This design comes from an exercise in tuning for small area on the open sky130 flow, not from production work. RTL that was checked went through simulation tests only; none was proved equivalent to the original. Some runs may be left out. An edit can pass the tests and still lose a function that they never use. Only the layout flow was run in runs 2 to 6; the RTL was not checked for function there.

Fig. 1: run 1, hierarchy map of the flops
Scale bar: 100 um.
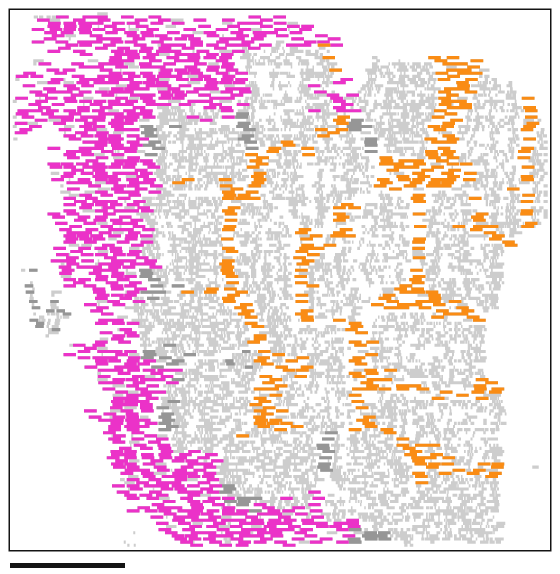
Fig. 2: run 1, track usage over the die
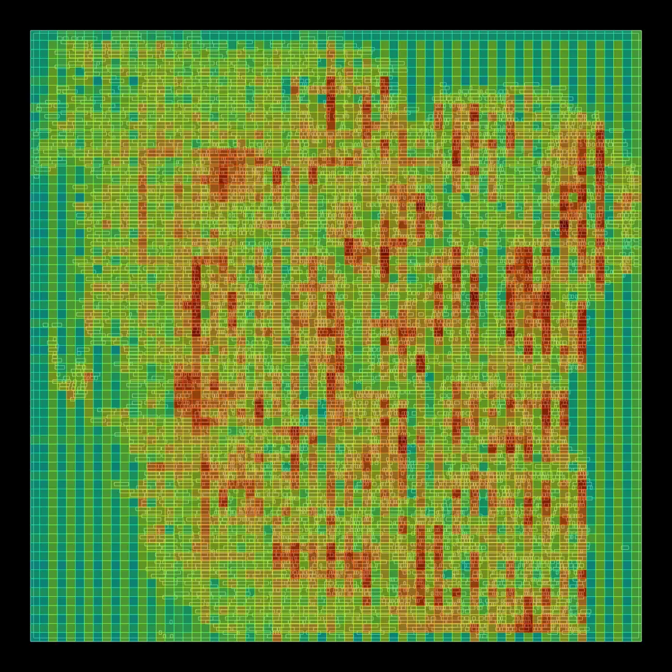
Fig. 3: run 1, cell classes on the final placement
Scale bar: 100 um. Fill, decap, tap and diode cells in grey.
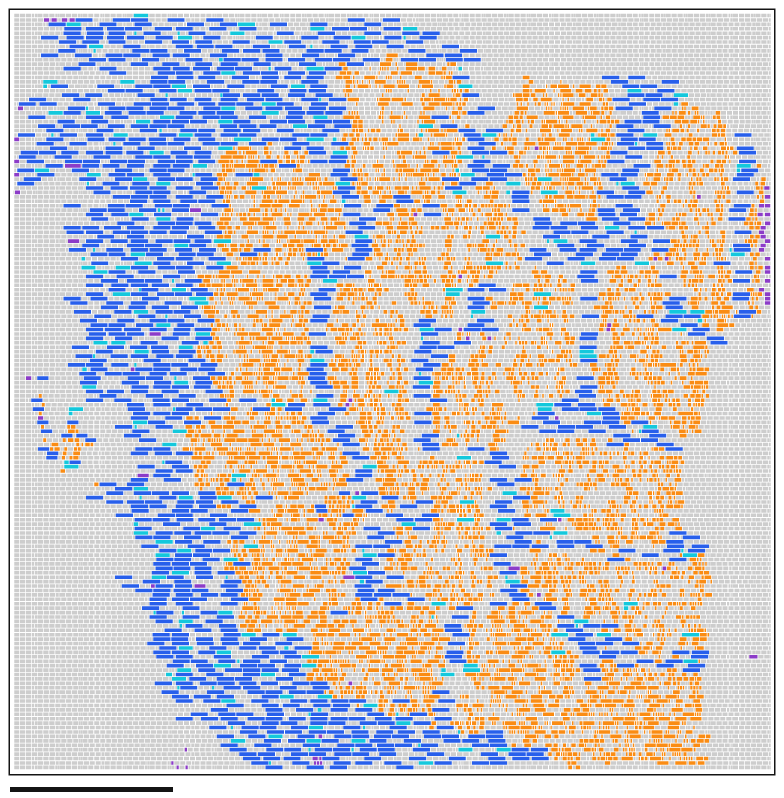
Fig. 4: run 1, met2 routing
Scale bar: 100 um.
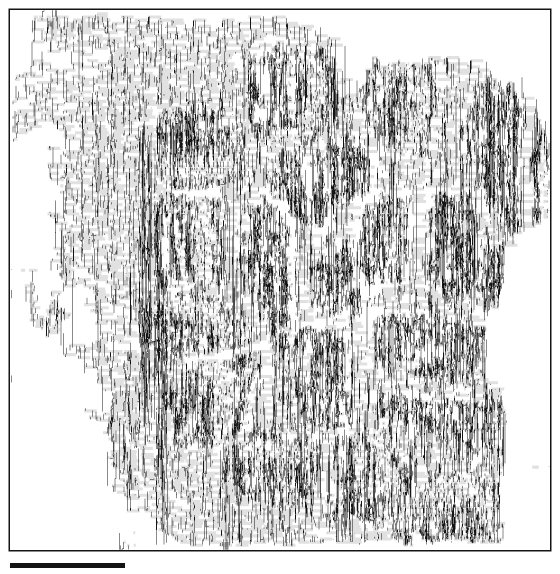
<file path="design/flow/config.mk">
export PLATFORM = sky130hd
export DESIGN_NAME = conv_pe_sr
export DESIGN_NICKNAME = conv_pe_sr
export VERILOG_FILES = /design/flow/design.v
export SDC_FILE = /design/flow/constraint.sdc
export NUM_CORES = 8
export LEC_CHECK = 0
export CAP_MARGIN = 20
export CORE_MARGIN = 2
export CORE_UTILIZATION = 40
export SLEW_MARGIN = 20
</file>
<file path="design/flow/constraint.sdc">
create_clock -name core_clock -period 10.0 [get_ports {clk}]
set_input_delay 2.0000 -clock core_clock [delete_from_list [all_inputs] [get_ports {clk}]]
set_output_delay 2.0000 -clock core_clock [all_outputs]
set_load 0.01 [all_outputs]
</file>
<file path="design/flow/run.sh">
#!/bin/bash
# synth_recipe.tcl (not shown) runs the flow's synth.tcl, then flattens the netlist and writes it again
# the make line also repeats each setting of config.mk as NAME=value (left out here)
make -C /OpenROAD-flow-scripts/flow DESIGN_CONFIG=/design/flow/config.mk WORK_HOME=/design/flow/orfs CLKGATE_MAP_FILE= SYNTH_SCRIPT=/design/flow/synth_recipe.tcl finish
</file>
<file path="design/flow/design.v">
`timescale 1ns / 1ps
module adder#(parameter WIDTH = 9, parameter DW = 2 * WIDTH)
(
	input clk,
	input rst_n,
    input signed [DW - 1:0] a,
    input signed [DW - 1:0] b,
    output wire signed [DW - 1:0] out
);
reg [DW - 1:0] sum;
always@(posedge clk)
begin
	if(rst_n)
	begin
		if(a[DW - 1] ^ b[DW - 1] == 0)
		begin
			sum[DW - 2:0] <= b[DW - 2:0] + a[DW - 2:0];
			sum[DW - 1] <= a[DW - 1];
		end
		if(a[DW - 1] ^ b[DW - 1] == 1)
		begin
			sum[DW - 2:0] <= (b[DW - 2:0] > a[DW - 2:0])?(b[DW - 2:0] - a[DW - 2:0]):(a[DW - 2:0] - b[DW - 2:0]);
			sum[DW - 1] <= (b[DW - 2:0] > a[DW - 2:0])?(b[DW - 1]):(a[DW - 1]);
		end
	end
end
assign out = sum;
endmodule
`timescale 1ns / 1ps
module mul#(parameter WIDTH = 9)
(
	input clk,
	input rst_n,
    input signed [WIDTH - 1 : 0] a,
	input signed [WIDTH - 1 : 0] b,
	output wire [2 * WIDTH -1 : 0] out
);
wire [WIDTH - 1 : 0] mag_a = a[WIDTH - 1] ? (~a + 1'b1) : a;
wire [WIDTH - 1 : 0] mag_b = b[WIDTH - 1] ? (~b + 1'b1) : b;
wire [2 * WIDTH - 2 : 0] mag_p = mag_a * mag_b;
reg [2 * WIDTH -1 : 0] product;
always@(posedge clk)
begin
	if(rst_n)
		product <= {a[WIDTH - 1] ^ b[WIDTH - 1], mag_p};
end
assign out = product;
endmodule
`timescale 1ns / 1ps
module adder_tree#(parameter WIDTH = 9, parameter DW = 2 * WIDTH + 3)
(
    input clk,
    input rst_n,
    input [2 * WIDTH - 1:0] a0,
    input [2 * WIDTH - 1:0] a1,
    input [2 * WIDTH - 1:0] b0,
    input [2 * WIDTH - 1:0] b1,
    input [2 * WIDTH - 1:0] c0,
    input [2 * WIDTH - 1:0] c1,
    input [2 * WIDTH - 1:0] d0,
    input [2 * WIDTH - 1:0] d1,
    input [2 * WIDTH - 1:0] e,
    output [DW - 1:0] sum
);
function [DW - 1:0] ext;
    input [2 * WIDTH - 1:0] p;
    begin
        ext = {p[2 * WIDTH - 1], {(DW - 2 * WIDTH){1'b0}}, p[2 * WIDTH - 2:0]};
    end
endfunction
wire [DW - 1:0] s10;
wire [DW - 1:0] s11;
wire [DW - 1:0] s12;
wire [DW - 1:0] s13;
wire [DW - 1:0] s20;
wire [DW - 1:0] s21;
wire [DW - 1:0] s3;
reg [2 * WIDTH - 1:0] e_d1;
reg [2 * WIDTH - 1:0] e_d2;
reg [2 * WIDTH - 1:0] e_d3;
always@(posedge clk)
begin
    if(rst_n)
    begin
        e_d1 <= e;
        e_d2 <= e_d1;
        e_d3 <= e_d2;
    end
end
wire [DW - 1:0] out_buffer;
adder #(.WIDTH(WIDTH),.DW(DW)) adder_a(.clk(clk),.rst_n(rst_n),.a(ext(a0)),.b(ext(a1)),.out(s10));
adder #(.WIDTH(WIDTH),.DW(DW)) adder_b(.clk(clk),.rst_n(rst_n),.a(ext(b0)),.b(ext(b1)),.out(s11));
adder #(.WIDTH(WIDTH),.DW(DW)) adder_c(.clk(clk),.rst_n(rst_n),.a(ext(c0)),.b(ext(c1)),.out(s12));
adder #(.WIDTH(WIDTH),.DW(DW)) adder_d(.clk(clk),.rst_n(rst_n),.a(ext(d0)),.b(ext(d1)),.out(s13));
adder #(.WIDTH(WIDTH),.DW(DW)) adder_s20(.clk(clk),.rst_n(rst_n),.a(s10),.b(s11),.out(s20));
adder #(.WIDTH(WIDTH),.DW(DW)) adder_s21(.clk(clk),.rst_n(rst_n),.a(s12),.b(s13),.out(s21));
adder #(.WIDTH(WIDTH),.DW(DW)) adder_s3(.clk(clk),.rst_n(rst_n),.a(s20),.b(s21),.out(s3));
adder #(.WIDTH(WIDTH),.DW(DW)) adder_sum(.clk(clk),.rst_n(rst_n),.a(s3),.b(ext(e_d3)),.out(out_buffer));
assign sum = out_buffer;
endmodule
`timescale 1ns / 1ps
module conv_unit#(parameter WIDTH = 9, parameter DW = 2 * WIDTH + 3)
(
    input clk,
    input rst_n,
    input [WIDTH - 1:0] a00, input [WIDTH - 1:0] a01, input [WIDTH - 1:0] a02,
    input [WIDTH - 1:0] a10, input [WIDTH - 1:0] a11, input [WIDTH - 1:0] a12,
    input [WIDTH - 1:0] a20, input [WIDTH - 1:0] a21, input [WIDTH - 1:0] a22,
    input [WIDTH - 1:0] b00, input [WIDTH - 1:0] b01, input [WIDTH - 1:0] b02,
    input [WIDTH - 1:0] b10, input [WIDTH - 1:0] b11, input [WIDTH - 1:0] b12,
    input [WIDTH - 1:0] b20, input [WIDTH - 1:0] b21, input [WIDTH - 1:0] b22,
    output [DW - 1:0] out
);
wire [2 * WIDTH - 1:0] p0;
wire [2 * WIDTH - 1:0] p1;
wire [2 * WIDTH - 1:0] p2;
wire [2 * WIDTH - 1:0] p3;
wire [2 * WIDTH - 1:0] p4;
wire [2 * WIDTH - 1:0] p5;
wire [2 * WIDTH - 1:0] p6;
wire [2 * WIDTH - 1:0] p7;
wire [2 * WIDTH - 1:0] p8;
wire [DW - 1:0] out_buffer;
mul #(.WIDTH(WIDTH)) mul0(.clk(clk),.rst_n(rst_n),.a(a00),.b(b00),.out(p0));
mul #(.WIDTH(WIDTH)) mul1(.clk(clk),.rst_n(rst_n),.a(a01),.b(b01),.out(p1));
mul #(.WIDTH(WIDTH)) mul2(.clk(clk),.rst_n(rst_n),.a(a02),.b(b02),.out(p2));
mul #(.WIDTH(WIDTH)) mul3(.clk(clk),.rst_n(rst_n),.a(a10),.b(b10),.out(p3));
mul #(.WIDTH(WIDTH)) mul4(.clk(clk),.rst_n(rst_n),.a(a11),.b(b11),.out(p4));
mul #(.WIDTH(WIDTH)) mul5(.clk(clk),.rst_n(rst_n),.a(a12),.b(b12),.out(p5));
mul #(.WIDTH(WIDTH)) mul6(.clk(clk),.rst_n(rst_n),.a(a20),.b(b20),.out(p6));
mul #(.WIDTH(WIDTH)) mul7(.clk(clk),.rst_n(rst_n),.a(a21),.b(b21),.out(p7));
mul #(.WIDTH(WIDTH)) mul8(.clk(clk),.rst_n(rst_n),.a(a22),.b(b22),.out(p8));
adder_tree #(.WIDTH(WIDTH),.DW(DW)) adder_tree0(.clk(clk),.rst_n(rst_n),.a0(p0),.a1(p1),.b0(p2),.b1(p3),.c0(p4),.c1(p5),.d0(p6),.d1(p7),.e(p8),.sum(out_buffer));
assign out = out_buffer;
endmodule
`timescale 1ns / 1ps
module shift_reg#(parameter WIDTH = 9)
(
    input clk,
    input rst_n,
    input en,                
    input [WIDTH-1:0] data_in,
    output [WIDTH-1:0] data_out0,
    output [WIDTH-1:0] data_out1,
    output [WIDTH-1:0] data_out2,
    output [WIDTH-1:0] data_out3,
    output [WIDTH-1:0] data_out4,
    output [WIDTH-1:0] data_out5,
    output [WIDTH-1:0] data_out6,
    output [WIDTH-1:0] data_out7,
    output [WIDTH-1:0] data_out8
);
reg [WIDTH-1:0] r0 [31:0];
reg [WIDTH-1:0] r1 [31:0];
reg [WIDTH-1:0] r2 [31:0];
reg [WIDTH-1:0] input_buffer;
always@(posedge clk) if(rst_n && en) input_buffer <= data_in;
always@(posedge clk)
begin
	if(rst_n && en)
    begin
        r0[0] <= r0[1];     r0[1] <= r0[2];     r0[2] <= r0[3];     r0[3] <= r0[4];
        r0[4] <= r0[5];     r0[5] <= r0[6];     r0[6] <= r0[7];     r0[7] <= r0[8];
        r0[8] <= r0[9];     r0[9] <= r0[10];    r0[10] <= r0[11];   r0[11] <= r0[12];
        r0[12] <= r0[13];   r0[13] <= r0[14];   r0[14] <= r0[15];   r0[15] <= r0[16];
        r0[16] <= r0[17];   r0[17] <= r0[18];   r0[18] <= r0[19];   r0[19] <= r0[20];
        r0[20] <= r0[21];   r0[21] <= r0[22];   r0[22] <= r0[23];   r0[23] <= r0[24];
        r0[24] <= r0[25];   r0[25] <= r0[26];   r0[26] <= r0[27];   r0[27] <= r0[28];
        r0[28] <= r0[29];   r0[29] <= r0[30];   r0[30] <= r0[31];   r0[31] <= r1[0];
        r1[0] <= r1[1];     r1[1] <= r1[2];     r1[2] <= r1[3];     r1[3] <= r1[4];
        r1[4] <= r1[5];     r1[5] <= r1[6];     r1[6] <= r1[7];     r1[7] <= r1[8];
        r1[8] <= r1[9];     r1[9] <= r1[10];    r1[10] <= r1[11];   r1[11] <= r1[12];
        r1[12] <= r1[13];   r1[13] <= r1[14];   r1[14] <= r1[15];   r1[15] <= r1[16];
        r1[16] <= r1[17];   r1[17] <= r1[18];   r1[18] <= r1[19];   r1[19] <= r1[20];
        r1[20] <= r1[21];   r1[21] <= r1[22];   r1[22] <= r1[23];   r1[23] <= r1[24];
        r1[24] <= r1[25];   r1[25] <= r1[26];   r1[26] <= r1[27];   r1[27] <= r1[28];
        r1[28] <= r1[29];   r1[29] <= r1[30];   r1[30] <= r1[31];   r1[31] <= r2[0];
        r2[0] <= r2[1];     r2[1] <= r2[2];     r2[2] <= r2[3];     r2[3] <= r2[4];
        r2[4] <= r2[5];     r2[5] <= r2[6];     r2[6] <= r2[7];     r2[7] <= r2[8];
        r2[8] <= r2[9];     r2[9] <= r2[10];    r2[10] <= r2[11];   r2[11] <= r2[12];
        r2[12] <= r2[13];   r2[13] <= r2[14];   r2[14] <= r2[15];   r2[15] <= r2[16];
        r2[16] <= r2[17];   r2[17] <= r2[18];   r2[18] <= r2[19];   r2[19] <= r2[20];
        r2[20] <= r2[21];   r2[21] <= r2[22];   r2[22] <= r2[23];   r2[23] <= r2[24];
        r2[24] <= r2[25];   r2[25] <= r2[26];   r2[26] <= r2[27];   r2[27] <= r2[28];
        r2[28] <= r2[29];   r2[29] <= r2[30];   r2[30] <= r2[31];
        r2[31] <= input_buffer;
    end
end
wire [WIDTH-1:0] w0;
wire [WIDTH-1:0] w1;
wire [WIDTH-1:0] w2;
wire [WIDTH-1:0] w3;
wire [WIDTH-1:0] w4;
wire [WIDTH-1:0] w5;
wire [WIDTH-1:0] w6;
wire [WIDTH-1:0] w7;
wire [WIDTH-1:0] w8;
reg [9*WIDTH-1:0] out_buffer;
assign w0 = r0[0];
assign w1 = r0[1];
assign w2 = r0[2];
assign w3 = r1[0];
assign w4 = r1[1];
assign w5 = r1[2];
assign w6 = r2[0];
assign w7 = r2[1];
assign w8 = r2[2];
always@(*)
begin
	out_buffer = {w0,w1,w2,w3,w4,w5,w6,w7,w8};
end
assign {data_out0,data_out1,data_out2,data_out3,data_out4,data_out5,data_out6,data_out7,data_out8} = out_buffer;
endmodule
`timescale 1ns / 1ps
module conv_pe_sr#(parameter WIDTH = 9, parameter DW = 2 * WIDTH + 3)
(
    input clk,
    input rst_n,
    input [WIDTH-1:0] data_in,
    input data_valid,
    input [WIDTH-1:0] weight_in,
    input weight_valid,
    output [DW-1:0] data_out,
    output out_valid
);
reg [3:0] weight_counter;
reg [WIDTH-1:0] weight_buffer0;
reg [WIDTH-1:0] weight_buffer1;
reg [WIDTH-1:0] weight_buffer2;
reg [WIDTH-1:0] weight_buffer3;
reg [WIDTH-1:0] weight_buffer4;
reg [WIDTH-1:0] weight_buffer5;
reg [WIDTH-1:0] weight_buffer6;
reg [WIDTH-1:0] weight_buffer7;
reg [WIDTH-1:0] weight_buffer8;
reg [4:0] col_counter;
reg [1:0] row_counter;
reg [5:0] valid;
always@(posedge clk)
begin
    if(!rst_n)
        weight_counter <= 0;
    else if(weight_valid)
    begin
        case (weight_counter)
            0: weight_buffer0 <= weight_in;
            1: weight_buffer1 <= weight_in;
            2: weight_buffer2 <= weight_in;
            3: weight_buffer3 <= weight_in;
            4: weight_buffer4 <= weight_in;
            5: weight_buffer5 <= weight_in;
            6: weight_buffer6 <= weight_in;
            7: weight_buffer7 <= weight_in;
            8: weight_buffer8 <= weight_in;
            default: ;
        endcase
        weight_counter <= (weight_counter == 8) ? 0 : (weight_counter + 1);
    end
end
always@(posedge clk)
begin
    if(!rst_n)
    begin
        col_counter <= 0;
        row_counter <= 0;
    end
    else if(data_valid)
    begin
        col_counter <= col_counter + 1;
        if(col_counter == 31 && row_counter != 3)
            row_counter <= row_counter + 1;
    end
end
always@(posedge clk)
begin
    if(!rst_n)
        valid <= 6'b000000;
    else
        valid <= {valid[4:0], data_valid && (row_counter == 3) && (col_counter < 30)};
end
assign out_valid = valid[5];
wire [WIDTH-1:0] sr_out0; 
wire [WIDTH-1:0] sr_out1;
wire [WIDTH-1:0] sr_out2;
wire [WIDTH-1:0] sr_out3;
wire [WIDTH-1:0] sr_out4;
wire [WIDTH-1:0] sr_out5;
wire [WIDTH-1:0] sr_out6;
wire [WIDTH-1:0] sr_out7;
wire [WIDTH-1:0] sr_out8;
shift_reg #(.WIDTH(WIDTH)) sr0(.clk(clk),
              .rst_n(rst_n),
              .en(data_valid),
              .data_in(data_in),
              .data_out0(sr_out0),
              .data_out1(sr_out1),
              .data_out2(sr_out2),
              .data_out3(sr_out3),
              .data_out4(sr_out4),
              .data_out5(sr_out5),
              .data_out6(sr_out6),
              .data_out7(sr_out7),
              .data_out8(sr_out8));
wire [DW-1:0] sm_out;
conv_unit #(.WIDTH(WIDTH),.DW(DW)) cu0(.clk(clk),
              .rst_n(rst_n),
              .a00(sr_out0),.a01(sr_out1),.a02(sr_out2),
              .a10(sr_out3),.a11(sr_out4),.a12(sr_out5),
              .a20(sr_out6),.a21(sr_out7),.a22(sr_out8),
              .b00(weight_buffer0),.b01(weight_buffer1),.b02(weight_buffer2),
              .b10(weight_buffer3),.b11(weight_buffer4),.b12(weight_buffer5),
              .b20(weight_buffer6),.b21(weight_buffer7),.b22(weight_buffer8),
              .out(sm_out));
assign data_out = sm_out[DW-1] ? (~{1'b0, sm_out[DW-2:0]} + 1'b1) : {1'b0, sm_out[DW-2:0]};
endmodule
</file>
==> metrics.md, run 1 <==
| Metric | Value |
|---|---|
| Outcome | `finished clean` |
| Most frequent CP cell | `fa_1` |
| Clock root buffer | `clkbuf_16` |
| Final setup viols | `0` |
| Startpoint types | `flip-flop` |
| Synth Instances | `7693` |
| Clock latency (worst-skew pair) | `about 0.85 ns` |
| CP arrival | `between 7 and 8 ns` |
| CTS tree | `built` |
| Slew @ Worst Pin | `roughly 1.1 ns` |
| Hold buffer count at CTS | `0` |
| Seq cells post-synth | `1351` |
| Max-cap violation count | `0` |
| Post-Syn Area per Cell | `roughly 11 um^2` |
| CP max stage cell | `or4b_2` |
| Die height | `approximately 470 um` |
| Worst hold stages | `0` |
| Initial antenna violation count | `9` |
| FF-to-FF End | `cu0.mul3.product[16]` |
| Dominant synthesized flop cell | `edfxtp_1` |
| Top Ports | `44` |
| Post-CTS sizing | `0` |
| Number of remaining DRC errors | `0` |
| Final GP Congestion | `about 0.89` |
| Vias in the first global route | `54800` |
| Vias per cell | `between 5 and 6` |
| DP HPWL | `approximately 140000 um` |
| Grt ovf | `0` |
| Area of the multi-input gates | `between 40000 and 50000 um^2` |
| Worst slew margin | `0.286` |
| Die X | `470 um` |
| WHS | `between 0.3 and 0.4 ns` |
| Starting density of the core | `0.401` |
| Drt pass-1 iters | `6` |
| Critical-path cell list | `clkinv_1 -> ha_1 -> nand2_1 -> or3_1 -> or4b_2 -> or2_2 -> fa_1 -> inv_1 -> fa_1 -> fa_1 -> inv_1 -> fa_1 -> inv_1 -> ha_1 -> a21boi_0 -> o21ai_0 -> nand2b_1 -> a21o_1 -> a41o_1 -> o41a_1 -> xnor2_1` |
| Port Buf Inserts | `43` |
| Setup Crit Path Kind | `reg -> reg` |
| Synth Cell Area | `about 87000 um^2` |
| Critical path depth | `21` |
| Wire per inst | `between 15 and 20 um` |
| Fmax | `approximately 150 MHz` |
| Top delay family on crit path | `adder cells` |
| Synth warn | `8` |
| RSZ-0062 raised after global routing | `no` |
## Picture notes: Fig. 1
legend:
  orange:
    scope: cu0
    sequential_cells: 380
  magenta:
    scope: sr0
    sequential_cells: 873
not coloured: 98

## Picture notes: Fig. 2
met1 GRT Util: 0.240
grt met3 use: 0.0243
gr usage total: 0.168

## Picture notes: Fig. 3
legend:
  orange:
    class: all other logic
    cells: 6143
    share_of_their_area: 50%
  cyan:
    class: clock drivers and dummy loads
    cells: 271
    share_of_their_area: 5.6%
  purple:
    class: other buffers and delay cells
    cells: 73
    share_of_their_area: 0.79%
  blue:
    class: flip-flops
    cells: 1351
    share_of_their_area: 44%
post-layout util: 0.441
fraction of area in registers: 0.423
area of the core: 217000 um^2
# rows: 171

## Picture notes: Fig. 4
nets with wire on the layer: 7427
longest straight run: 173 um
share of all routed wire: 45%
final wirelength: 187000 um
met2 usage: 0.265

run 1: flip-flops by register name (all words and copies together), names as in the netlist, 20 cells and up:
name / count
sr0.r0: 288
sr0.r1: 288
sr0.r2: 288
cu0.adder_tree0.adder_s20.sum: 21
cu0.adder_tree0.adder_s21.sum: 21
cu0.adder_tree0.adder_s3.sum: 21
cu0.adder_tree0.adder_sum.sum: 21
cu0.adder_tree0.adder_a.sum: 20
cu0.adder_tree0.adder_b.sum: 20
cu0.adder_tree0.adder_c.sum: 20
cu0.adder_tree0.adder_d.sum: 20
run 1: worst register-to-register path, stage by stage (launching register included):
cell and delay, ns:
edfxtp_1 0.50, clkinv_1 0.21, ha_1 0.21, nand2_1 0.08, or3_1 0.32, or4b_2 0.77, or2_2 0.35, fa_1 0.53
inv_1 0.06, fa_1 0.48, fa_1 0.54, inv_1 0.05, fa_1 0.47, inv_1 0.04, ha_1 0.30, a21boi_0 0.16
o21ai_0 0.18, nand2b_1 0.11, a21o_1 0.20, a41o_1 0.26, o41a_1 0.33, xnor2_1 0.14
run 1: worst max-delay path by stage:
stage                  from              endpoint  slack (ns)
2_1_floorplan    data_valid              valid[0]        1.10
3_3_place_gp   sr0.r1[0][0]  cu0.mul3.product[16]        3.56
3_5_place_dp   sr0.r1[0][0]  cu0.mul3.product[16]        3.54
4_1_cts        sr0.r1[0][0]  cu0.mul3.product[16]        3.54
5_1_grt        sr0.r1[0][0]  cu0.mul3.product[16]        3.21
6_report       sr0.r1[0][0]  cu0.mul3.product[16]        3.49
run 1: through the flow:
step	std cells	util	worst slack (ns)
after CTS	10700	0.441	3.54
final	10700	0.441	3.49
after detailed placement	10400	0.417	3.54
after floorplan	7693	-	1.10
after global routing	10700	0.441	3.21
after global placement	10400	0.417	3.56
run 1: synthesized netlist by cell type, types with 62 or more instances:
master	n	area [um^2]
edfxtp_1	1334	40100
inv_1	1165	4370
ha_1	779	9750
nor2_1	749	2810
nand2_1	521	1960
fa_1	465	9310
a21oi_1	301	1510
xnor2_1	295	2580
o21ai_0	220	1100
clkbuf_1	163	612
xor2_1	162	1420
nand2b_1	126	788
nor3_1	118	591
a21o_1	103	773
nor2b_1	90	563
nand3_1	77	385
mux2i_1	64	641
a31oi_1	63	394
or2_2	62	388
run 1: cell families (layout without fill, tap and decap cells):
group,count (synthesis),in the layout,share of synthesized area
simple gates,1980,1980,0.105
buf+inv,1368,1513,0.0599
flops,1351,1351,0.465
fa+ha+maj,1244,1244,0.219
compound gates,1206,1206,0.0934
xor+xnor,457,457,0.0461
mux,87,87,0.0104
other cells,0,4,0
run 1: area by class of cell:
class,count,share of cell area
Antenna cell,4,0.000105
Clock buffer,163,0.0403
Clock inverter,108,0.0134
Inverter,1169,0.0459
Multi-Input combinational cell,4974,0.432
Sequential cell,1351,0.423
Tap cell,2854,0.0374
Timing Repair Buffer,73,0.00762
run 1: placed cells by master, fill, tap and decap left out, types with 37 or more instances in the layout:
master / synthesis / routed
a211oi_1: 45 / 45
fa_1: 465 / 465
nor3_1: 118 / 118
nand2_1: 521 / 521
or3_1: 37 / 37
o21bai_1: 49 / 49
o21ai_0: 220 / 219
or2_2: 62 / 62
nor2_1: 749 / 749
edfxtp_1: 1334 / 1334
xnor2_1: 295 / 294
inv_1: 1165 / 1165
a21oi_1: 301 / 301
and2_1: 54 / 53
o31ai_1: 56 / 56
xor2_1: 162 / 159
nand2b_1: 126 / 126
nor2b_1: 90 / 90
nand3_1: 77 / 77
a31oi_1: 63 / 63
a21o_1: 103 / 103
mux2i_1: 64 / 64
clkbuf_16: 0 / 152
ha_1: 779 / 779
run 1: routing by layer:
| metal | GRT usage | part of all wire | vias up | wire length, um |
|---|---|---|---|---|
| li1 | - | - | 26300 | - |
| met1 | 0.240 | 0.47 | 27000 | 88800 |
| met2 | 0.265 | 0.45 | 1307 | 85000 |
| met3 | 0.0243 | 0.047 | 279 | 8810 |
| met4 | 0.0491 | 0.025 | 2 | 4620 |
| met5 | 0 | 0.000069 | - | 13 |
==> run 2: a larger rewrite; changed files in full <==
==> design/flow/design.v <==
`timescale 1ns / 1ps
module conv_pe_sr#(parameter WIDTH = 9, parameter DW = 2 * WIDTH + 3)
(
    input clk,
    input rst_n,
    input [WIDTH-1:0] data_in,
    input data_valid,
    input [WIDTH-1:0] weight_in,
    input weight_valid,
    output [DW-1:0] data_out,
    output out_valid
);
localparam NPIX = 67;
reg [9*WIDTH-1:0] wreg;
always @(posedge clk)
    if (weight_valid)
        wreg <= {weight_in, wreg[9*WIDTH-1:WIDTH]};
reg [NPIX*WIDTH-1:0] pix;
always @(posedge clk)
    if (data_valid)
        pix <= {pix[(NPIX-1)*WIDTH-1:0], data_in};
reg [4:0] col;
reg [1:0] row;
reg ov;
always @(posedge clk)
begin
    if (!rst_n)
    begin
        col <= 0;
        row <= 0;
        ov <= 1'b0;
    end
    else
    begin
        ov <= data_valid && row[1] && (col >= 2);
        if (data_valid)
        begin
            col <= col + 1'b1;
            if (col == 31 && !row[1])
                row <= row + 1'b1;
        end
    end
end
assign out_valid = ov;
function signed [DW-1:0] prod;
    input [WIDTH-1:0] x;
    input [WIDTH-1:0] w;
    begin
        prod = $signed(x) * $signed(w);
    end
endfunction
wire signed [WIDTH-1:0] x [0:8];
wire signed [WIDTH-1:0] w [0:8];
genvar g;
generate
    for (g = 0; g < 9; g = g + 1)
    begin : taps
        assign x[g] = pix[(32*(2-g/3) + (2-g%3))*WIDTH +: WIDTH];
        assign w[g] = wreg[g*WIDTH +: WIDTH];
    end
endgenerate
wire [DW-1:0] acc =
    {1'b0, 1'b0, 1'b0, 1'b0, 1'b0, 1'b0, 1'b0, 1'b0, 1'b0, 1'b0, 1'b0, 1'b0, ~(x[0][8] & w[0][0]), (x[0][7] & w[0][0]), (x[0][6] & w[0][0]), (x[0][5] & w[0][0]), (x[0][4] & w[0][0]), (x[0][3] & w[0][0]), (x[0][2] & w[0][0]), (x[0][1] & w[0][0]), (x[0][0] & w[0][0])}
  + {1'b0, 1'b0, 1'b0, 1'b0, 1'b0, 1'b0, 1'b0, 1'b0, 1'b0, 1'b0, 1'b0, ~(x[0][8] & w[0][1]), (x[0][7] & w[0][1]), (x[0][6] & w[0][1]), (x[0][5] & w[0][1]), (x[0][4] & w[0][1]), (x[0][3] & w[0][1]), (x[0][2] & w[0][1]), (x[0][1] & w[0][1]), (x[0][0] & w[0][1]), 1'b0}
  + {1'b0, 1'b0, 1'b0, 1'b0, 1'b0, 1'b0, 1'b0, 1'b0, 1'b0, 1'b0, ~(x[0][8] & w[0][2]), (x[0][7] & w[0][2]), (x[0][6] & w[0][2]), (x[0][5] & w[0][2]), (x[0][4] & w[0][2]), (x[0][3] & w[0][2]), (x[0][2] & w[0][2]), (x[0][1] & w[0][2]), (x[0][0] & w[0][2]), 1'b0, 1'b0}
  + {1'b0, 1'b0, 1'b0, 1'b0, 1'b0, 1'b0, 1'b0, 1'b0, 1'b0, ~(x[0][8] & w[0][3]), (x[0][7] & w[0][3]), (x[0][6] & w[0][3]), (x[0][5] & w[0][3]), (x[0][4] & w[0][3]), (x[0][3] & w[0][3]), (x[0][2] & w[0][3]), (x[0][1] & w[0][3]), (x[0][0] & w[0][3]), 1'b0, 1'b0, 1'b0}
  + {1'b0, 1'b0, 1'b0, 1'b0, 1'b0, 1'b0, 1'b0, 1'b0, ~(x[0][8] & w[0][4]), (x[0][7] & w[0][4]), (x[0][6] & w[0][4]), (x[0][5] & w[0][4]), (x[0][4] & w[0][4]), (x[0][3] & w[0][4]), (x[0][2] & w[0][4]), (x[0][1] & w[0][4]), (x[0][0] & w[0][4]), 1'b0, 1'b0, 1'b0, 1'b0}
  + {1'b0, 1'b0, 1'b0, 1'b0, 1'b0, 1'b0, 1'b0, ~(x[0][8] & w[0][5]), (x[0][7] & w[0][5]), (x[0][6] & w[0][5]), (x[0][5] & w[0][5]), (x[0][4] & w[0][5]), (x[0][3] & w[0][5]), (x[0][2] & w[0][5]), (x[0][1] & w[0][5]), (x[0][0] & w[0][5]), 1'b0, 1'b0, 1'b0, 1'b0, 1'b0}
  + {1'b0, 1'b0, 1'b0, 1'b0, 1'b0, 1'b0, ~(x[0][8] & w[0][6]), (x[0][7] & w[0][6]), (x[0][6] & w[0][6]), (x[0][5] & w[0][6]), (x[0][4] & w[0][6]), (x[0][3] & w[0][6]), (x[0][2] & w[0][6]), (x[0][1] & w[0][6]), (x[0][0] & w[0][6]), 1'b0, 1'b0, 1'b0, 1'b0, 1'b0, 1'b0}
  + {1'b0, 1'b0, 1'b0, 1'b0, 1'b0, ~(x[0][8] & w[0][7]), (x[0][7] & w[0][7]), (x[0][6] & w[0][7]), (x[0][5] & w[0][7]), (x[0][4] & w[0][7]), (x[0][3] & w[0][7]), (x[0][2] & w[0][7]), (x[0][1] & w[0][7]), (x[0][0] & w[0][7]), 1'b0, 1'b0, 1'b0, 1'b0, 1'b0, 1'b0, 1'b0}
  + {1'b0, 1'b0, 1'b0, 1'b0, (x[0][8] & w[0][8]), ~(x[0][7] & w[0][8]), ~(x[0][6] & w[0][8]), ~(x[0][5] & w[0][8]), ~(x[0][4] & w[0][8]), ~(x[0][3] & w[0][8]), ~(x[0][2] & w[0][8]), ~(x[0][1] & w[0][8]), ~(x[0][0] & w[0][8]), 1'b0, 1'b0, 1'b0, 1'b0, 1'b0, 1'b0, 1'b0, 1'b0}
  + {1'b0, 1'b0, 1'b0, 1'b0, 1'b0, 1'b0, 1'b0, 1'b0, 1'b0, 1'b0, 1'b0, 1'b0, ~(x[1][8] & w[1][0]), (x[1][7] & w[1][0]), (x[1][6] & w[1][0]), (x[1][5] & w[1][0]), (x[1][4] & w[1][0]), (x[1][3] & w[1][0]), (x[1][2] & w[1][0]), (x[1][1] & w[1][0]), (x[1][0] & w[1][0])}
  + {1'b0, 1'b0, 1'b0, 1'b0, 1'b0, 1'b0, 1'b0, 1'b0, 1'b0, 1'b0, 1'b0, ~(x[1][8] & w[1][1]), (x[1][7] & w[1][1]), (x[1][6] & w[1][1]), (x[1][5] & w[1][1]), (x[1][4] & w[1][1]), (x[1][3] & w[1][1]), (x[1][2] & w[1][1]), (x[1][1] & w[1][1]), (x[1][0] & w[1][1]), 1'b0}
  + {1'b0, 1'b0, 1'b0, 1'b0, 1'b0, 1'b0, 1'b0, 1'b0, 1'b0, 1'b0, ~(x[1][8] & w[1][2]), (x[1][7] & w[1][2]), (x[1][6] & w[1][2]), (x[1][5] & w[1][2]), (x[1][4] & w[1][2]), (x[1][3] & w[1][2]), (x[1][2] & w[1][2]), (x[1][1] & w[1][2]), (x[1][0] & w[1][2]), 1'b0, 1'b0}
  + {1'b0, 1'b0, 1'b0, 1'b0, 1'b0, 1'b0, 1'b0, 1'b0, 1'b0, ~(x[1][8] & w[1][3]), (x[1][7] & w[1][3]), (x[1][6] & w[1][3]), (x[1][5] & w[1][3]), (x[1][4] & w[1][3]), (x[1][3] & w[1][3]), (x[1][2] & w[1][3]), (x[1][1] & w[1][3]), (x[1][0] & w[1][3]), 1'b0, 1'b0, 1'b0}
  + {1'b0, 1'b0, 1'b0, 1'b0, 1'b0, 1'b0, 1'b0, 1'b0, ~(x[1][8] & w[1][4]), (x[1][7] & w[1][4]), (x[1][6] & w[1][4]), (x[1][5] & w[1][4]), (x[1][4] & w[1][4]), (x[1][3] & w[1][4]), (x[1][2] & w[1][4]), (x[1][1] & w[1][4]), (x[1][0] & w[1][4]), 1'b0, 1'b0, 1'b0, 1'b0}
  + {1'b0, 1'b0, 1'b0, 1'b0, 1'b0, 1'b0, 1'b0, ~(x[1][8] & w[1][5]), (x[1][7] & w[1][5]), (x[1][6] & w[1][5]), (x[1][5] & w[1][5]), (x[1][4] & w[1][5]), (x[1][3] & w[1][5]), (x[1][2] & w[1][5]), (x[1][1] & w[1][5]), (x[1][0] & w[1][5]), 1'b0, 1'b0, 1'b0, 1'b0, 1'b0}
  + {1'b0, 1'b0, 1'b0, 1'b0, 1'b0, 1'b0, ~(x[1][8] & w[1][6]), (x[1][7] & w[1][6]), (x[1][6] & w[1][6]), (x[1][5] & w[1][6]), (x[1][4] & w[1][6]), (x[1][3] & w[1][6]), (x[1][2] & w[1][6]), (x[1][1] & w[1][6]), (x[1][0] & w[1][6]), 1'b0, 1'b0, 1'b0, 1'b0, 1'b0, 1'b0}
  + {1'b0, 1'b0, 1'b0, 1'b0, 1'b0, ~(x[1][8] & w[1][7]), (x[1][7] & w[1][7]), (x[1][6] & w[1][7]), (x[1][5] & w[1][7]), (x[1][4] & w[1][7]), (x[1][3] & w[1][7]), (x[1][2] & w[1][7]), (x[1][1] & w[1][7]), (x[1][0] & w[1][7]), 1'b0, 1'b0, 1'b0, 1'b0, 1'b0, 1'b0, 1'b0}
  + {1'b0, 1'b0, 1'b0, 1'b0, (x[1][8] & w[1][8]), ~(x[1][7] & w[1][8]), ~(x[1][6] & w[1][8]), ~(x[1][5] & w[1][8]), ~(x[1][4] & w[1][8]), ~(x[1][3] & w[1][8]), ~(x[1][2] & w[1][8]), ~(x[1][1] & w[1][8]), ~(x[1][0] & w[1][8]), 1'b0, 1'b0, 1'b0, 1'b0, 1'b0, 1'b0, 1'b0, 1'b0}
  + {1'b0, 1'b0, 1'b0, 1'b0, 1'b0, 1'b0, 1'b0, 1'b0, 1'b0, 1'b0, 1'b0, 1'b0, ~(x[2][8] & w[2][0]), (x[2][7] & w[2][0]), (x[2][6] & w[2][0]), (x[2][5] & w[2][0]), (x[2][4] & w[2][0]), (x[2][3] & w[2][0]), (x[2][2] & w[2][0]), (x[2][1] & w[2][0]), (x[2][0] & w[2][0])}
  + {1'b0, 1'b0, 1'b0, 1'b0, 1'b0, 1'b0, 1'b0, 1'b0, 1'b0, 1'b0, 1'b0, ~(x[2][8] & w[2][1]), (x[2][7] & w[2][1]), (x[2][6] & w[2][1]), (x[2][5] & w[2][1]), (x[2][4] & w[2][1]), (x[2][3] & w[2][1]), (x[2][2] & w[2][1]), (x[2][1] & w[2][1]), (x[2][0] & w[2][1]), 1'b0}
  + {1'b0, 1'b0, 1'b0, 1'b0, 1'b0, 1'b0, 1'b0, 1'b0, 1'b0, 1'b0, ~(x[2][8] & w[2][2]), (x[2][7] & w[2][2]), (x[2][6] & w[2][2]), (x[2][5] & w[2][2]), (x[2][4] & w[2][2]), (x[2][3] & w[2][2]), (x[2][2] & w[2][2]), (x[2][1] & w[2][2]), (x[2][0] & w[2][2]), 1'b0, 1'b0}
  + {1'b0, 1'b0, 1'b0, 1'b0, 1'b0, 1'b0, 1'b0, 1'b0, 1'b0, ~(x[2][8] & w[2][3]), (x[2][7] & w[2][3]), (x[2][6] & w[2][3]), (x[2][5] & w[2][3]), (x[2][4] & w[2][3]), (x[2][3] & w[2][3]), (x[2][2] & w[2][3]), (x[2][1] & w[2][3]), (x[2][0] & w[2][3]), 1'b0, 1'b0, 1'b0}
  + {1'b0, 1'b0, 1'b0, 1'b0, 1'b0, 1'b0, 1'b0, 1'b0, ~(x[2][8] & w[2][4]), (x[2][7] & w[2][4]), (x[2][6] & w[2][4]), (x[2][5] & w[2][4]), (x[2][4] & w[2][4]), (x[2][3] & w[2][4]), (x[2][2] & w[2][4]), (x[2][1] & w[2][4]), (x[2][0] & w[2][4]), 1'b0, 1'b0, 1'b0, 1'b0}
  + {1'b0, 1'b0, 1'b0, 1'b0, 1'b0, 1'b0, 1'b0, ~(x[2][8] & w[2][5]), (x[2][7] & w[2][5]), (x[2][6] & w[2][5]), (x[2][5] & w[2][5]), (x[2][4] & w[2][5]), (x[2][3] & w[2][5]), (x[2][2] & w[2][5]), (x[2][1] & w[2][5]), (x[2][0] & w[2][5]), 1'b0, 1'b0, 1'b0, 1'b0, 1'b0}
  + {1'b0, 1'b0, 1'b0, 1'b0, 1'b0, 1'b0, ~(x[2][8] & w[2][6]), (x[2][7] & w[2][6]), (x[2][6] & w[2][6]), (x[2][5] & w[2][6]), (x[2][4] & w[2][6]), (x[2][3] & w[2][6]), (x[2][2] & w[2][6]), (x[2][1] & w[2][6]), (x[2][0] & w[2][6]), 1'b0, 1'b0, 1'b0, 1'b0, 1'b0, 1'b0}
  + {1'b0, 1'b0, 1'b0, 1'b0, 1'b0, ~(x[2][8] & w[2][7]), (x[2][7] & w[2][7]), (x[2][6] & w[2][7]), (x[2][5] & w[2][7]), (x[2][4] & w[2][7]), (x[2][3] & w[2][7]), (x[2][2] & w[2][7]), (x[2][1] & w[2][7]), (x[2][0] & w[2][7]), 1'b0, 1'b0, 1'b0, 1'b0, 1'b0, 1'b0, 1'b0}
  + {1'b0, 1'b0, 1'b0, 1'b0, (x[2][8] & w[2][8]), ~(x[2][7] & w[2][8]), ~(x[2][6] & w[2][8]), ~(x[2][5] & w[2][8]), ~(x[2][4] & w[2][8]), ~(x[2][3] & w[2][8]), ~(x[2][2] & w[2][8]), ~(x[2][1] & w[2][8]), ~(x[2][0] & w[2][8]), 1'b0, 1'b0, 1'b0, 1'b0, 1'b0, 1'b0, 1'b0, 1'b0}
  + {1'b0, 1'b0, 1'b0, 1'b0, 1'b0, 1'b0, 1'b0, 1'b0, 1'b0, 1'b0, 1'b0, 1'b0, ~(x[3][8] & w[3][0]), (x[3][7] & w[3][0]), (x[3][6] & w[3][0]), (x[3][5] & w[3][0]), (x[3][4] & w[3][0]), (x[3][3] & w[3][0]), (x[3][2] & w[3][0]), (x[3][1] & w[3][0]), (x[3][0] & w[3][0])}
  + {1'b0, 1'b0, 1'b0, 1'b0, 1'b0, 1'b0, 1'b0, 1'b0, 1'b0, 1'b0, 1'b0, ~(x[3][8] & w[3][1]), (x[3][7] & w[3][1]), (x[3][6] & w[3][1]), (x[3][5] & w[3][1]), (x[3][4] & w[3][1]), (x[3][3] & w[3][1]), (x[3][2] & w[3][1]), (x[3][1] & w[3][1]), (x[3][0] & w[3][1]), 1'b0}
  + {1'b0, 1'b0, 1'b0, 1'b0, 1'b0, 1'b0, 1'b0, 1'b0, 1'b0, 1'b0, ~(x[3][8] & w[3][2]), (x[3][7] & w[3][2]), (x[3][6] & w[3][2]), (x[3][5] & w[3][2]), (x[3][4] & w[3][2]), (x[3][3] & w[3][2]), (x[3][2] & w[3][2]), (x[3][1] & w[3][2]), (x[3][0] & w[3][2]), 1'b0, 1'b0}
  + {1'b0, 1'b0, 1'b0, 1'b0, 1'b0, 1'b0, 1'b0, 1'b0, 1'b0, ~(x[3][8] & w[3][3]), (x[3][7] & w[3][3]), (x[3][6] & w[3][3]), (x[3][5] & w[3][3]), (x[3][4] & w[3][3]), (x[3][3] & w[3][3]), (x[3][2] & w[3][3]), (x[3][1] & w[3][3]), (x[3][0] & w[3][3]), 1'b0, 1'b0, 1'b0}
  + {1'b0, 1'b0, 1'b0, 1'b0, 1'b0, 1'b0, 1'b0, 1'b0, ~(x[3][8] & w[3][4]), (x[3][7] & w[3][4]), (x[3][6] & w[3][4]), (x[3][5] & w[3][4]), (x[3][4] & w[3][4]), (x[3][3] & w[3][4]), (x[3][2] & w[3][4]), (x[3][1] & w[3][4]), (x[3][0] & w[3][4]), 1'b0, 1'b0, 1'b0, 1'b0}
  + {1'b0, 1'b0, 1'b0, 1'b0, 1'b0, 1'b0, 1'b0, ~(x[3][8] & w[3][5]), (x[3][7] & w[3][5]), (x[3][6] & w[3][5]), (x[3][5] & w[3][5]), (x[3][4] & w[3][5]), (x[3][3] & w[3][5]), (x[3][2] & w[3][5]), (x[3][1] & w[3][5]), (x[3][0] & w[3][5]), 1'b0, 1'b0, 1'b0, 1'b0, 1'b0}
  + {1'b0, 1'b0, 1'b0, 1'b0, 1'b0, 1'b0, ~(x[3][8] & w[3][6]), (x[3][7] & w[3][6]), (x[3][6] & w[3][6]), (x[3][5] & w[3][6]), (x[3][4] & w[3][6]), (x[3][3] & w[3][6]), (x[3][2] & w[3][6]), (x[3][1] & w[3][6]), (x[3][0] & w[3][6]), 1'b0, 1'b0, 1'b0, 1'b0, 1'b0, 1'b0}
  + {1'b0, 1'b0, 1'b0, 1'b0, 1'b0, ~(x[3][8] & w[3][7]), (x[3][7] & w[3][7]), (x[3][6] & w[3][7]), (x[3][5] & w[3][7]), (x[3][4] & w[3][7]), (x[3][3] & w[3][7]), (x[3][2] & w[3][7]), (x[3][1] & w[3][7]), (x[3][0] & w[3][7]), 1'b0, 1'b0, 1'b0, 1'b0, 1'b0, 1'b0, 1'b0}
  + {1'b0, 1'b0, 1'b0, 1'b0, (x[3][8] & w[3][8]), ~(x[3][7] & w[3][8]), ~(x[3][6] & w[3][8]), ~(x[3][5] & w[3][8]), ~(x[3][4] & w[3][8]), ~(x[3][3] & w[3][8]), ~(x[3][2] & w[3][8]), ~(x[3][1] & w[3][8]), ~(x[3][0] & w[3][8]), 1'b0, 1'b0, 1'b0, 1'b0, 1'b0, 1'b0, 1'b0, 1'b0}
  + {1'b0, 1'b0, 1'b0, 1'b0, 1'b0, 1'b0, 1'b0, 1'b0, 1'b0, 1'b0, 1'b0, 1'b0, ~(x[4][8] & w[4][0]), (x[4][7] & w[4][0]), (x[4][6] & w[4][0]), (x[4][5] & w[4][0]), (x[4][4] & w[4][0]), (x[4][3] & w[4][0]), (x[4][2] & w[4][0]), (x[4][1] & w[4][0]), (x[4][0] & w[4][0])}
  + {1'b0, 1'b0, 1'b0, 1'b0, 1'b0, 1'b0, 1'b0, 1'b0, 1'b0, 1'b0, 1'b0, ~(x[4][8] & w[4][1]), (x[4][7] & w[4][1]), (x[4][6] & w[4][1]), (x[4][5] & w[4][1]), (x[4][4] & w[4][1]), (x[4][3] & w[4][1]), (x[4][2] & w[4][1]), (x[4][1] & w[4][1]), (x[4][0] & w[4][1]), 1'b0}
  + {1'b0, 1'b0, 1'b0, 1'b0, 1'b0, 1'b0, 1'b0, 1'b0, 1'b0, 1'b0, ~(x[4][8] & w[4][2]), (x[4][7] & w[4][2]), (x[4][6] & w[4][2]), (x[4][5] & w[4][2]), (x[4][4] & w[4][2]), (x[4][3] & w[4][2]), (x[4][2] & w[4][2]), (x[4][1] & w[4][2]), (x[4][0] & w[4][2]), 1'b0, 1'b0}
  + {1'b0, 1'b0, 1'b0, 1'b0, 1'b0, 1'b0, 1'b0, 1'b0, 1'b0, ~(x[4][8] & w[4][3]), (x[4][7] & w[4][3]), (x[4][6] & w[4][3]), (x[4][5] & w[4][3]), (x[4][4] & w[4][3]), (x[4][3] & w[4][3]), (x[4][2] & w[4][3]), (x[4][1] & w[4][3]), (x[4][0] & w[4][3]), 1'b0, 1'b0, 1'b0}
  + {1'b0, 1'b0, 1'b0, 1'b0, 1'b0, 1'b0, 1'b0, 1'b0, ~(x[4][8] & w[4][4]), (x[4][7] & w[4][4]), (x[4][6] & w[4][4]), (x[4][5] & w[4][4]), (x[4][4] & w[4][4]), (x[4][3] & w[4][4]), (x[4][2] & w[4][4]), (x[4][1] & w[4][4]), (x[4][0] & w[4][4]), 1'b0, 1'b0, 1'b0, 1'b0}
  + {1'b0, 1'b0, 1'b0, 1'b0, 1'b0, 1'b0, 1'b0, ~(x[4][8] & w[4][5]), (x[4][7] & w[4][5]), (x[4][6] & w[4][5]), (x[4][5] & w[4][5]), (x[4][4] & w[4][5]), (x[4][3] & w[4][5]), (x[4][2] & w[4][5]), (x[4][1] & w[4][5]), (x[4][0] & w[4][5]), 1'b0, 1'b0, 1'b0, 1'b0, 1'b0}
  + {1'b0, 1'b0, 1'b0, 1'b0, 1'b0, 1'b0, ~(x[4][8] & w[4][6]), (x[4][7] & w[4][6]), (x[4][6] & w[4][6]), (x[4][5] & w[4][6]), (x[4][4] & w[4][6]), (x[4][3] & w[4][6]), (x[4][2] & w[4][6]), (x[4][1] & w[4][6]), (x[4][0] & w[4][6]), 1'b0, 1'b0, 1'b0, 1'b0, 1'b0, 1'b0}
  + {1'b0, 1'b0, 1'b0, 1'b0, 1'b0, ~(x[4][8] & w[4][7]), (x[4][7] & w[4][7]), (x[4][6] & w[4][7]), (x[4][5] & w[4][7]), (x[4][4] & w[4][7]), (x[4][3] & w[4][7]), (x[4][2] & w[4][7]), (x[4][1] & w[4][7]), (x[4][0] & w[4][7]), 1'b0, 1'b0, 1'b0, 1'b0, 1'b0, 1'b0, 1'b0}
  + {1'b0, 1'b0, 1'b0, 1'b0, (x[4][8] & w[4][8]), ~(x[4][7] & w[4][8]), ~(x[4][6] & w[4][8]), ~(x[4][5] & w[4][8]), ~(x[4][4] & w[4][8]), ~(x[4][3] & w[4][8]), ~(x[4][2] & w[4][8]), ~(x[4][1] & w[4][8]), ~(x[4][0] & w[4][8]), 1'b0, 1'b0, 1'b0, 1'b0, 1'b0, 1'b0, 1'b0, 1'b0}
  + {1'b0, 1'b0, 1'b0, 1'b0, 1'b0, 1'b0, 1'b0, 1'b0, 1'b0, 1'b0, 1'b0, 1'b0, ~(x[5][8] & w[5][0]), (x[5][7] & w[5][0]), (x[5][6] & w[5][0]), (x[5][5] & w[5][0]), (x[5][4] & w[5][0]), (x[5][3] & w[5][0]), (x[5][2] & w[5][0]), (x[5][1] & w[5][0]), (x[5][0] & w[5][0])}
  + {1'b0, 1'b0, 1'b0, 1'b0, 1'b0, 1'b0, 1'b0, 1'b0, 1'b0, 1'b0, 1'b0, ~(x[5][8] & w[5][1]), (x[5][7] & w[5][1]), (x[5][6] & w[5][1]), (x[5][5] & w[5][1]), (x[5][4] & w[5][1]), (x[5][3] & w[5][1]), (x[5][2] & w[5][1]), (x[5][1] & w[5][1]), (x[5][0] & w[5][1]), 1'b0}
  + {1'b0, 1'b0, 1'b0, 1'b0, 1'b0, 1'b0, 1'b0, 1'b0, 1'b0, 1'b0, ~(x[5][8] & w[5][2]), (x[5][7] & w[5][2]), (x[5][6] & w[5][2]), (x[5][5] & w[5][2]), (x[5][4] & w[5][2]), (x[5][3] & w[5][2]), (x[5][2] & w[5][2]), (x[5][1] & w[5][2]), (x[5][0] & w[5][2]), 1'b0, 1'b0}
  + {1'b0, 1'b0, 1'b0, 1'b0, 1'b0, 1'b0, 1'b0, 1'b0, 1'b0, ~(x[5][8] & w[5][3]), (x[5][7] & w[5][3]), (x[5][6] & w[5][3]), (x[5][5] & w[5][3]), (x[5][4] & w[5][3]), (x[5][3] & w[5][3]), (x[5][2] & w[5][3]), (x[5][1] & w[5][3]), (x[5][0] & w[5][3]), 1'b0, 1'b0, 1'b0}
  + {1'b0, 1'b0, 1'b0, 1'b0, 1'b0, 1'b0, 1'b0, 1'b0, ~(x[5][8] & w[5][4]), (x[5][7] & w[5][4]), (x[5][6] & w[5][4]), (x[5][5] & w[5][4]), (x[5][4] & w[5][4]), (x[5][3] & w[5][4]), (x[5][2] & w[5][4]), (x[5][1] & w[5][4]), (x[5][0] & w[5][4]), 1'b0, 1'b0, 1'b0, 1'b0}
  + {1'b0, 1'b0, 1'b0, 1'b0, 1'b0, 1'b0, 1'b0, ~(x[5][8] & w[5][5]), (x[5][7] & w[5][5]), (x[5][6] & w[5][5]), (x[5][5] & w[5][5]), (x[5][4] & w[5][5]), (x[5][3] & w[5][5]), (x[5][2] & w[5][5]), (x[5][1] & w[5][5]), (x[5][0] & w[5][5]), 1'b0, 1'b0, 1'b0, 1'b0, 1'b0}
  + {1'b0, 1'b0, 1'b0, 1'b0, 1'b0, 1'b0, ~(x[5][8] & w[5][6]), (x[5][7] & w[5][6]), (x[5][6] & w[5][6]), (x[5][5] & w[5][6]), (x[5][4] & w[5][6]), (x[5][3] & w[5][6]), (x[5][2] & w[5][6]), (x[5][1] & w[5][6]), (x[5][0] & w[5][6]), 1'b0, 1'b0, 1'b0, 1'b0, 1'b0, 1'b0}
  + {1'b0, 1'b0, 1'b0, 1'b0, 1'b0, ~(x[5][8] & w[5][7]), (x[5][7] & w[5][7]), (x[5][6] & w[5][7]), (x[5][5] & w[5][7]), (x[5][4] & w[5][7]), (x[5][3] & w[5][7]), (x[5][2] & w[5][7]), (x[5][1] & w[5][7]), (x[5][0] & w[5][7]), 1'b0, 1'b0, 1'b0, 1'b0, 1'b0, 1'b0, 1'b0}
  + {1'b0, 1'b0, 1'b0, 1'b0, (x[5][8] & w[5][8]), ~(x[5][7] & w[5][8]), ~(x[5][6] & w[5][8]), ~(x[5][5] & w[5][8]), ~(x[5][4] & w[5][8]), ~(x[5][3] & w[5][8]), ~(x[5][2] & w[5][8]), ~(x[5][1] & w[5][8]), ~(x[5][0] & w[5][8]), 1'b0, 1'b0, 1'b0, 1'b0, 1'b0, 1'b0, 1'b0, 1'b0}
  + {1'b0, 1'b0, 1'b0, 1'b0, 1'b0, 1'b0, 1'b0, 1'b0, 1'b0, 1'b0, 1'b0, 1'b0, ~(x[6][8] & w[6][0]), (x[6][7] & w[6][0]), (x[6][6] & w[6][0]), (x[6][5] & w[6][0]), (x[6][4] & w[6][0]), (x[6][3] & w[6][0]), (x[6][2] & w[6][0]), (x[6][1] & w[6][0]), (x[6][0] & w[6][0])}
  + {1'b0, 1'b0, 1'b0, 1'b0, 1'b0, 1'b0, 1'b0, 1'b0, 1'b0, 1'b0, 1'b0, ~(x[6][8] & w[6][1]), (x[6][7] & w[6][1]), (x[6][6] & w[6][1]), (x[6][5] & w[6][1]), (x[6][4] & w[6][1]), (x[6][3] & w[6][1]), (x[6][2] & w[6][1]), (x[6][1] & w[6][1]), (x[6][0] & w[6][1]), 1'b0}
  + {1'b0, 1'b0, 1'b0, 1'b0, 1'b0, 1'b0, 1'b0, 1'b0, 1'b0, 1'b0, ~(x[6][8] & w[6][2]), (x[6][7] & w[6][2]), (x[6][6] & w[6][2]), (x[6][5] & w[6][2]), (x[6][4] & w[6][2]), (x[6][3] & w[6][2]), (x[6][2] & w[6][2]), (x[6][1] & w[6][2]), (x[6][0] & w[6][2]), 1'b0, 1'b0}
  + {1'b0, 1'b0, 1'b0, 1'b0, 1'b0, 1'b0, 1'b0, 1'b0, 1'b0, ~(x[6][8] & w[6][3]), (x[6][7] & w[6][3]), (x[6][6] & w[6][3]), (x[6][5] & w[6][3]), (x[6][4] & w[6][3]), (x[6][3] & w[6][3]), (x[6][2] & w[6][3]), (x[6][1] & w[6][3]), (x[6][0] & w[6][3]), 1'b0, 1'b0, 1'b0}
  + {1'b0, 1'b0, 1'b0, 1'b0, 1'b0, 1'b0, 1'b0, 1'b0, ~(x[6][8] & w[6][4]), (x[6][7] & w[6][4]), (x[6][6] & w[6][4]), (x[6][5] & w[6][4]), (x[6][4] & w[6][4]), (x[6][3] & w[6][4]), (x[6][2] & w[6][4]), (x[6][1] & w[6][4]), (x[6][0] & w[6][4]), 1'b0, 1'b0, 1'b0, 1'b0}
  + {1'b0, 1'b0, 1'b0, 1'b0, 1'b0, 1'b0, 1'b0, ~(x[6][8] & w[6][5]), (x[6][7] & w[6][5]), (x[6][6] & w[6][5]), (x[6][5] & w[6][5]), (x[6][4] & w[6][5]), (x[6][3] & w[6][5]), (x[6][2] & w[6][5]), (x[6][1] & w[6][5]), (x[6][0] & w[6][5]), 1'b0, 1'b0, 1'b0, 1'b0, 1'b0}
  + {1'b0, 1'b0, 1'b0, 1'b0, 1'b0, 1'b0, ~(x[6][8] & w[6][6]), (x[6][7] & w[6][6]), (x[6][6] & w[6][6]), (x[6][5] & w[6][6]), (x[6][4] & w[6][6]), (x[6][3] & w[6][6]), (x[6][2] & w[6][6]), (x[6][1] & w[6][6]), (x[6][0] & w[6][6]), 1'b0, 1'b0, 1'b0, 1'b0, 1'b0, 1'b0}
  + {1'b0, 1'b0, 1'b0, 1'b0, 1'b0, ~(x[6][8] & w[6][7]), (x[6][7] & w[6][7]), (x[6][6] & w[6][7]), (x[6][5] & w[6][7]), (x[6][4] & w[6][7]), (x[6][3] & w[6][7]), (x[6][2] & w[6][7]), (x[6][1] & w[6][7]), (x[6][0] & w[6][7]), 1'b0, 1'b0, 1'b0, 1'b0, 1'b0, 1'b0, 1'b0}
  + {1'b0, 1'b0, 1'b0, 1'b0, (x[6][8] & w[6][8]), ~(x[6][7] & w[6][8]), ~(x[6][6] & w[6][8]), ~(x[6][5] & w[6][8]), ~(x[6][4] & w[6][8]), ~(x[6][3] & w[6][8]), ~(x[6][2] & w[6][8]), ~(x[6][1] & w[6][8]), ~(x[6][0] & w[6][8]), 1'b0, 1'b0, 1'b0, 1'b0, 1'b0, 1'b0, 1'b0, 1'b0}
  + {1'b0, 1'b0, 1'b0, 1'b0, 1'b0, 1'b0, 1'b0, 1'b0, 1'b0, 1'b0, 1'b0, 1'b0, ~(x[7][8] & w[7][0]), (x[7][7] & w[7][0]), (x[7][6] & w[7][0]), (x[7][5] & w[7][0]), (x[7][4] & w[7][0]), (x[7][3] & w[7][0]), (x[7][2] & w[7][0]), (x[7][1] & w[7][0]), (x[7][0] & w[7][0])}
  + {1'b0, 1'b0, 1'b0, 1'b0, 1'b0, 1'b0, 1'b0, 1'b0, 1'b0, 1'b0, 1'b0, ~(x[7][8] & w[7][1]), (x[7][7] & w[7][1]), (x[7][6] & w[7][1]), (x[7][5] & w[7][1]), (x[7][4] & w[7][1]), (x[7][3] & w[7][1]), (x[7][2] & w[7][1]), (x[7][1] & w[7][1]), (x[7][0] & w[7][1]), 1'b0}
  + {1'b0, 1'b0, 1'b0, 1'b0, 1'b0, 1'b0, 1'b0, 1'b0, 1'b0, 1'b0, ~(x[7][8] & w[7][2]), (x[7][7] & w[7][2]), (x[7][6] & w[7][2]), (x[7][5] & w[7][2]), (x[7][4] & w[7][2]), (x[7][3] & w[7][2]), (x[7][2] & w[7][2]), (x[7][1] & w[7][2]), (x[7][0] & w[7][2]), 1'b0, 1'b0}
  + {1'b0, 1'b0, 1'b0, 1'b0, 1'b0, 1'b0, 1'b0, 1'b0, 1'b0, ~(x[7][8] & w[7][3]), (x[7][7] & w[7][3]), (x[7][6] & w[7][3]), (x[7][5] & w[7][3]), (x[7][4] & w[7][3]), (x[7][3] & w[7][3]), (x[7][2] & w[7][3]), (x[7][1] & w[7][3]), (x[7][0] & w[7][3]), 1'b0, 1'b0, 1'b0}
  + {1'b0, 1'b0, 1'b0, 1'b0, 1'b0, 1'b0, 1'b0, 1'b0, ~(x[7][8] & w[7][4]), (x[7][7] & w[7][4]), (x[7][6] & w[7][4]), (x[7][5] & w[7][4]), (x[7][4] & w[7][4]), (x[7][3] & w[7][4]), (x[7][2] & w[7][4]), (x[7][1] & w[7][4]), (x[7][0] & w[7][4]), 1'b0, 1'b0, 1'b0, 1'b0}
  + {1'b0, 1'b0, 1'b0, 1'b0, 1'b0, 1'b0, 1'b0, ~(x[7][8] & w[7][5]), (x[7][7] & w[7][5]), (x[7][6] & w[7][5]), (x[7][5] & w[7][5]), (x[7][4] & w[7][5]), (x[7][3] & w[7][5]), (x[7][2] & w[7][5]), (x[7][1] & w[7][5]), (x[7][0] & w[7][5]), 1'b0, 1'b0, 1'b0, 1'b0, 1'b0}
  + {1'b0, 1'b0, 1'b0, 1'b0, 1'b0, 1'b0, ~(x[7][8] & w[7][6]), (x[7][7] & w[7][6]), (x[7][6] & w[7][6]), (x[7][5] & w[7][6]), (x[7][4] & w[7][6]), (x[7][3] & w[7][6]), (x[7][2] & w[7][6]), (x[7][1] & w[7][6]), (x[7][0] & w[7][6]), 1'b0, 1'b0, 1'b0, 1'b0, 1'b0, 1'b0}
  + {1'b0, 1'b0, 1'b0, 1'b0, 1'b0, ~(x[7][8] & w[7][7]), (x[7][7] & w[7][7]), (x[7][6] & w[7][7]), (x[7][5] & w[7][7]), (x[7][4] & w[7][7]), (x[7][3] & w[7][7]), (x[7][2] & w[7][7]), (x[7][1] & w[7][7]), (x[7][0] & w[7][7]), 1'b0, 1'b0, 1'b0, 1'b0, 1'b0, 1'b0, 1'b0}
  + {1'b0, 1'b0, 1'b0, 1'b0, (x[7][8] & w[7][8]), ~(x[7][7] & w[7][8]), ~(x[7][6] & w[7][8]), ~(x[7][5] & w[7][8]), ~(x[7][4] & w[7][8]), ~(x[7][3] & w[7][8]), ~(x[7][2] & w[7][8]), ~(x[7][1] & w[7][8]), ~(x[7][0] & w[7][8]), 1'b0, 1'b0, 1'b0, 1'b0, 1'b0, 1'b0, 1'b0, 1'b0}
  + {1'b0, 1'b0, 1'b0, 1'b0, 1'b0, 1'b0, 1'b0, 1'b0, 1'b0, 1'b0, 1'b0, 1'b0, ~(x[8][8] & w[8][0]), (x[8][7] & w[8][0]), (x[8][6] & w[8][0]), (x[8][5] & w[8][0]), (x[8][4] & w[8][0]), (x[8][3] & w[8][0]), (x[8][2] & w[8][0]), (x[8][1] & w[8][0]), (x[8][0] & w[8][0])}
  + {1'b0, 1'b0, 1'b0, 1'b0, 1'b0, 1'b0, 1'b0, 1'b0, 1'b0, 1'b0, 1'b0, ~(x[8][8] & w[8][1]), (x[8][7] & w[8][1]), (x[8][6] & w[8][1]), (x[8][5] & w[8][1]), (x[8][4] & w[8][1]), (x[8][3] & w[8][1]), (x[8][2] & w[8][1]), (x[8][1] & w[8][1]), (x[8][0] & w[8][1]), 1'b0}
  + {1'b0, 1'b0, 1'b0, 1'b0, 1'b0, 1'b0, 1'b0, 1'b0, 1'b0, 1'b0, ~(x[8][8] & w[8][2]), (x[8][7] & w[8][2]), (x[8][6] & w[8][2]), (x[8][5] & w[8][2]), (x[8][4] & w[8][2]), (x[8][3] & w[8][2]), (x[8][2] & w[8][2]), (x[8][1] & w[8][2]), (x[8][0] & w[8][2]), 1'b0, 1'b0}
  + {1'b0, 1'b0, 1'b0, 1'b0, 1'b0, 1'b0, 1'b0, 1'b0, 1'b0, ~(x[8][8] & w[8][3]), (x[8][7] & w[8][3]), (x[8][6] & w[8][3]), (x[8][5] & w[8][3]), (x[8][4] & w[8][3]), (x[8][3] & w[8][3]), (x[8][2] & w[8][3]), (x[8][1] & w[8][3]), (x[8][0] & w[8][3]), 1'b0, 1'b0, 1'b0}
  + {1'b0, 1'b0, 1'b0, 1'b0, 1'b0, 1'b0, 1'b0, 1'b0, ~(x[8][8] & w[8][4]), (x[8][7] & w[8][4]), (x[8][6] & w[8][4]), (x[8][5] & w[8][4]), (x[8][4] & w[8][4]), (x[8][3] & w[8][4]), (x[8][2] & w[8][4]), (x[8][1] & w[8][4]), (x[8][0] & w[8][4]), 1'b0, 1'b0, 1'b0, 1'b0}
  + {1'b0, 1'b0, 1'b0, 1'b0, 1'b0, 1'b0, 1'b0, ~(x[8][8] & w[8][5]), (x[8][7] & w[8][5]), (x[8][6] & w[8][5]), (x[8][5] & w[8][5]), (x[8][4] & w[8][5]), (x[8][3] & w[8][5]), (x[8][2] & w[8][5]), (x[8][1] & w[8][5]), (x[8][0] & w[8][5]), 1'b0, 1'b0, 1'b0, 1'b0, 1'b0}
  + {1'b0, 1'b0, 1'b0, 1'b0, 1'b0, 1'b0, ~(x[8][8] & w[8][6]), (x[8][7] & w[8][6]), (x[8][6] & w[8][6]), (x[8][5] & w[8][6]), (x[8][4] & w[8][6]), (x[8][3] & w[8][6]), (x[8][2] & w[8][6]), (x[8][1] & w[8][6]), (x[8][0] & w[8][6]), 1'b0, 1'b0, 1'b0, 1'b0, 1'b0, 1'b0}
  + {1'b0, 1'b0, 1'b0, 1'b0, 1'b0, ~(x[8][8] & w[8][7]), (x[8][7] & w[8][7]), (x[8][6] & w[8][7]), (x[8][5] & w[8][7]), (x[8][4] & w[8][7]), (x[8][3] & w[8][7]), (x[8][2] & w[8][7]), (x[8][1] & w[8][7]), (x[8][0] & w[8][7]), 1'b0, 1'b0, 1'b0, 1'b0, 1'b0, 1'b0, 1'b0}
  + {1'b0, 1'b0, 1'b0, 1'b0, (x[8][8] & w[8][8]), ~(x[8][7] & w[8][8]), ~(x[8][6] & w[8][8]), ~(x[8][5] & w[8][8]), ~(x[8][4] & w[8][8]), ~(x[8][3] & w[8][8]), ~(x[8][2] & w[8][8]), ~(x[8][1] & w[8][8]), ~(x[8][0] & w[8][8]), 1'b0, 1'b0, 1'b0, 1'b0, 1'b0, 1'b0, 1'b0, 1'b0}
  + 21'd922112;
assign data_out = acc;
endmodule
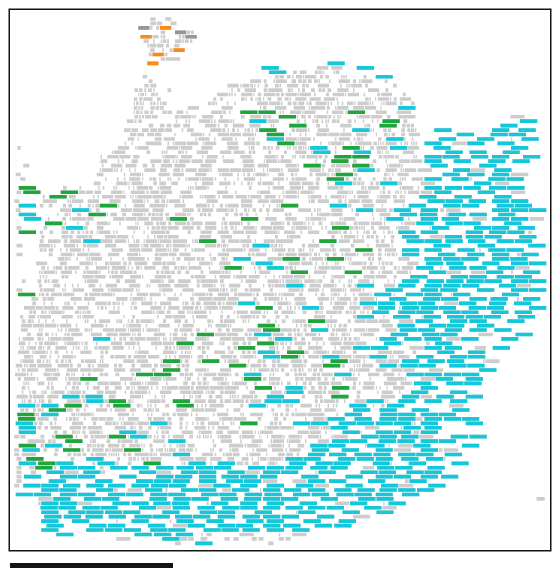
Fig. 5. Register map, names as in the netlist (run 2).
Scale bar: 100 um.
legend:
  green:
    signal: wreg
    sequential_cells: 81
  orange:
    signal: col
    sequential_cells: 5
    where: top left
  cyan:
    signal: pix
    sequential_cells: 603
    where: all over the die

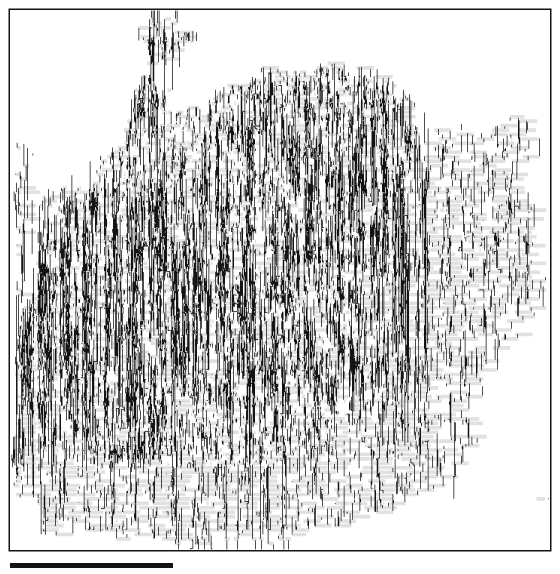
Fig. 6. Met2 routing (run 2).
Scale bar: 100 um.
longest straight run: 111 um
main direction: vertical
nets with wire on the layer: 3783
share of all routed wire: 48%
wire length on this layer: 45.1 mm
final wirelength: 94600 um
met2 usage: 0.296
via count: 22900

==> metrics.md, run 2 <==
| Metric | Value |
|---|---|
| Setup WS pre-CTS | `-0.593 ns (-4.14 ns)` |
| RSZ-0062 raised after global routing | `yes` |
| Wire per inst | `19.1 um (+9.3%)` |
| CP arrival | `8.41 ns (+1.34 ns)` |
| Gr usage total | `0.182 (+0.0143)` |
| Clock latency (worst-skew pair) | `0.66 ns (-0.19 ns)` |
| Initial antenna violation count | `1 (-8)` |
| Commonest non-fill, non-tap cell in the layout | `edfxtp_1` |
| Vias in the first global route | `25500 (-54%)` |
| Dominant synthesized flop cell | `edfxtp_1` |
| Grt ovf | `0 (unchanged)` |
| Most frequent cells in the layout | `684 x edfxtp_1, 660 x fa_1, 617 x inv_1` |
| # rows | `119 (-30%)` |
| Cell taking the most area after synthesis | `edfxtp_1` |
| Max reg flops | `~600` |
| Area of the core | `106000 um^2 (-51%)` |
| Synth warn | `1 (-7)` |
| Port Buf Inserts | `43 (unchanged)` |
| Fmax | `96.0 MHz (-37%)` |
| Final worst slack | `-0.415 ns (-3.90 ns)` |
| Final setup viols | `9 (+9)` |
| Share of the synthesized area in the top cell type | `0.482 (+0.0202)` |
| Outcome | `finished with violations` |
| Post-layout util | `0.481 (+0.0398)` |
| Worst slew margin | `0.286 (about the same)` |
| Setup Crit Path Kind | `reg -> out` |
| Synth cell count leaders | `694 x fa_1, 684 x edfxtp_1, 632 x inv_1, 423 x nand2_1, 315 x and2_1` |
| Startpoint types | `flip-flop` |
| Die X | `331 um (-30%)` |
| Area of the multi-input gates | `19700 um^2 (-52%)` |
| Max-cap violation count | `0 (unchanged)` |
| Seq cells post-synth | `692 (-49%)` |
| Finished Layout Cells | `4944 (-54%)` |
| Layout Check Fails | `negative setup slack` |
| Die height | `331 um (-30%)` |
| CTS tree | `built` |
| Vias per cell | `4.63 (-9.8%)` |
| Final GP Congestion | `0.877 (-1.2%)` |
run 2: cell types whose count changed in the layout (fill, tap and decap cells not counted), moves of 285 or more:
cell / before / now
ha_1: 779 / 95
buf_4: 22 / 406
a21oi_1: 301 / 8
nor2_1: 749 / 7
xnor2_1: 294 / 9
inv_1: 1165 / 617
edfxtp_1: 1334 / 684
run 2: per-layer routing:
| layer | vias up | track usage | share of wire |
|---|---|---|---|
| met5 | - | 0 | 0 |
| met1 | 12000 | 0.251 | 0.44 |
| met4 | 0 | 0.0603 | 0.032 |
| met2 | 472 | 0.296 | 0.48 |
| li1 | 10300 | - | - |
| met3 | 156 | 0.0323 | 0.048 |
run 2: kinds of logic after synthesis:
group	after synthesis	share of synthesized area
AOI/OAI and AO/OA	40	0.00607
xor gates and xnor gates	16	0.00329
adders and majority gates	797	0.356
buffers and inverters	706	0.0621
DFF	692	0.485
muxes	1	0.000235
and+or+nand+nor	767	0.0870
run 2: critical path: stages, from the launching register on:
cell and delay [ns]:
edfxtp_1 0.45, buf_6 0.17, and2_1 0.14, fa_1 0.54
inv_2 0.06, fa_1 0.54, inv_1 0.05, fa_1 0.48
fa_1 0.58, inv_2 0.05, fa_1 0.49, inv_2 0.04
fa_1 0.51, fa_2 0.63, fa_2 0.44, fa_1 0.61
ha_4 0.23, ha_4 0.23, a21oi_2 0.16, buf_4 0.15
nand4b_1 0.20, a21oi_2 0.11, buf_4 0.15, o2111a_1 0.22
a311oi_1 0.24, buf_4 0.16, buf_6 0.09
run 2: area by class of cell:
cell class | count | area share
Clock buffer | 88 | 0.0383
Inverter | 632 | 0.0467
Clock inverter | 49 | 0.0111
Timing Repair Buffer | 471 | 0.0740
Tap cell | 1391 | 0.0343
Sequential cell | 692 | 0.408
Multi-Input combinational cell | 1621 | 0.388
run 2: repair_timing:
item                                    in CTS  in global routing
pin swaps                                   52                 69
cloned                                       0                  1
endpoints found under the setup margin      13                 13
gates resized for setup                    127                 55
buffers inserted                            57                 26
run 2: final timing paths:
path              startpoint           end  slack (ns)  cells after the start
setup reg to reg      col[1]        row[0]        8.46                      6
hold reg to reg     pix[427]      pix[436]        0.40                      0
setup / recovery    pix[295]  data_out[18]       -0.41                     26
hold / removal      pix[427]      pix[436]        0.40                      0
--- run 3: outline of the changes from run 2 ---
design/flow/design.v: 146 -> 1538 lines; modules unchanged: 0
  fa: new, 4 lines
  ha: new, 4 lines
  conv_pe_sr: edited, 145 -> 1528 lines
==> module ha as of run 3 <==
module ha(input a, input b, output s, output co);
assign s = a ^ b;
assign co = a & b;
endmodule
==> module fa as of run 3 <==
module fa(input a, input b, input ci, output s, output co);
assign s = a ^ b ^ ci;
assign co = (a & b) | (a & ci) | (b & ci);
endmodule
--- a/design/flow/config.mk
+++ b/design/flow/config.mk
@@ -10,2 +10,4 @@
 export CORE_UTILIZATION = 40
 export SLEW_MARGIN = 20
+export SYNTH_HIERARCHICAL = 1
+export SYNTH_MINIMUM_KEEP_SIZE = 0
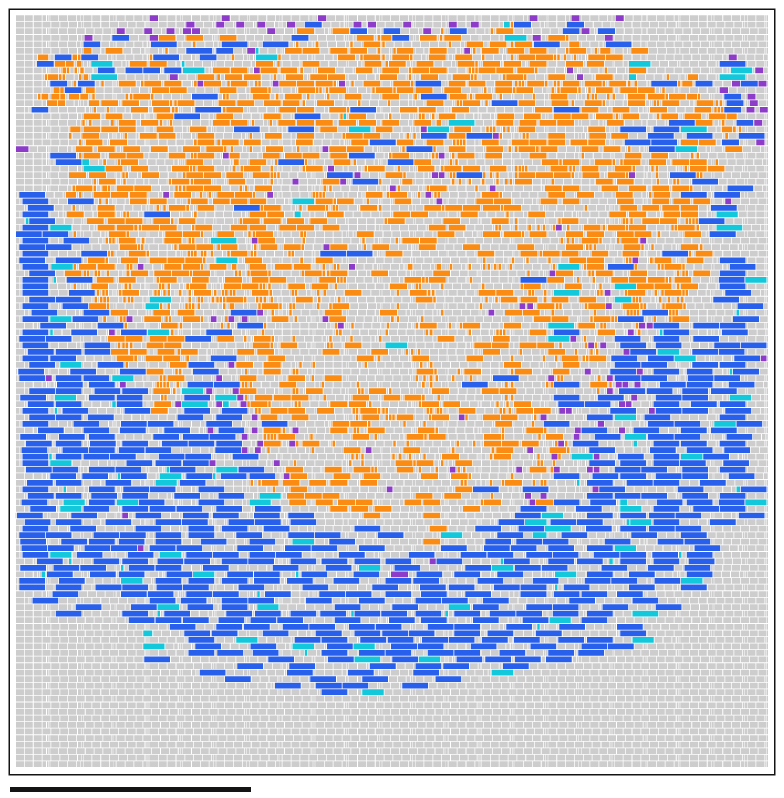
Fig. 7. Cell classes on the final placement (run 3).
Scale bar: 100 um. Fill, decap, tap and diode cells in grey.
legend:
  cyan:
    class: clock drivers and dummy loads
    cells: 129
    share_of_their_area: 5.8%
  purple:
    class: other buffers and delay cells
    cells: 158
    share_of_their_area: 3.1%
  blue:
    class: flip-flops
    cells: 707
    share_of_their_area: 49%
  orange:
    class: all other logic
    cells: 1549
    share_of_their_area: 42%

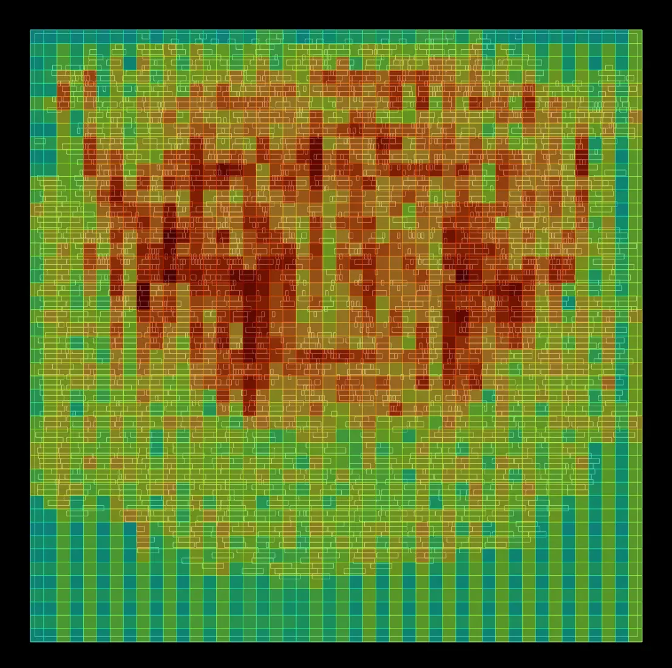
Fig. 8. Track usage over the die (run 3).
met2 usage: 0.333
wire per inst: 28.0 um

==> metrics.md, run 3 <==
| Metric | Value |
|---|---|
| Share of the synthesized area in the top cell type | `0.515 (+0.0339)` |
| Setup Crit Path Kind | `reg -> reg` |
| Vias in the first global route | `22700 (-11%)` |
| Final setup viols | `0 (-9)` |
| Mux contribution to synthesized area | `0.000764 (+0.000529)` |
| Reg2reg setup slack | `0.77 ns (-7.69 ns)` |
| Post-CTS sizing | `0 (-100%)` |
| Post-Synth Adder-Cell Area | `0.367 (+0.0106)` |
| # rows | `115 (-3.4%)` |
| Sink of the worst hold path | `pix[200]` |
| Initial antenna violation count | `1 (unchanged)` |
| Worst slew margin | `0.352 (+0.0652)` |
| Setup WS pre-CTS | `0.462 ns (+1.05 ns)` |
| FF-to-FF path depth | `25 (+19)` |
| Clock latency (worst-skew pair) | `0.65 ns (about the same)` |
| Max-cap violation count | `0 (unchanged)` |
| Postcts setup bufs | `0 (-100%)` |
| Area of the multi-input gates | `17300 um^2 (-12%)` |
| Die X | `318 um (-3.9%)` |
| Port Buf Inserts | `43 (unchanged)` |
| Dominant synthesized flop cell | `edfxtp_1` |
| Final wirelength | `107000 um (+14%)` |
| Final GP Congestion | `1.00 (+14%)` |
| Final worst slack | `0.765 ns (+1.18 ns)` |
| Top delay family on crit path | `adder cells` |
| Post-layout util | `0.448 (-0.0327)` |
| Most frequent CP cell | `fa_1` |
| CP max stage cell | `edfxtp_1` |
| Synth warn | `7 (+6)` |
| Via count | `20200 (-12%)` |
| Gr usage total | `0.219 (+0.0369)` |
| Area of the core | `97800 um^2 (-7.3%)` |
| Synth cell count leaders | `724 x nand2_1, 710 x fa_1, 675 x edfxtp_1, 162 x buf_2, 66 x inv_1` |
| Synth Area in Compound Gates | `0.00108 (-0.00499)` |
| Worst hold stages | `0 (unchanged)` |
| XOR/XNOR share of the synthesized area | `0.000223 (-0.00306)` |
| Worst r2r src | `pix[577]` |
| FF-to-FF End | `res_lo[15]` |
| Worst path max stage delay | `0.72 ns (+0.09 ns)` |
| Cell taking the most area after synthesis | `edfxtp_1` |
| Outcome | `finished clean` |
| RSZ-0062 raised after global routing | `no` |
| Grt ovf | `0 (unchanged)` |
## run 3: layer usage
metal  GRT usage  wire (um)  vias to the layer above
met5           0         13                        -
met4       0.109       6020                        2
met3      0.0449       8400                      267
met2       0.333      49200                      986
met1       0.303      43800                    11000
li1            -          -                     7955
## run 3: cells by family (layout without fill, tap and decap cells)
kind of cell,count (synthesis),after routing
adder cells (fa/ha/maj),726,726
multiplexers,3,3
buffers and inverters,230,354
AND/OR/NAND/NOR,744,744
AO/OA/AOI/OAI,5,5
XOR/XNOR,1,1
flip-flops,707,707
other,1,3
## run 3: metrics by stage
step	cell area (um^2)
floorplan	39300
global placement	41400
detailed placement	41400
CTS	43900
global route	43900
finish	43900
## run 3: area by class of cell
| cell class | count | share of cell area |
|---|---|---|
| tap | 1287 | 0.0367 |
| timing repair buffer | 158 | 0.0298 |
| clock inverter | 44 | 0.0128 |
| clock buffer | 85 | 0.0427 |
| inverter | 67 | 0.00573 |
| multi-input combinational | 1482 | 0.395 |
| sequential | 707 | 0.477 |
## run 3: worst max-delay path by stage
stage | depth (start not counted) | from | slack (ns) | endpoint
after CTS | 25 | pix[577] | 0.70 | res_lo[15]
after detailed placement | 23 | data_in[1] | 0.46 | res_lo[15]
after floorplan | 23 | data_in[3] | 1.48 | res_lo[15]
after global routing | 25 | pix[577] | 0.48 | res_lo[15]
final | 25 | pix[577] | 0.77 | res_lo[15]
after global placement | 23 | data_in[3] | 0.45 | res_lo[15]
## run 3: modules after synthesis, one instance, submodules excluded
module,times used,cells inside,flops+latches
conv_pe_sr,1,1702,707
fa,710,1,0
ha,5,1,0
==> run 3 -> run 4 <==
--- a/design/flow/config.mk
+++ b/design/flow/config.mk
@@ -7,7 +7,8 @@
 export LEC_CHECK = 0
 export CAP_MARGIN = 20
 export CORE_MARGIN = 2
-export CORE_UTILIZATION = 40
+export CORE_UTILIZATION = 60
+export CTS_BUF_LIST = sky130_fd_sc_hd__clkbuf_4
 export SLEW_MARGIN = 20
 export SYNTH_HIERARCHICAL = 1
 export SYNTH_MINIMUM_KEEP_SIZE = 0
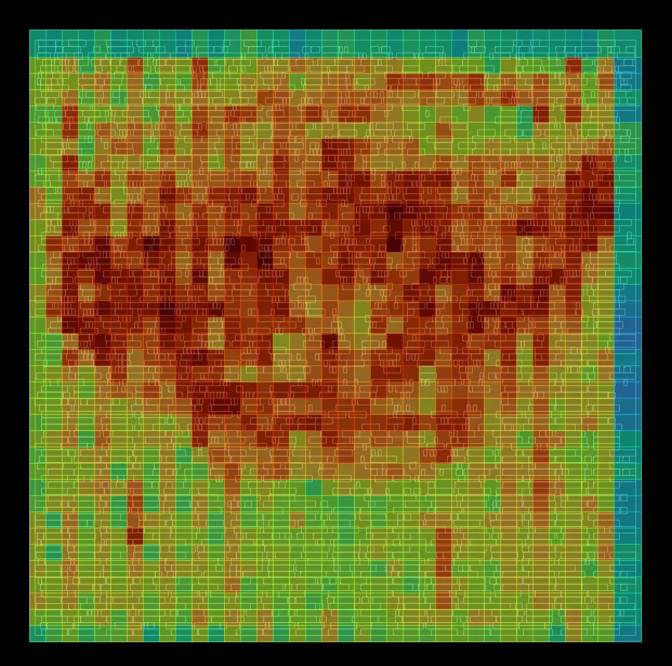
Fig. 9. Track usage over the die (run 4).
post-layout util: 0.668
grt met3 use: 0.116

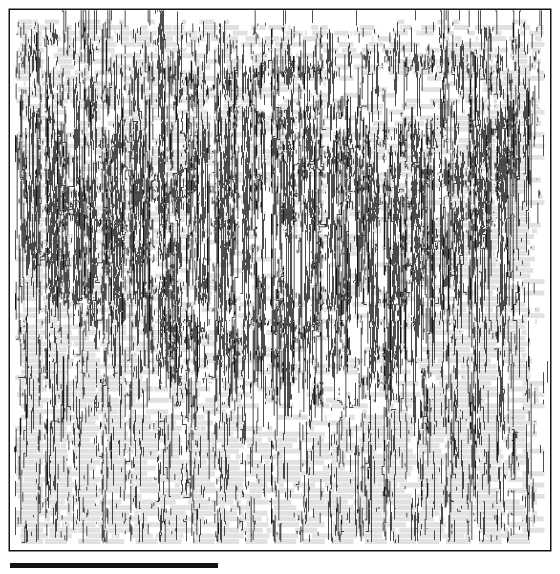
Fig. 10. Met2 routing (run 4).
Scale bar: 100 um.
share of all routed wire: 44%
wire length on this layer: 46.5 mm
nets with wire on the layer: 3014
final wirelength: 106000 um
via count: 21200
met2 usage: 0.476

==> metrics.md, run 4 <==
| Metric | Value |
|---|---|
| Outcome | `finished clean` |
| Setup Crit Path Kind | `reg -> reg` |
| Die X | `260 um (-18%)` |
| Postcts setup bufs | `0 (unchanged)` |
| Gr usage total | `0.337 (+0.118)` |
| Setup WS pre-CTS | `0.491 ns (+0.0291 ns)` |
| Final setup viols | `0 (unchanged)` |
| Synth cell count leaders | `724 x nand2_1, 710 x fa_1, 675 x edfxtp_1, 162 x buf_2, 66 x inv_1` |
| Grt ovf | `0 (unchanged)` |
| First-pass GRT wire length | `around 160000 um` |
| Post-CTS sizing | `0 (unchanged)` |
| CP arrival | `about 10 ns` |
| RSZ-0062 raised after global routing | `no` |
| Synth warn | `7 (unchanged)` |
| Initial DRC Count | `around 2600` |
| Die height | `around 260 um` |
| Clock root buffer | `clkbuf_4` |
| FF-to-FF path depth | `25 (unchanged)` |
| Final GP Congestion | `1.03 (+2.4%)` |
| Slew Viols, Final | `0` |
| Placed cell areas | `40800 um^2 (-1.5%)` |
| Vias per cell | `about 5.9` |
| Finished Cell Area | `43100 um^2 (-1.6%)` |
| Dominant synthesized flop cell | `edfxtp_1` |
| Initial antenna violation count | `1 (unchanged)` |
| Async SR Flop Fraction | `0` |
| Clock latency (worst-skew pair) | `1.05 ns (+0.40 ns)` |
| # rows | `93 (-19%)` |
| Area of the core | `64600 um^2 (-34%)` |
| Vias in the first global route | `24200 (+6.6%)` |
| Share of the synthesized area in the top cell type | `0.515 (unchanged)` |
| Max-cap violation count | `0 (unchanged)` |
| Wire per inst | `29.7 um (+5.9%)` |
| Cell taking the most area after synthesis | `edfxtp_1` |
-- run 4: cell counts after synthesis --
Identical to the previous run, type by type.
-- run 4: final timing paths --
check	startpoint	end	slack [ns]
max	wreg[36]	res_lo[15]	0.69
min	pix[355]	pix[364]	0.34
max reg2reg	wreg[36]	res_lo[15]	0.69
min reg2reg	pix[355]	pix[364]	0.34
-- run 4: routing by layer --
metal | track usage | up-vias | routed length, um
met4 | 0.235 | 0 | 8500
met3 | 0.116 | 430 | 12700
met5 | 0 | - | 0
met2 | 0.476 | 1524 | 46500
li1 | - | 8277 | -
met1 | 0.446 | 11000 | 38600
-- run 4: final cells by class --
class	count	area, um^2
diodes	4	10.0
clock buffers	252	1890
clock inverters	69	419
fillers	4436	21400
inverters	67	251
multi-input cells	1482	17300
flip-flops and latches	707	20900
well taps	855	1070
repair buffers	147	1240
-- run 4: modules after synthesis (local to each module, per instance) --
module | cell area, um^2 | flops+latches | times used | cells inside
ha | 12.5 | 0 | 5 | 1
fa | 20.0 | 0 | 710 | 1
conv_pe_sr | 25000 | 707 | 1 | 1702
-- run 4: kinds of logic (layout without fill, tap and decap cells) --
kind of cell	after synthesis	in the layout	synth area share
simple gates	744	744	0.0722
fa+ha+maj	726	726	0.367
flops	707	707	0.532
buf+inv	230	535	0.0273
compound gates	5	5	0.00108
mux	3	3	0.000764
other cells	1	7	0.0000954
xor+xnor	1	1	0.000223
-- run 4: worst max-delay path, stage by stage, from the launching register on --
cell and delay (ns):
edfxtp_1 0.84, nand2_1 0.22, fa_1 0.57, fa_1 0.47
fa_1 0.43, fa_1 0.46, fa_1 0.60, fa_1 0.45
fa_1 0.42, fa_1 0.47, fa_1 0.41, fa_1 0.39
fa_1 0.43, inv_1 0.07, ha_1 0.14, inv_1 0.05
fa_1 0.37, fa_1 0.42, fa_1 0.41, inv_1 0.07
ha_1 0.14, inv_1 0.06, fa_1 0.38, fa_1 0.39
fa_1 0.50, inv_1 0.04
-- run 4: per-stage QoR --
stage | cells
after CTS | 3579
after detailed placement | 3258
after global placement | 3258
final | 3583
after floorplan | 2419
after global routing | 3581
==> run 4 -> run 5 <==
--- a/design/flow/config.mk
+++ b/design/flow/config.mk
@@ -8,7 +8,9 @@
 export CAP_MARGIN = 20
 export CORE_MARGIN = 2
 export CORE_UTILIZATION = 60
-export CTS_BUF_LIST = sky130_fd_sc_hd__clkbuf_4
+export CTS_BUF_LIST = sky130_fd_sc_hd__clkbuf_8
+export CTS_CLUSTER_DIAMETER = 60
+export CTS_CLUSTER_SIZE = 20
 export SLEW_MARGIN = 20
 export SYNTH_HIERARCHICAL = 1
 export SYNTH_MINIMUM_KEEP_SIZE = 0
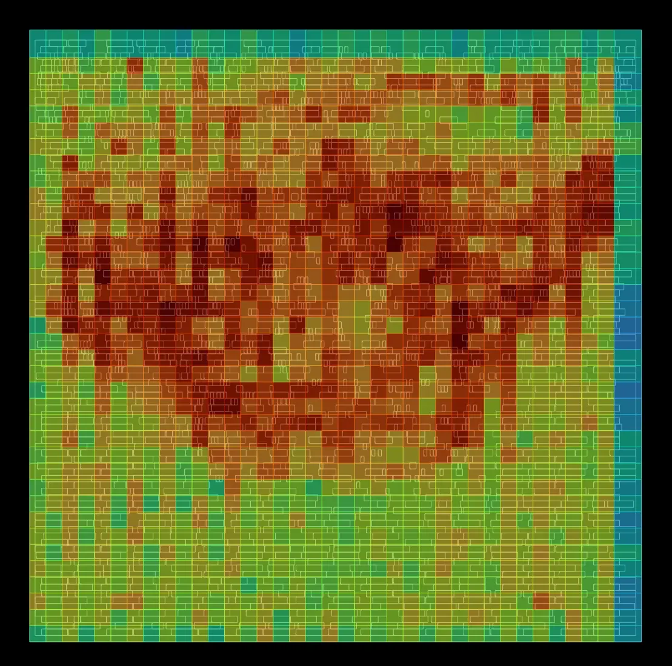
Fig. 11. Track usage over the die (run 5).
met1 GRT Util: 0.439
met2 usage: 0.471
grt met3 use: 0.0988
GR peak layer: met2
wire per inst: 31.0 um

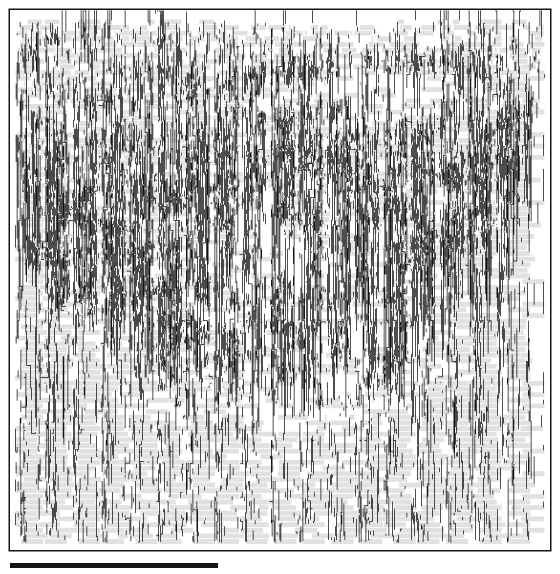
Fig. 12. Met2 routing (run 5).
Scale bar: 100 um.
share of all routed wire: 44%
main direction: vertical
longest straight run: 89.1 um
final wirelength: 104000 um
via count: 20300

==> metrics.md, run 5 <==
| Metric | Value |
|---|---|
| Postcts setup bufs | `0 (unchanged)` |
| XOR/XNOR share of the synthesized area | `0.000223 (unchanged)` |
| Simple-Gate Fraction of Synth Area | `0.0722 (unchanged)` |
| Slew Viols, Final | `0 (unchanged)` |
| Die height | `260 um (unchanged)` |
| Outcome | `finished clean` |
| Gr usage total | `0.325 (-0.0122)` |
| Setup Crit Path Kind | `reg -> reg` |
| RSZ-0062 raised after global routing | `no` |
| Vias in the first global route | `22900 (-5.3%)` |
| Post-layout util | `0.648 (-0.0198)` |
| Top delay family on crit path | `adder cells` |
| Clock latency (worst-skew pair) | `0.72 ns (-0.33 ns)` |
| Largest family of logic cells by synthesized area | `adder cells` |
| Mux contribution to synthesized area | `0.000764 (unchanged)` |
| Synth cell count leaders | `724 x nand2_1, 710 x fa_1, 675 x edfxtp_1, 162 x buf_2, 66 x inv_1` |
| Area of the core | `64600 um^2 (unchanged)` |
| Async SR Flop Fraction | `0 (unchanged)` |
| Grt ovf | `0 (unchanged)` |
| Finished Cell Area | `41900 um^2 (-3.0%)` |
| Most frequent CP cell | `fa_1` |
| # rows | `93 (unchanged)` |
| Post-CTS sizing | `0 (unchanged)` |
| Initial DRC Count | `2360 (-8.6%)` |
| Post-Synth Adder-Cell Area | `0.367 (unchanged)` |
| Synth warn | `7 (unchanged)` |
| First-pass GRT wire length | `152000 um (-3.1%)` |
| CP max stage cell | `edfxtp_1` |
| Clock root buffer | `clkbuf_8` |
| Final setup viols | `0 (unchanged)` |
| Reg2reg setup slack | `0.65 ns (-0.03 ns)` |
run 5: cell counts after synthesis:
No cell type changed its count.
run 5: logic make-up after synthesis:
logic type                 count (synthesis)
and+or+nand+nor                          744
adders and majority gates                726
DFF                                      707
xor gates and xnor gates                   1
AOI/OAI and AO/OA                          5
muxes                                      3
other                                      1
buffers and inverters                    230
run 5: final timing paths:
kind | depth (start not counted) | startpoint | end
max reg2reg | 25 | pix[289] | res_lo[15]
min | 0 | pix[63] | pix[72]
max | 25 | pix[289] | res_lo[15]
min reg2reg | 0 | pix[63] | pix[72]
run 5: cell type report:
class | count | area (um^2)
multi-input combinational | 1482 | 17300
clock buffer | 52 | 716
tap | 855 | 1070
inverter | 67 | 251
fill | 4536 | 22700
antenna | 4 | 10.0
sequential | 707 | 20900
clock inverter | 25 | 317
timing repair buffer | 147 | 1240
run 5: worst register-to-register path: cells and delay by family (launching register included):
kind	cells	cell delay [ns]
simple gates	1	0.21
fa+ha+maj	19	7.86
flops	1	0.90
buf+inv	5	0.29
run 5: routing by layer:
metal	wire length, um	vias up
met5	0	-
met4	7980	0
met3	11900	404
met2	45500	1351
met1	38300	10700
li1	-	7850
run 5: modules after synthesis (local to each module, per instance):
module	copies in the design	cells	flops+latches
conv_pe_sr	1	1702	707
fa	710	1	0
ha	5	1	0
==> run 5 -> run 6 <==
==> design/flow/config.mk (replaced) <==
export PLATFORM = sky130hd
export DESIGN_NAME = conv_pe_sr
export DESIGN_NICKNAME = conv_pe_sr
export VERILOG_FILES = /design/flow/design.v
export SDC_FILE = /design/flow/constraint.sdc
export NUM_CORES = 8
export LEC_CHECK = 0
export CAP_MARGIN = 20
export CORE_MARGIN = 2
export CORE_UTILIZATION = 40
export CTS_BUF_LIST = sky130_fd_sc_hd__clkbuf_16
export CTS_CLUSTER_DIAMETER = 80
export CTS_CLUSTER_SIZE = 30
export SLEW_MARGIN = 20
export SYNTH_HIERARCHICAL = 1
export SYNTH_MINIMUM_KEEP_SIZE = 0
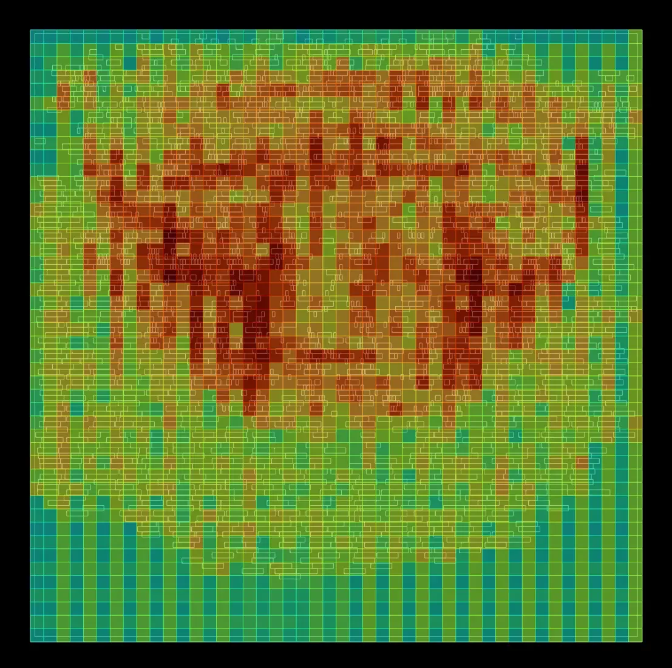
Fig. 13. Track usage over the die (run 6).
gr usage total: 0.216
post-layout util: 0.438

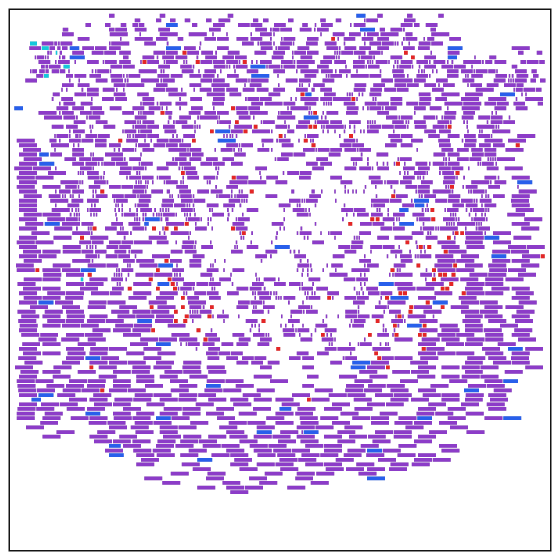
Fig. 14. Drive-strength map (run 6).
legend:
  red:
    size: drive 3 to 4
    cells: 115
  purple:
    size: drive 1 or less
    cells: 2296
  cyan:
    size: drive 2
    cells: 6
  blue:
    size: drive 6 and up
    cells: 60

==> metrics.md, run 6 <==
| Metric | Value |
|---|---|
| Outcome | `finished clean` |
| Setup_tns | `0 ns` |
| Setup crit end kind | `flip-flop` |
| Setup Crit Path Kind | `reg -> reg` |
| Top cells by area, synth | `edfxtp_1 52%, fa_1 36%, nand2_1 6.9%` |
| RSZ-0062 raised after global routing | `no` |
| Async SR Flop Fraction | `0 (unchanged)` |
| Clock root buffer | `clkbuf_16` |
| Largest family of logic cells by synthesized area | `adder cells` |
| Initial DRC Count | `2250 (-4.7%)` |
| Synth unique cells | `26` |
| Mux contribution to synthesized area | `0.000764 (unchanged)` |
| Number of remaining DRC errors | `0` |
| Die height | `318 um (+22%)` |
| Largest register by flop count | `pix` |
| Fmax | `roughly 110 MHz` |
| Vias per cell | `5.28` |
| Max-cap violation count | `0` |
| # rows | `115 (+24%)` |
| XOR/XNOR share of the synthesized area | `0.000223 (unchanged)` |
| Final wirelength | `106000 um (+2.5%)` |
| Htree depth | `2` |
| WHS | `slightly above 0.4 ns` |
| DR WL met3 | `8290 um (-30%)` |
| Wire per inst | `28.2 um (-9.0%)` |
| Simple-Gate Fraction of Synth Area | `0.0722 (unchanged)` |
| Cell taking the most area after synthesis | `edfxtp_1` |
| Slew @ Worst Pin | `0.951 ns` |
| Max Used Layer | `met4` |
| Die area | `roughly 100000 um^2` |
| CTS clk-pin slew, worst paths | `about 0.10 ns` |
| Postcts setup bufs | `0 (unchanged)` |
| Vias in the first global route | `22200 (-2.8%)` |
| Most frequent cells in the layout | `724 x nand2_1, 710 x fa_1, 675 x edfxtp_1` |
| First-pass GRT wire length | `155000 um (+2.1%)` |
| DP HPWL | `81700 um` |
| Clock latency (worst-skew pair) | `0.63 ns (-0.09 ns)` |
| Post-synth EDFFs | `a little under 700` |
| Synth Instances | `roughly 2400` |
| Final setup viols | `0 (unchanged)` |
| Grt ovf | `0 (unchanged)` |
| Post-CTS sizing | `0 (unchanged)` |
| Met1 wire length | `43300 um (+13%)` |
| WL met2 | `48800 um (+7.2%)` |
| Inserted Diodes | `0 (-4)` |
| Drt pass-1 iters | `6` |
| Synth warn | `7 (unchanged)` |
| Max reg flops | `a little under 600` |
| Area of the core | `97800 um^2 (+52%)` |
| Post-Synth Adder-Cell Area | `0.367 (unchanged)` |
| Slew Viols, Final | `0 (unchanged)` |
| Post-synthesis sequential area ratio | `0.532` |
| CTS tree | `built` |
| Via count | `19900 (-1.8%)` |
| Final GP Congestion | `~1` |
| Largest net degree at the start of global routing | `about 190` |
| Synth cell count leaders | `724 x nand2_1, 710 x fa_1, 675 x edfxtp_1, 162 x buf_2, 66 x inv_1` |
| Post-Syn Area per Cell | `16.3 um^2` |
## run 6: routing by layer
layer / track usage / up-vias
met5: 0 / -
met4: 0.0988 / 0
li1: - / 7845
met3: 0.0399 / 275
met2: 0.333 / 1015
met1: 0.300 / 10800
## run 6: worst max-delay path: stages (launching register included)
cell and delay, ns:
edfxtp_1 0.74, nand2_1 0.18, fa_1 0.54, fa_1 0.47
fa_1 0.45, fa_1 0.45, fa_1 0.51, fa_1 0.47
fa_1 0.55, fa_1 0.43, fa_1 0.40, fa_1 0.53
fa_1 0.42, inv_1 0.07, ha_1 0.15, inv_1 0.05
fa_1 0.38, fa_1 0.42, fa_1 0.39, inv_1 0.07
ha_1 0.14, inv_1 0.05, fa_1 0.38, fa_1 0.39
fa_1 0.49, inv_1 0.04
## run 6: cells by family (layout without fill, tap and decap cells)
family                     after synthesis  after routing
other                                    1              3
and+or+nand+nor                        744            744
muxes                                    3              3
buffers and inverters                  230            288
xor gates and xnor gates                 1              1
adders and majority gates              726            726
AOI/OAI and AO/OA                        5              5
DFF                                    707            707
## run 6: layout make-up
type / count / area, um^2
Clock buffer: 40 / 1000
Clock inverter: 23 / 394
Fill cell: 8627 / 55000
Inverter: 67 / 251
Multi-Input combinational cell: 1482 / 17300
Sequential cell: 707 / 20900
Tap cell: 1287 / 1610
Timing Repair Buffer: 158 / 1310
## run 6: final timing paths
kind / to / from / slack (ns) / cells after the start
setup reg to reg: res_lo[15] / pix[577] / 0.76 / 25
setup / recovery: res_lo[15] / pix[577] / 0.76 / 25
hold reg to reg: pix[216] / pix[207] / 0.40 / 0
hold / removal: pix[216] / pix[207] / 0.40 / 0
## run 6: per-stage QoR
stage / std cells / worst slack, ns / cell area (um^2)
floorplan: 2419 / 1.48 / 39300
global placement: 3701 / 0.452 / 41400
detailed placement: 3701 / 0.462 / 41400
CTS: 3764 / 0.693 / 42800
global route: 3764 / 0.464 / 42800
finish: 3764 / 0.760 / 42800
## run 6: Yosys stat by module, one instance, submodules excluded
module | times used | cells
fa | 710 | 1
ha | 5 | 1
conv_pe_sr | 1 | 1702
==> run 7: too many edits to list; what changed since run 6 <==
design/flow/design.v: 1538 -> 1019 lines; modules unchanged: 2
  sel3: new, 3 lines
  conv_pe_sr: edited, 1528 -> 1006 lines
==> module sel3 as of run 7 <==
module sel3(input a1, input a2, input b1, input b2, input c1, input c2, output y);
assign y = ~((a1 & a2) | (b1 & b2) | (c1 & c2));
endmodule
--- a/design/flow/config.mk
+++ b/design/flow/config.mk
@@ -9,7 +9,7 @@
 export CORE_MARGIN = 2
 export CORE_UTILIZATION = 40
-export CTS_BUF_LIST = sky130_fd_sc_hd__clkbuf_16
-export CTS_CLUSTER_DIAMETER = 80
-export CTS_CLUSTER_SIZE = 30
+export CTS_BUF_LIST = sky130_fd_sc_hd__clkbuf_8
+export CTS_CLUSTER_DIAMETER = 60
+export CTS_CLUSTER_SIZE = 16
 export SLEW_MARGIN = 20
 export SYNTH_HIERARCHICAL = 1
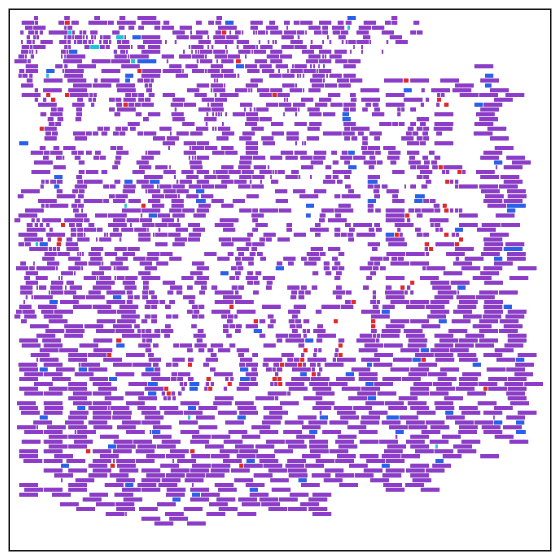
Fig. 15. Drive-strength map (run 7).
legend:
  red:
    size: drive 3 to 4
    cells: 61
  purple:
    size: drive 1 or less
    cells: 1938
  cyan:
    size: drive 2
    cells: 10
  blue:
    size: drive 6 and up
    cells: 92
P&R area growth vs syn: 10.2%
Non-CTS buffers: 97
final worst slack: 0.830 ns
Finished Cell Area: 40000 um^2

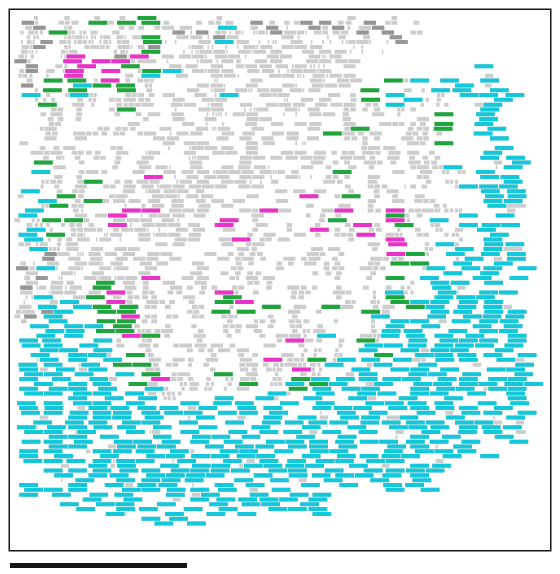
Fig. 16. Register map, names as in the netlist (run 7).
Scale bar: 100 um.
legend:
  green:
    signal: wreg
    sequential_cells: 81
  magenta:
    signal: psum
    sequential_cells: 40
  cyan:
    signal: pix
    sequential_cells: 594
not coloured: 33

==> metrics.md, run 7 <==
| Metric | Value |
|---|---|
| Grt ovf | `0 (unchanged)` |
| Final wirelength | `104000 um (-1.7%)` |
| Drt pass-1 iters | `17 (+11)` |
| DP HPWL | `75100 um (-8.0%)` |
| Max reg flops | `594 (unchanged)` |
| First-pass GRT wire length | `152000 um (-2.1%)` |
| Max-cap violation count | `0 (unchanged)` |
| Fmax | `109 MHz (+0.76%)` |
| Post-synth EDFFs | `715 (+5.9%)` |
| Async SR Flop Fraction | `0 (unchanged)` |
| FF-to-FF path depth | `25 (unchanged)` |
| Vias per cell | `6.35 (+20%)` |
| Worst r2r src | `pix[9]` |
| Post-synthesis sequential area ratio | `0.610 (+0.0786)` |
| CTS clk-pin slew, worst paths | `0.09 ns (about the same)` |
| Vias in the first global route | `21200 (-4.7%)` |
| Outcome | `finished clean` |
| Post-layout util | `0.445 (+0.00693)` |
| Crit path from | `pix[9]` |
| Reg2reg setup slack | `0.83 ns (+0.07 ns)` |
| Final setup viols | `0 (unchanged)` |
| # rows | `110 (-4.3%)` |
| Clock latency (worst-skew pair) | `0.74 ns (+0.11 ns)` |
| FF-to-FF End | `res_lo[15]` |
| Gr usage total | `0.225 (+0.00967)` |
| Synth Instances | `1901 (-21%)` |
| RSZ-0062 raised after global routing | `no` |
| Final GP Congestion | `0.975 (-2.6%)` |
| Slew @ Worst Pin | `1.29 ns (+0.343 ns)` |
==> run 7: layout make-up <==
type | count | area (um^2)
repair buffers | 97 | 851
flip-flops and latches | 748 | 22100
multi-input cells | 1063 | 13800
fillers | 7743 | 49900
clock inverters | 49 | 452
well taps | 1176 | 1470
diodes | 4 | 10.0
inverters | 73 | 274
clock buffers | 71 | 977
==> run 7: worst min path at each step <==
stage / startpoint / endpoint / slack, ns / cells after the start
6_report: pix[108] / pix[117] / 0.40 / 0
5_1_grt: pix[108] / pix[117] / 0.40 / 0
4_1_cts: pix[118] / pix[127] / 0.40 / 0
3_5_place_dp: pix[144] / pix[153] / 0.40 / 0
3_3_place_gp: pix[412] / pix[421] / 0.40 / 0
2_1_floorplan: pix[91] / pix[100] / 0.40 / 0
==> run 7: per-layer routing <==
layer  up-vias  wire length, um  GRT usage  share of wire
li1       8212                -          -              -
met1     11000            42700      0.321           0.41
met2      1438            45300      0.328           0.43
met3       217            11700     0.0592           0.11
met4         2             4690     0.0916          0.045
met5         -              104    0.00879         0.0010
==> run 7: kinds of logic after synthesis <==
kind of cell,synth area share
other cells,0.000103
fa+ha+maj,0.243
xor+xnor,0.00242
compound gates,0.103
simple gates,0.0312
mux,0.000276
flops,0.610
buf+inv,0.00963
==> run 7: worst max-delay path, cell delays in order (launching register included) <==
cell and delay (ns):
edfxtp_1 0.60, nor2b_1 0.69, a222oi_1 0.31, fa_1 0.62
fa_1 0.57, fa_1 0.45, fa_1 0.42, fa_1 0.47
fa_1 0.53, fa_1 0.44, fa_1 0.42, fa_1 0.38
fa_1 0.44, inv_1 0.07, ha_1 0.14, inv_1 0.05
fa_1 0.36, inv_1 0.07, ha_1 0.14, ha_1 0.15
inv_1 0.06, fa_1 0.39, fa_1 0.39, fa_1 0.38
inv_1 0.08, fa_1 0.40
==> run 7: per-module statistics from Yosys, one instance, submodules excluded <==
module      copies in the design  cells
conv_pe_sr                     1   1113
sel3                         360      1
ha                             6      1
fa                           422      1
==> run 7 -> run 8 <==
--- a/design/flow/config.mk
+++ b/design/flow/config.mk
@@ -7,7 +7,7 @@
 export LEC_CHECK = 0
 export CAP_MARGIN = 20
 export CORE_MARGIN = 2
-export CORE_UTILIZATION = 40
+export CORE_UTILIZATION = 60
 export CTS_BUF_LIST = sky130_fd_sc_hd__clkbuf_8
 export CTS_CLUSTER_DIAMETER = 60
 export CTS_CLUSTER_SIZE = 16
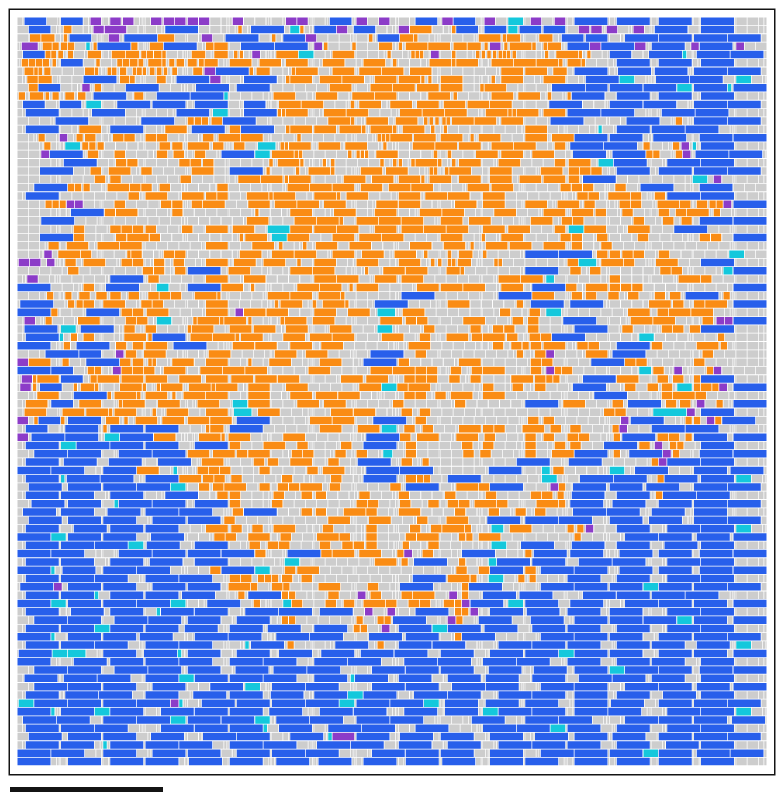
Fig. 17. Cell classes on the final placement (run 8).
Scale bar: 50 um. Fill, decap, tap and diode cells in grey.
legend:
  orange:
    class: all other logic
    cells: 1136
    share_of_their_area: 37%
  purple:
    class: other buffers and delay cells
    cells: 91
    share_of_their_area: 2.1%
  cyan:
    class: clock drivers and dummy loads
    cells: 100
    share_of_their_area: 3.0%
  blue:
    class: flip-flops
    cells: 748
    share_of_their_area: 58%
area of the core: 60000 um^2
# rows: 90
Finished Cell Area: 39100 um^2

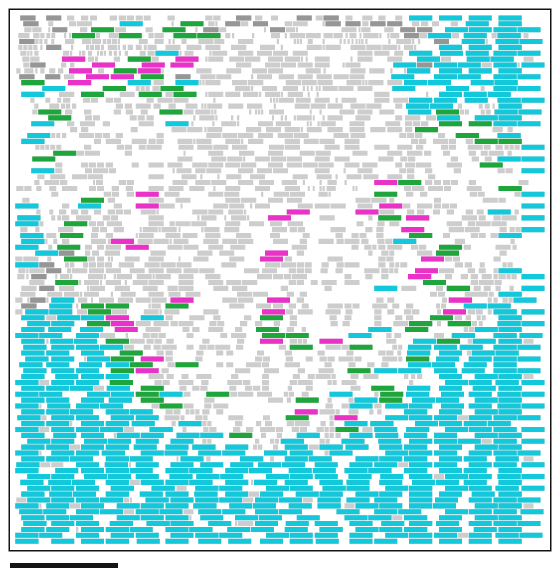
Fig. 18. Register map, names as in the netlist (run 8).
Scale bar: 50 um.
legend:
  magenta:
    signal: psum
    sequential_cells: 40
  green:
    signal: wreg
    sequential_cells: 81
  cyan:
    signal: pix
    sequential_cells: 594
    where: all over the die
not coloured: 33

==> metrics.md, run 8 <==
| Metric | Value |
|---|---|
| Outcome | `finished clean` |
| P&R area growth vs syn | `7.93%` |
| DP Cell Count | `around 2800` |
| Final wirelength | `98700 um (-5.6%)` |
| Mux contribution to synthesized area | `0.000276 (unchanged)` |
| Largest family of logic cells by synthesized area | `adder cells` |
| Vias in the first global route | `20900 (-1.2%)` |
| Max reg flops | `594 (unchanged)` |
| XOR/XNOR share of the synthesized area | `0.00242 (unchanged)` |
| Fmax | `111 MHz (+2.2%)` |
| Slew @ Worst Pin | `1.09 ns (-0.200 ns)` |
| CTS clk-pin slew, worst paths | `0.10 ns (about the same)` |
| Post-synth EDFFs | `715 (unchanged)` |
| DP HPWL | `69800 um (-7.1%)` |
| Drt pass-1 iters | `23 (+6)` |
| Final setup viols | `0 (unchanged)` |
| Simple-Gate Fraction of Synth Area | `0.0312 (unchanged)` |
| Clk sink count | `approximately 750` |
| Async SR Flop Fraction | `0 (unchanged)` |
| Post-synthesis sequential area ratio | `0.610 (unchanged)` |
| Synth Instances | `1901 (unchanged)` |
| First-pass GRT wire length | `145000 um (-4.6%)` |
| Synth Area in Compound Gates | `0.103 (unchanged)` |
| Fillcell total | `3983 (-49%)` |
| RSZ-0062 raised after global routing | `no` |
| Clock latency (worst-skew pair) | `0.73 ns (about the same)` |
| Max-cap violation count | `0 (unchanged)` |
| Final GP Congestion | `1.05 (+7.2%)` |
| Wire per inst | `34.5 um` |
| Post-Synth Adder-Cell Area | `0.243 (unchanged)` |
| Gr usage total | `0.323 (+0.0982)` |
| Reg2reg setup slack | `1.03 ns (+0.20 ns)` |
-- run 8: cell counts after synthesis --
No cell type changed its count.
-- run 8: worst paths after layout --
| check | startpoint | endpoint | cells after the start |
|---|---|---|---|
| setup / recovery | pix[576] | res_lo[15] | 25 |
| hold / removal | pix[177] | pix[186] | 0 |
| setup reg to reg | pix[576] | res_lo[15] | 25 |
| hold reg to reg | pix[177] | pix[186] | 0 |
-- run 8: final cells by class --
cell class / instances / area (um^2) / share of cell area
flip-flops and latches: 748 / 22100 / 0.565
multi-input cells: 1063 / 13800 / 0.352
well taps: 782 / 978 / 0.0250
clock buffers: 60 / 826 / 0.0211
repair buffers: 91 / 818 / 0.0209
clock inverters: 40 / 313 / 0.00799
inverters: 73 / 274 / 0.00700
diodes: 2 / 5.00 / 0.000128
-- run 8: logic make-up (layout without fill, tap and decap cells) --
group / count (synthesis) / after routing
DFF: 748 / 748
adders and majority gates: 450 / 450
AOI/OAI and AO/OA: 381 / 381
and+or+nand+nor: 218 / 218
buffers and inverters: 92 / 264
xor gates and xnor gates: 10 / 10
other: 1 / 5
muxes: 1 / 1
-- run 8: critical path: stages (launching register included) --
cell and delay [ns]:
edfxtp_1 0.43, nor2b_1 0.69, a222oi_1 0.29, fa_1 0.59
fa_1 0.58, fa_1 0.47, fa_1 0.46, fa_1 0.51
fa_1 0.43, fa_1 0.49, fa_1 0.42, fa_1 0.39
fa_1 0.43, inv_1 0.07, ha_1 0.14, inv_1 0.05
fa_1 0.36, inv_1 0.07, ha_1 0.15, ha_1 0.15
inv_1 0.05, fa_1 0.38, fa_1 0.39, fa_1 0.37
inv_1 0.08, fa_1 0.41
-- run 8: per-stage QoR --
stage | util | setup WS (ns) | cell area [um^2] | hold slack (ns)
3_5_place_dp | 0.633 | 0.870 | 38000 | 0.405
6_report | 0.652 | 1.03 | 39100 | 0.409
2_1_floorplan | - | 1.68 | 36300 | 0.400
5_1_grt | 0.652 | 0.769 | 39100 | 0.403
4_1_cts | 0.652 | 1.05 | 39100 | 0.409
3_3_place_gp | 0.633 | 0.940 | 38000 | 0.401
-- run 8: modules after synthesis, one instance, submodules excluded --
module,cells inside,copies in the design
conv_pe_sr,1113,1
fa,1,422
ha,1,6
sel3,1,360
-- run 8: routing by layer --
metal  GRT usage  routed length [um]  up-vias
li1            -                   -     8152
met1       0.468               38000    10700
met2       0.461               42600     1648
met3       0.112               13200      317
met4       0.118                4810        2
met5           0                  13        -

## Gallery

Drive-strength map.
(a)
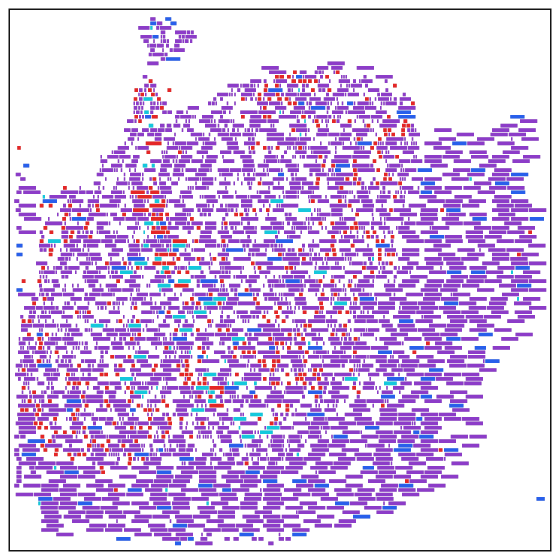
(b)
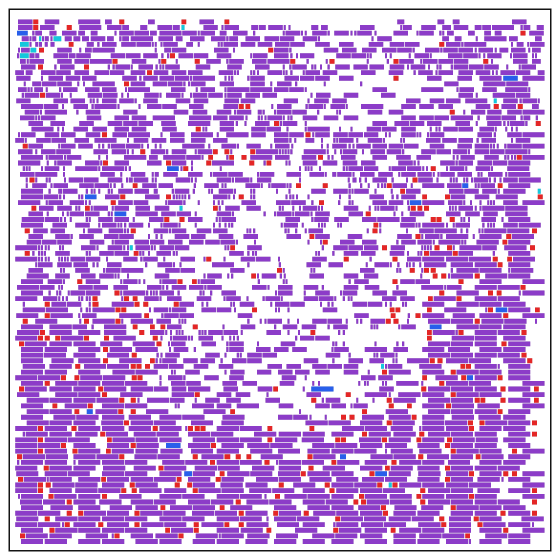
(c)
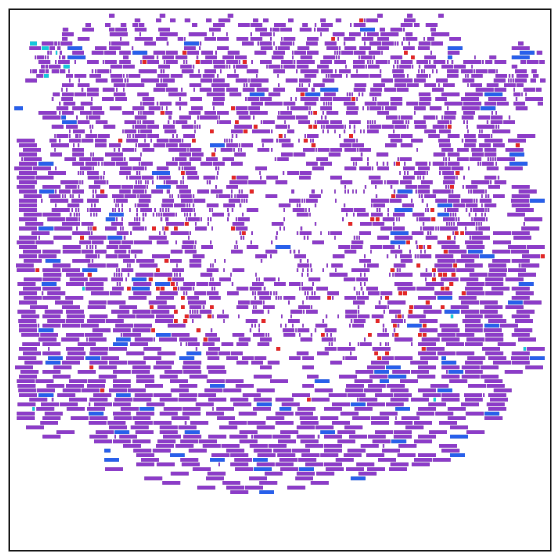
(d)
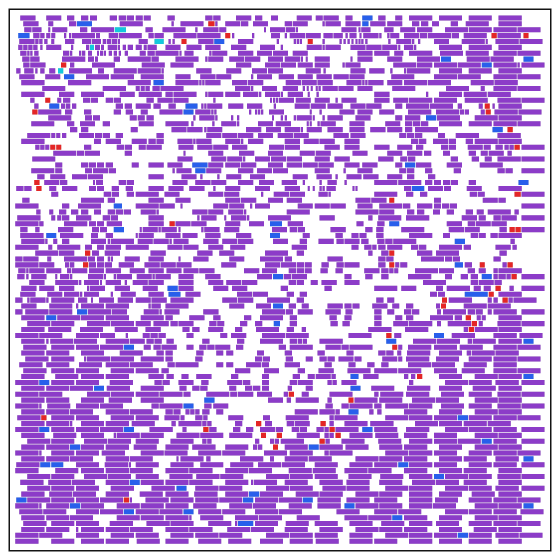
- run 3 = (c)
- run 4 = (b)
- run 8 = (d)
- run 2 = (a)
The one with the most cells is (a).
The one with the fewest cells is (d).

Key to (d):
legend:
  blue:
    size: drive 6 and up
    cells: 75
  red:
    size: drive 3 to 4
    cells: 53
  cyan:
    size: drive 2
    cells: 4
  purple:
    size: drive 1 or less
    cells: 1943


==> screenshots <==
Track usage over the die.
picture 1
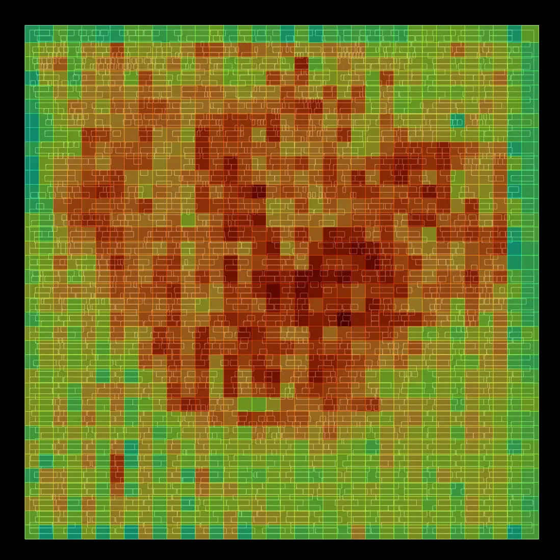
picture 2
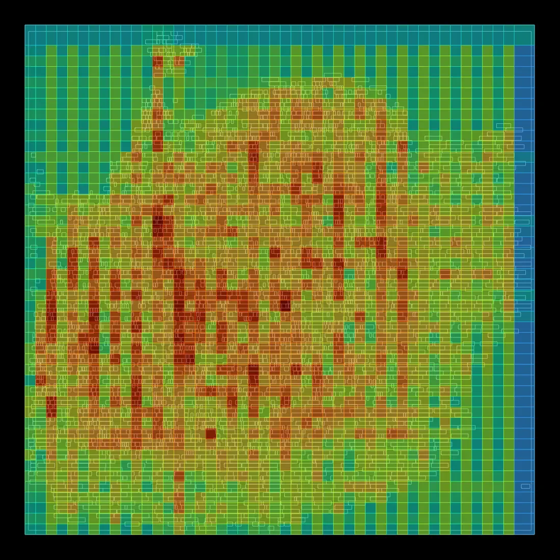
picture 3
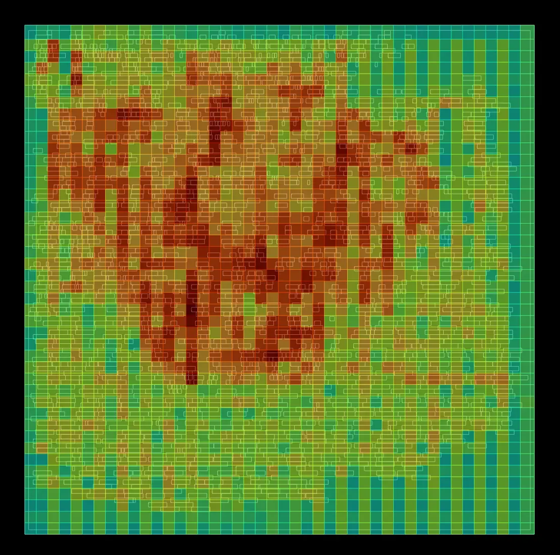
run 2 -> picture 2
run 8 -> picture 1
run 7 -> picture 3
- least wire per cell: picture 2

[port drivers added, routing unchanged]
The flow's constraints put no driver on any port. The routed layouts listed below were extracted and timed again, unchanged, in two steps. Step 1 sets driving cells, clkbuf_16 on the clock port and buf_2 on the other inputs (assumed; they add their load-dependent delay and slew). Step 2 moves the port delays by t, midway between the first and last clock arrival at a register: inputs arrive t later, outputs are due t later. That takes back most of the time a late clock gives input paths. Three values: ideal ports, drivers, drivers and shift; two values: the first two.
run | shift t [ns] | slack for setup (ns) | hold slack, ns | latest minus earliest clock arrival (ns)
run 1 | 0.900 | 3.489 / 3.489 / 3.489 | 0.379 / 0.379 / 0.379 | 0.088 / 0.088
run 2 | 0.718 | -0.415 / -0.485 / 0.233 | 0.402 / 0.402 / 0.402 | 0.039 / 0.040
run 3 | 0.699 | 0.765 / 0.765 / 0.468 | 0.409 / 0.409 / 0.409 | 0.036 / 0.036
run 4 | 1.062 | 0.690 / 0.690 / 0.522 | 0.340 / 0.340 / 0.340 | 0.137 / 0.138
run 5 | 0.756 | 0.655 / 0.655 / 0.528 | 0.406 / 0.406 / 0.406 | 0.046 / 0.046
run 6 | 0.674 | 0.760 / 0.760 / 0.500 | 0.403 / 0.403 / 0.403 | 0.042 / 0.041
run 7 | 0.762 | 0.830 / 0.830 / 0.803 | 0.402 / 0.402 / 0.402 | 0.075 / 0.075
run 8 | 0.772 | 1.029 / 1.029 / 0.857 | 0.409 / 0.409 / 0.409 | 0.038 / 0.037
The setup slack of run 3, which loses most, moves by 0.000 ns with the drivers and by -0.297 ns with both steps.
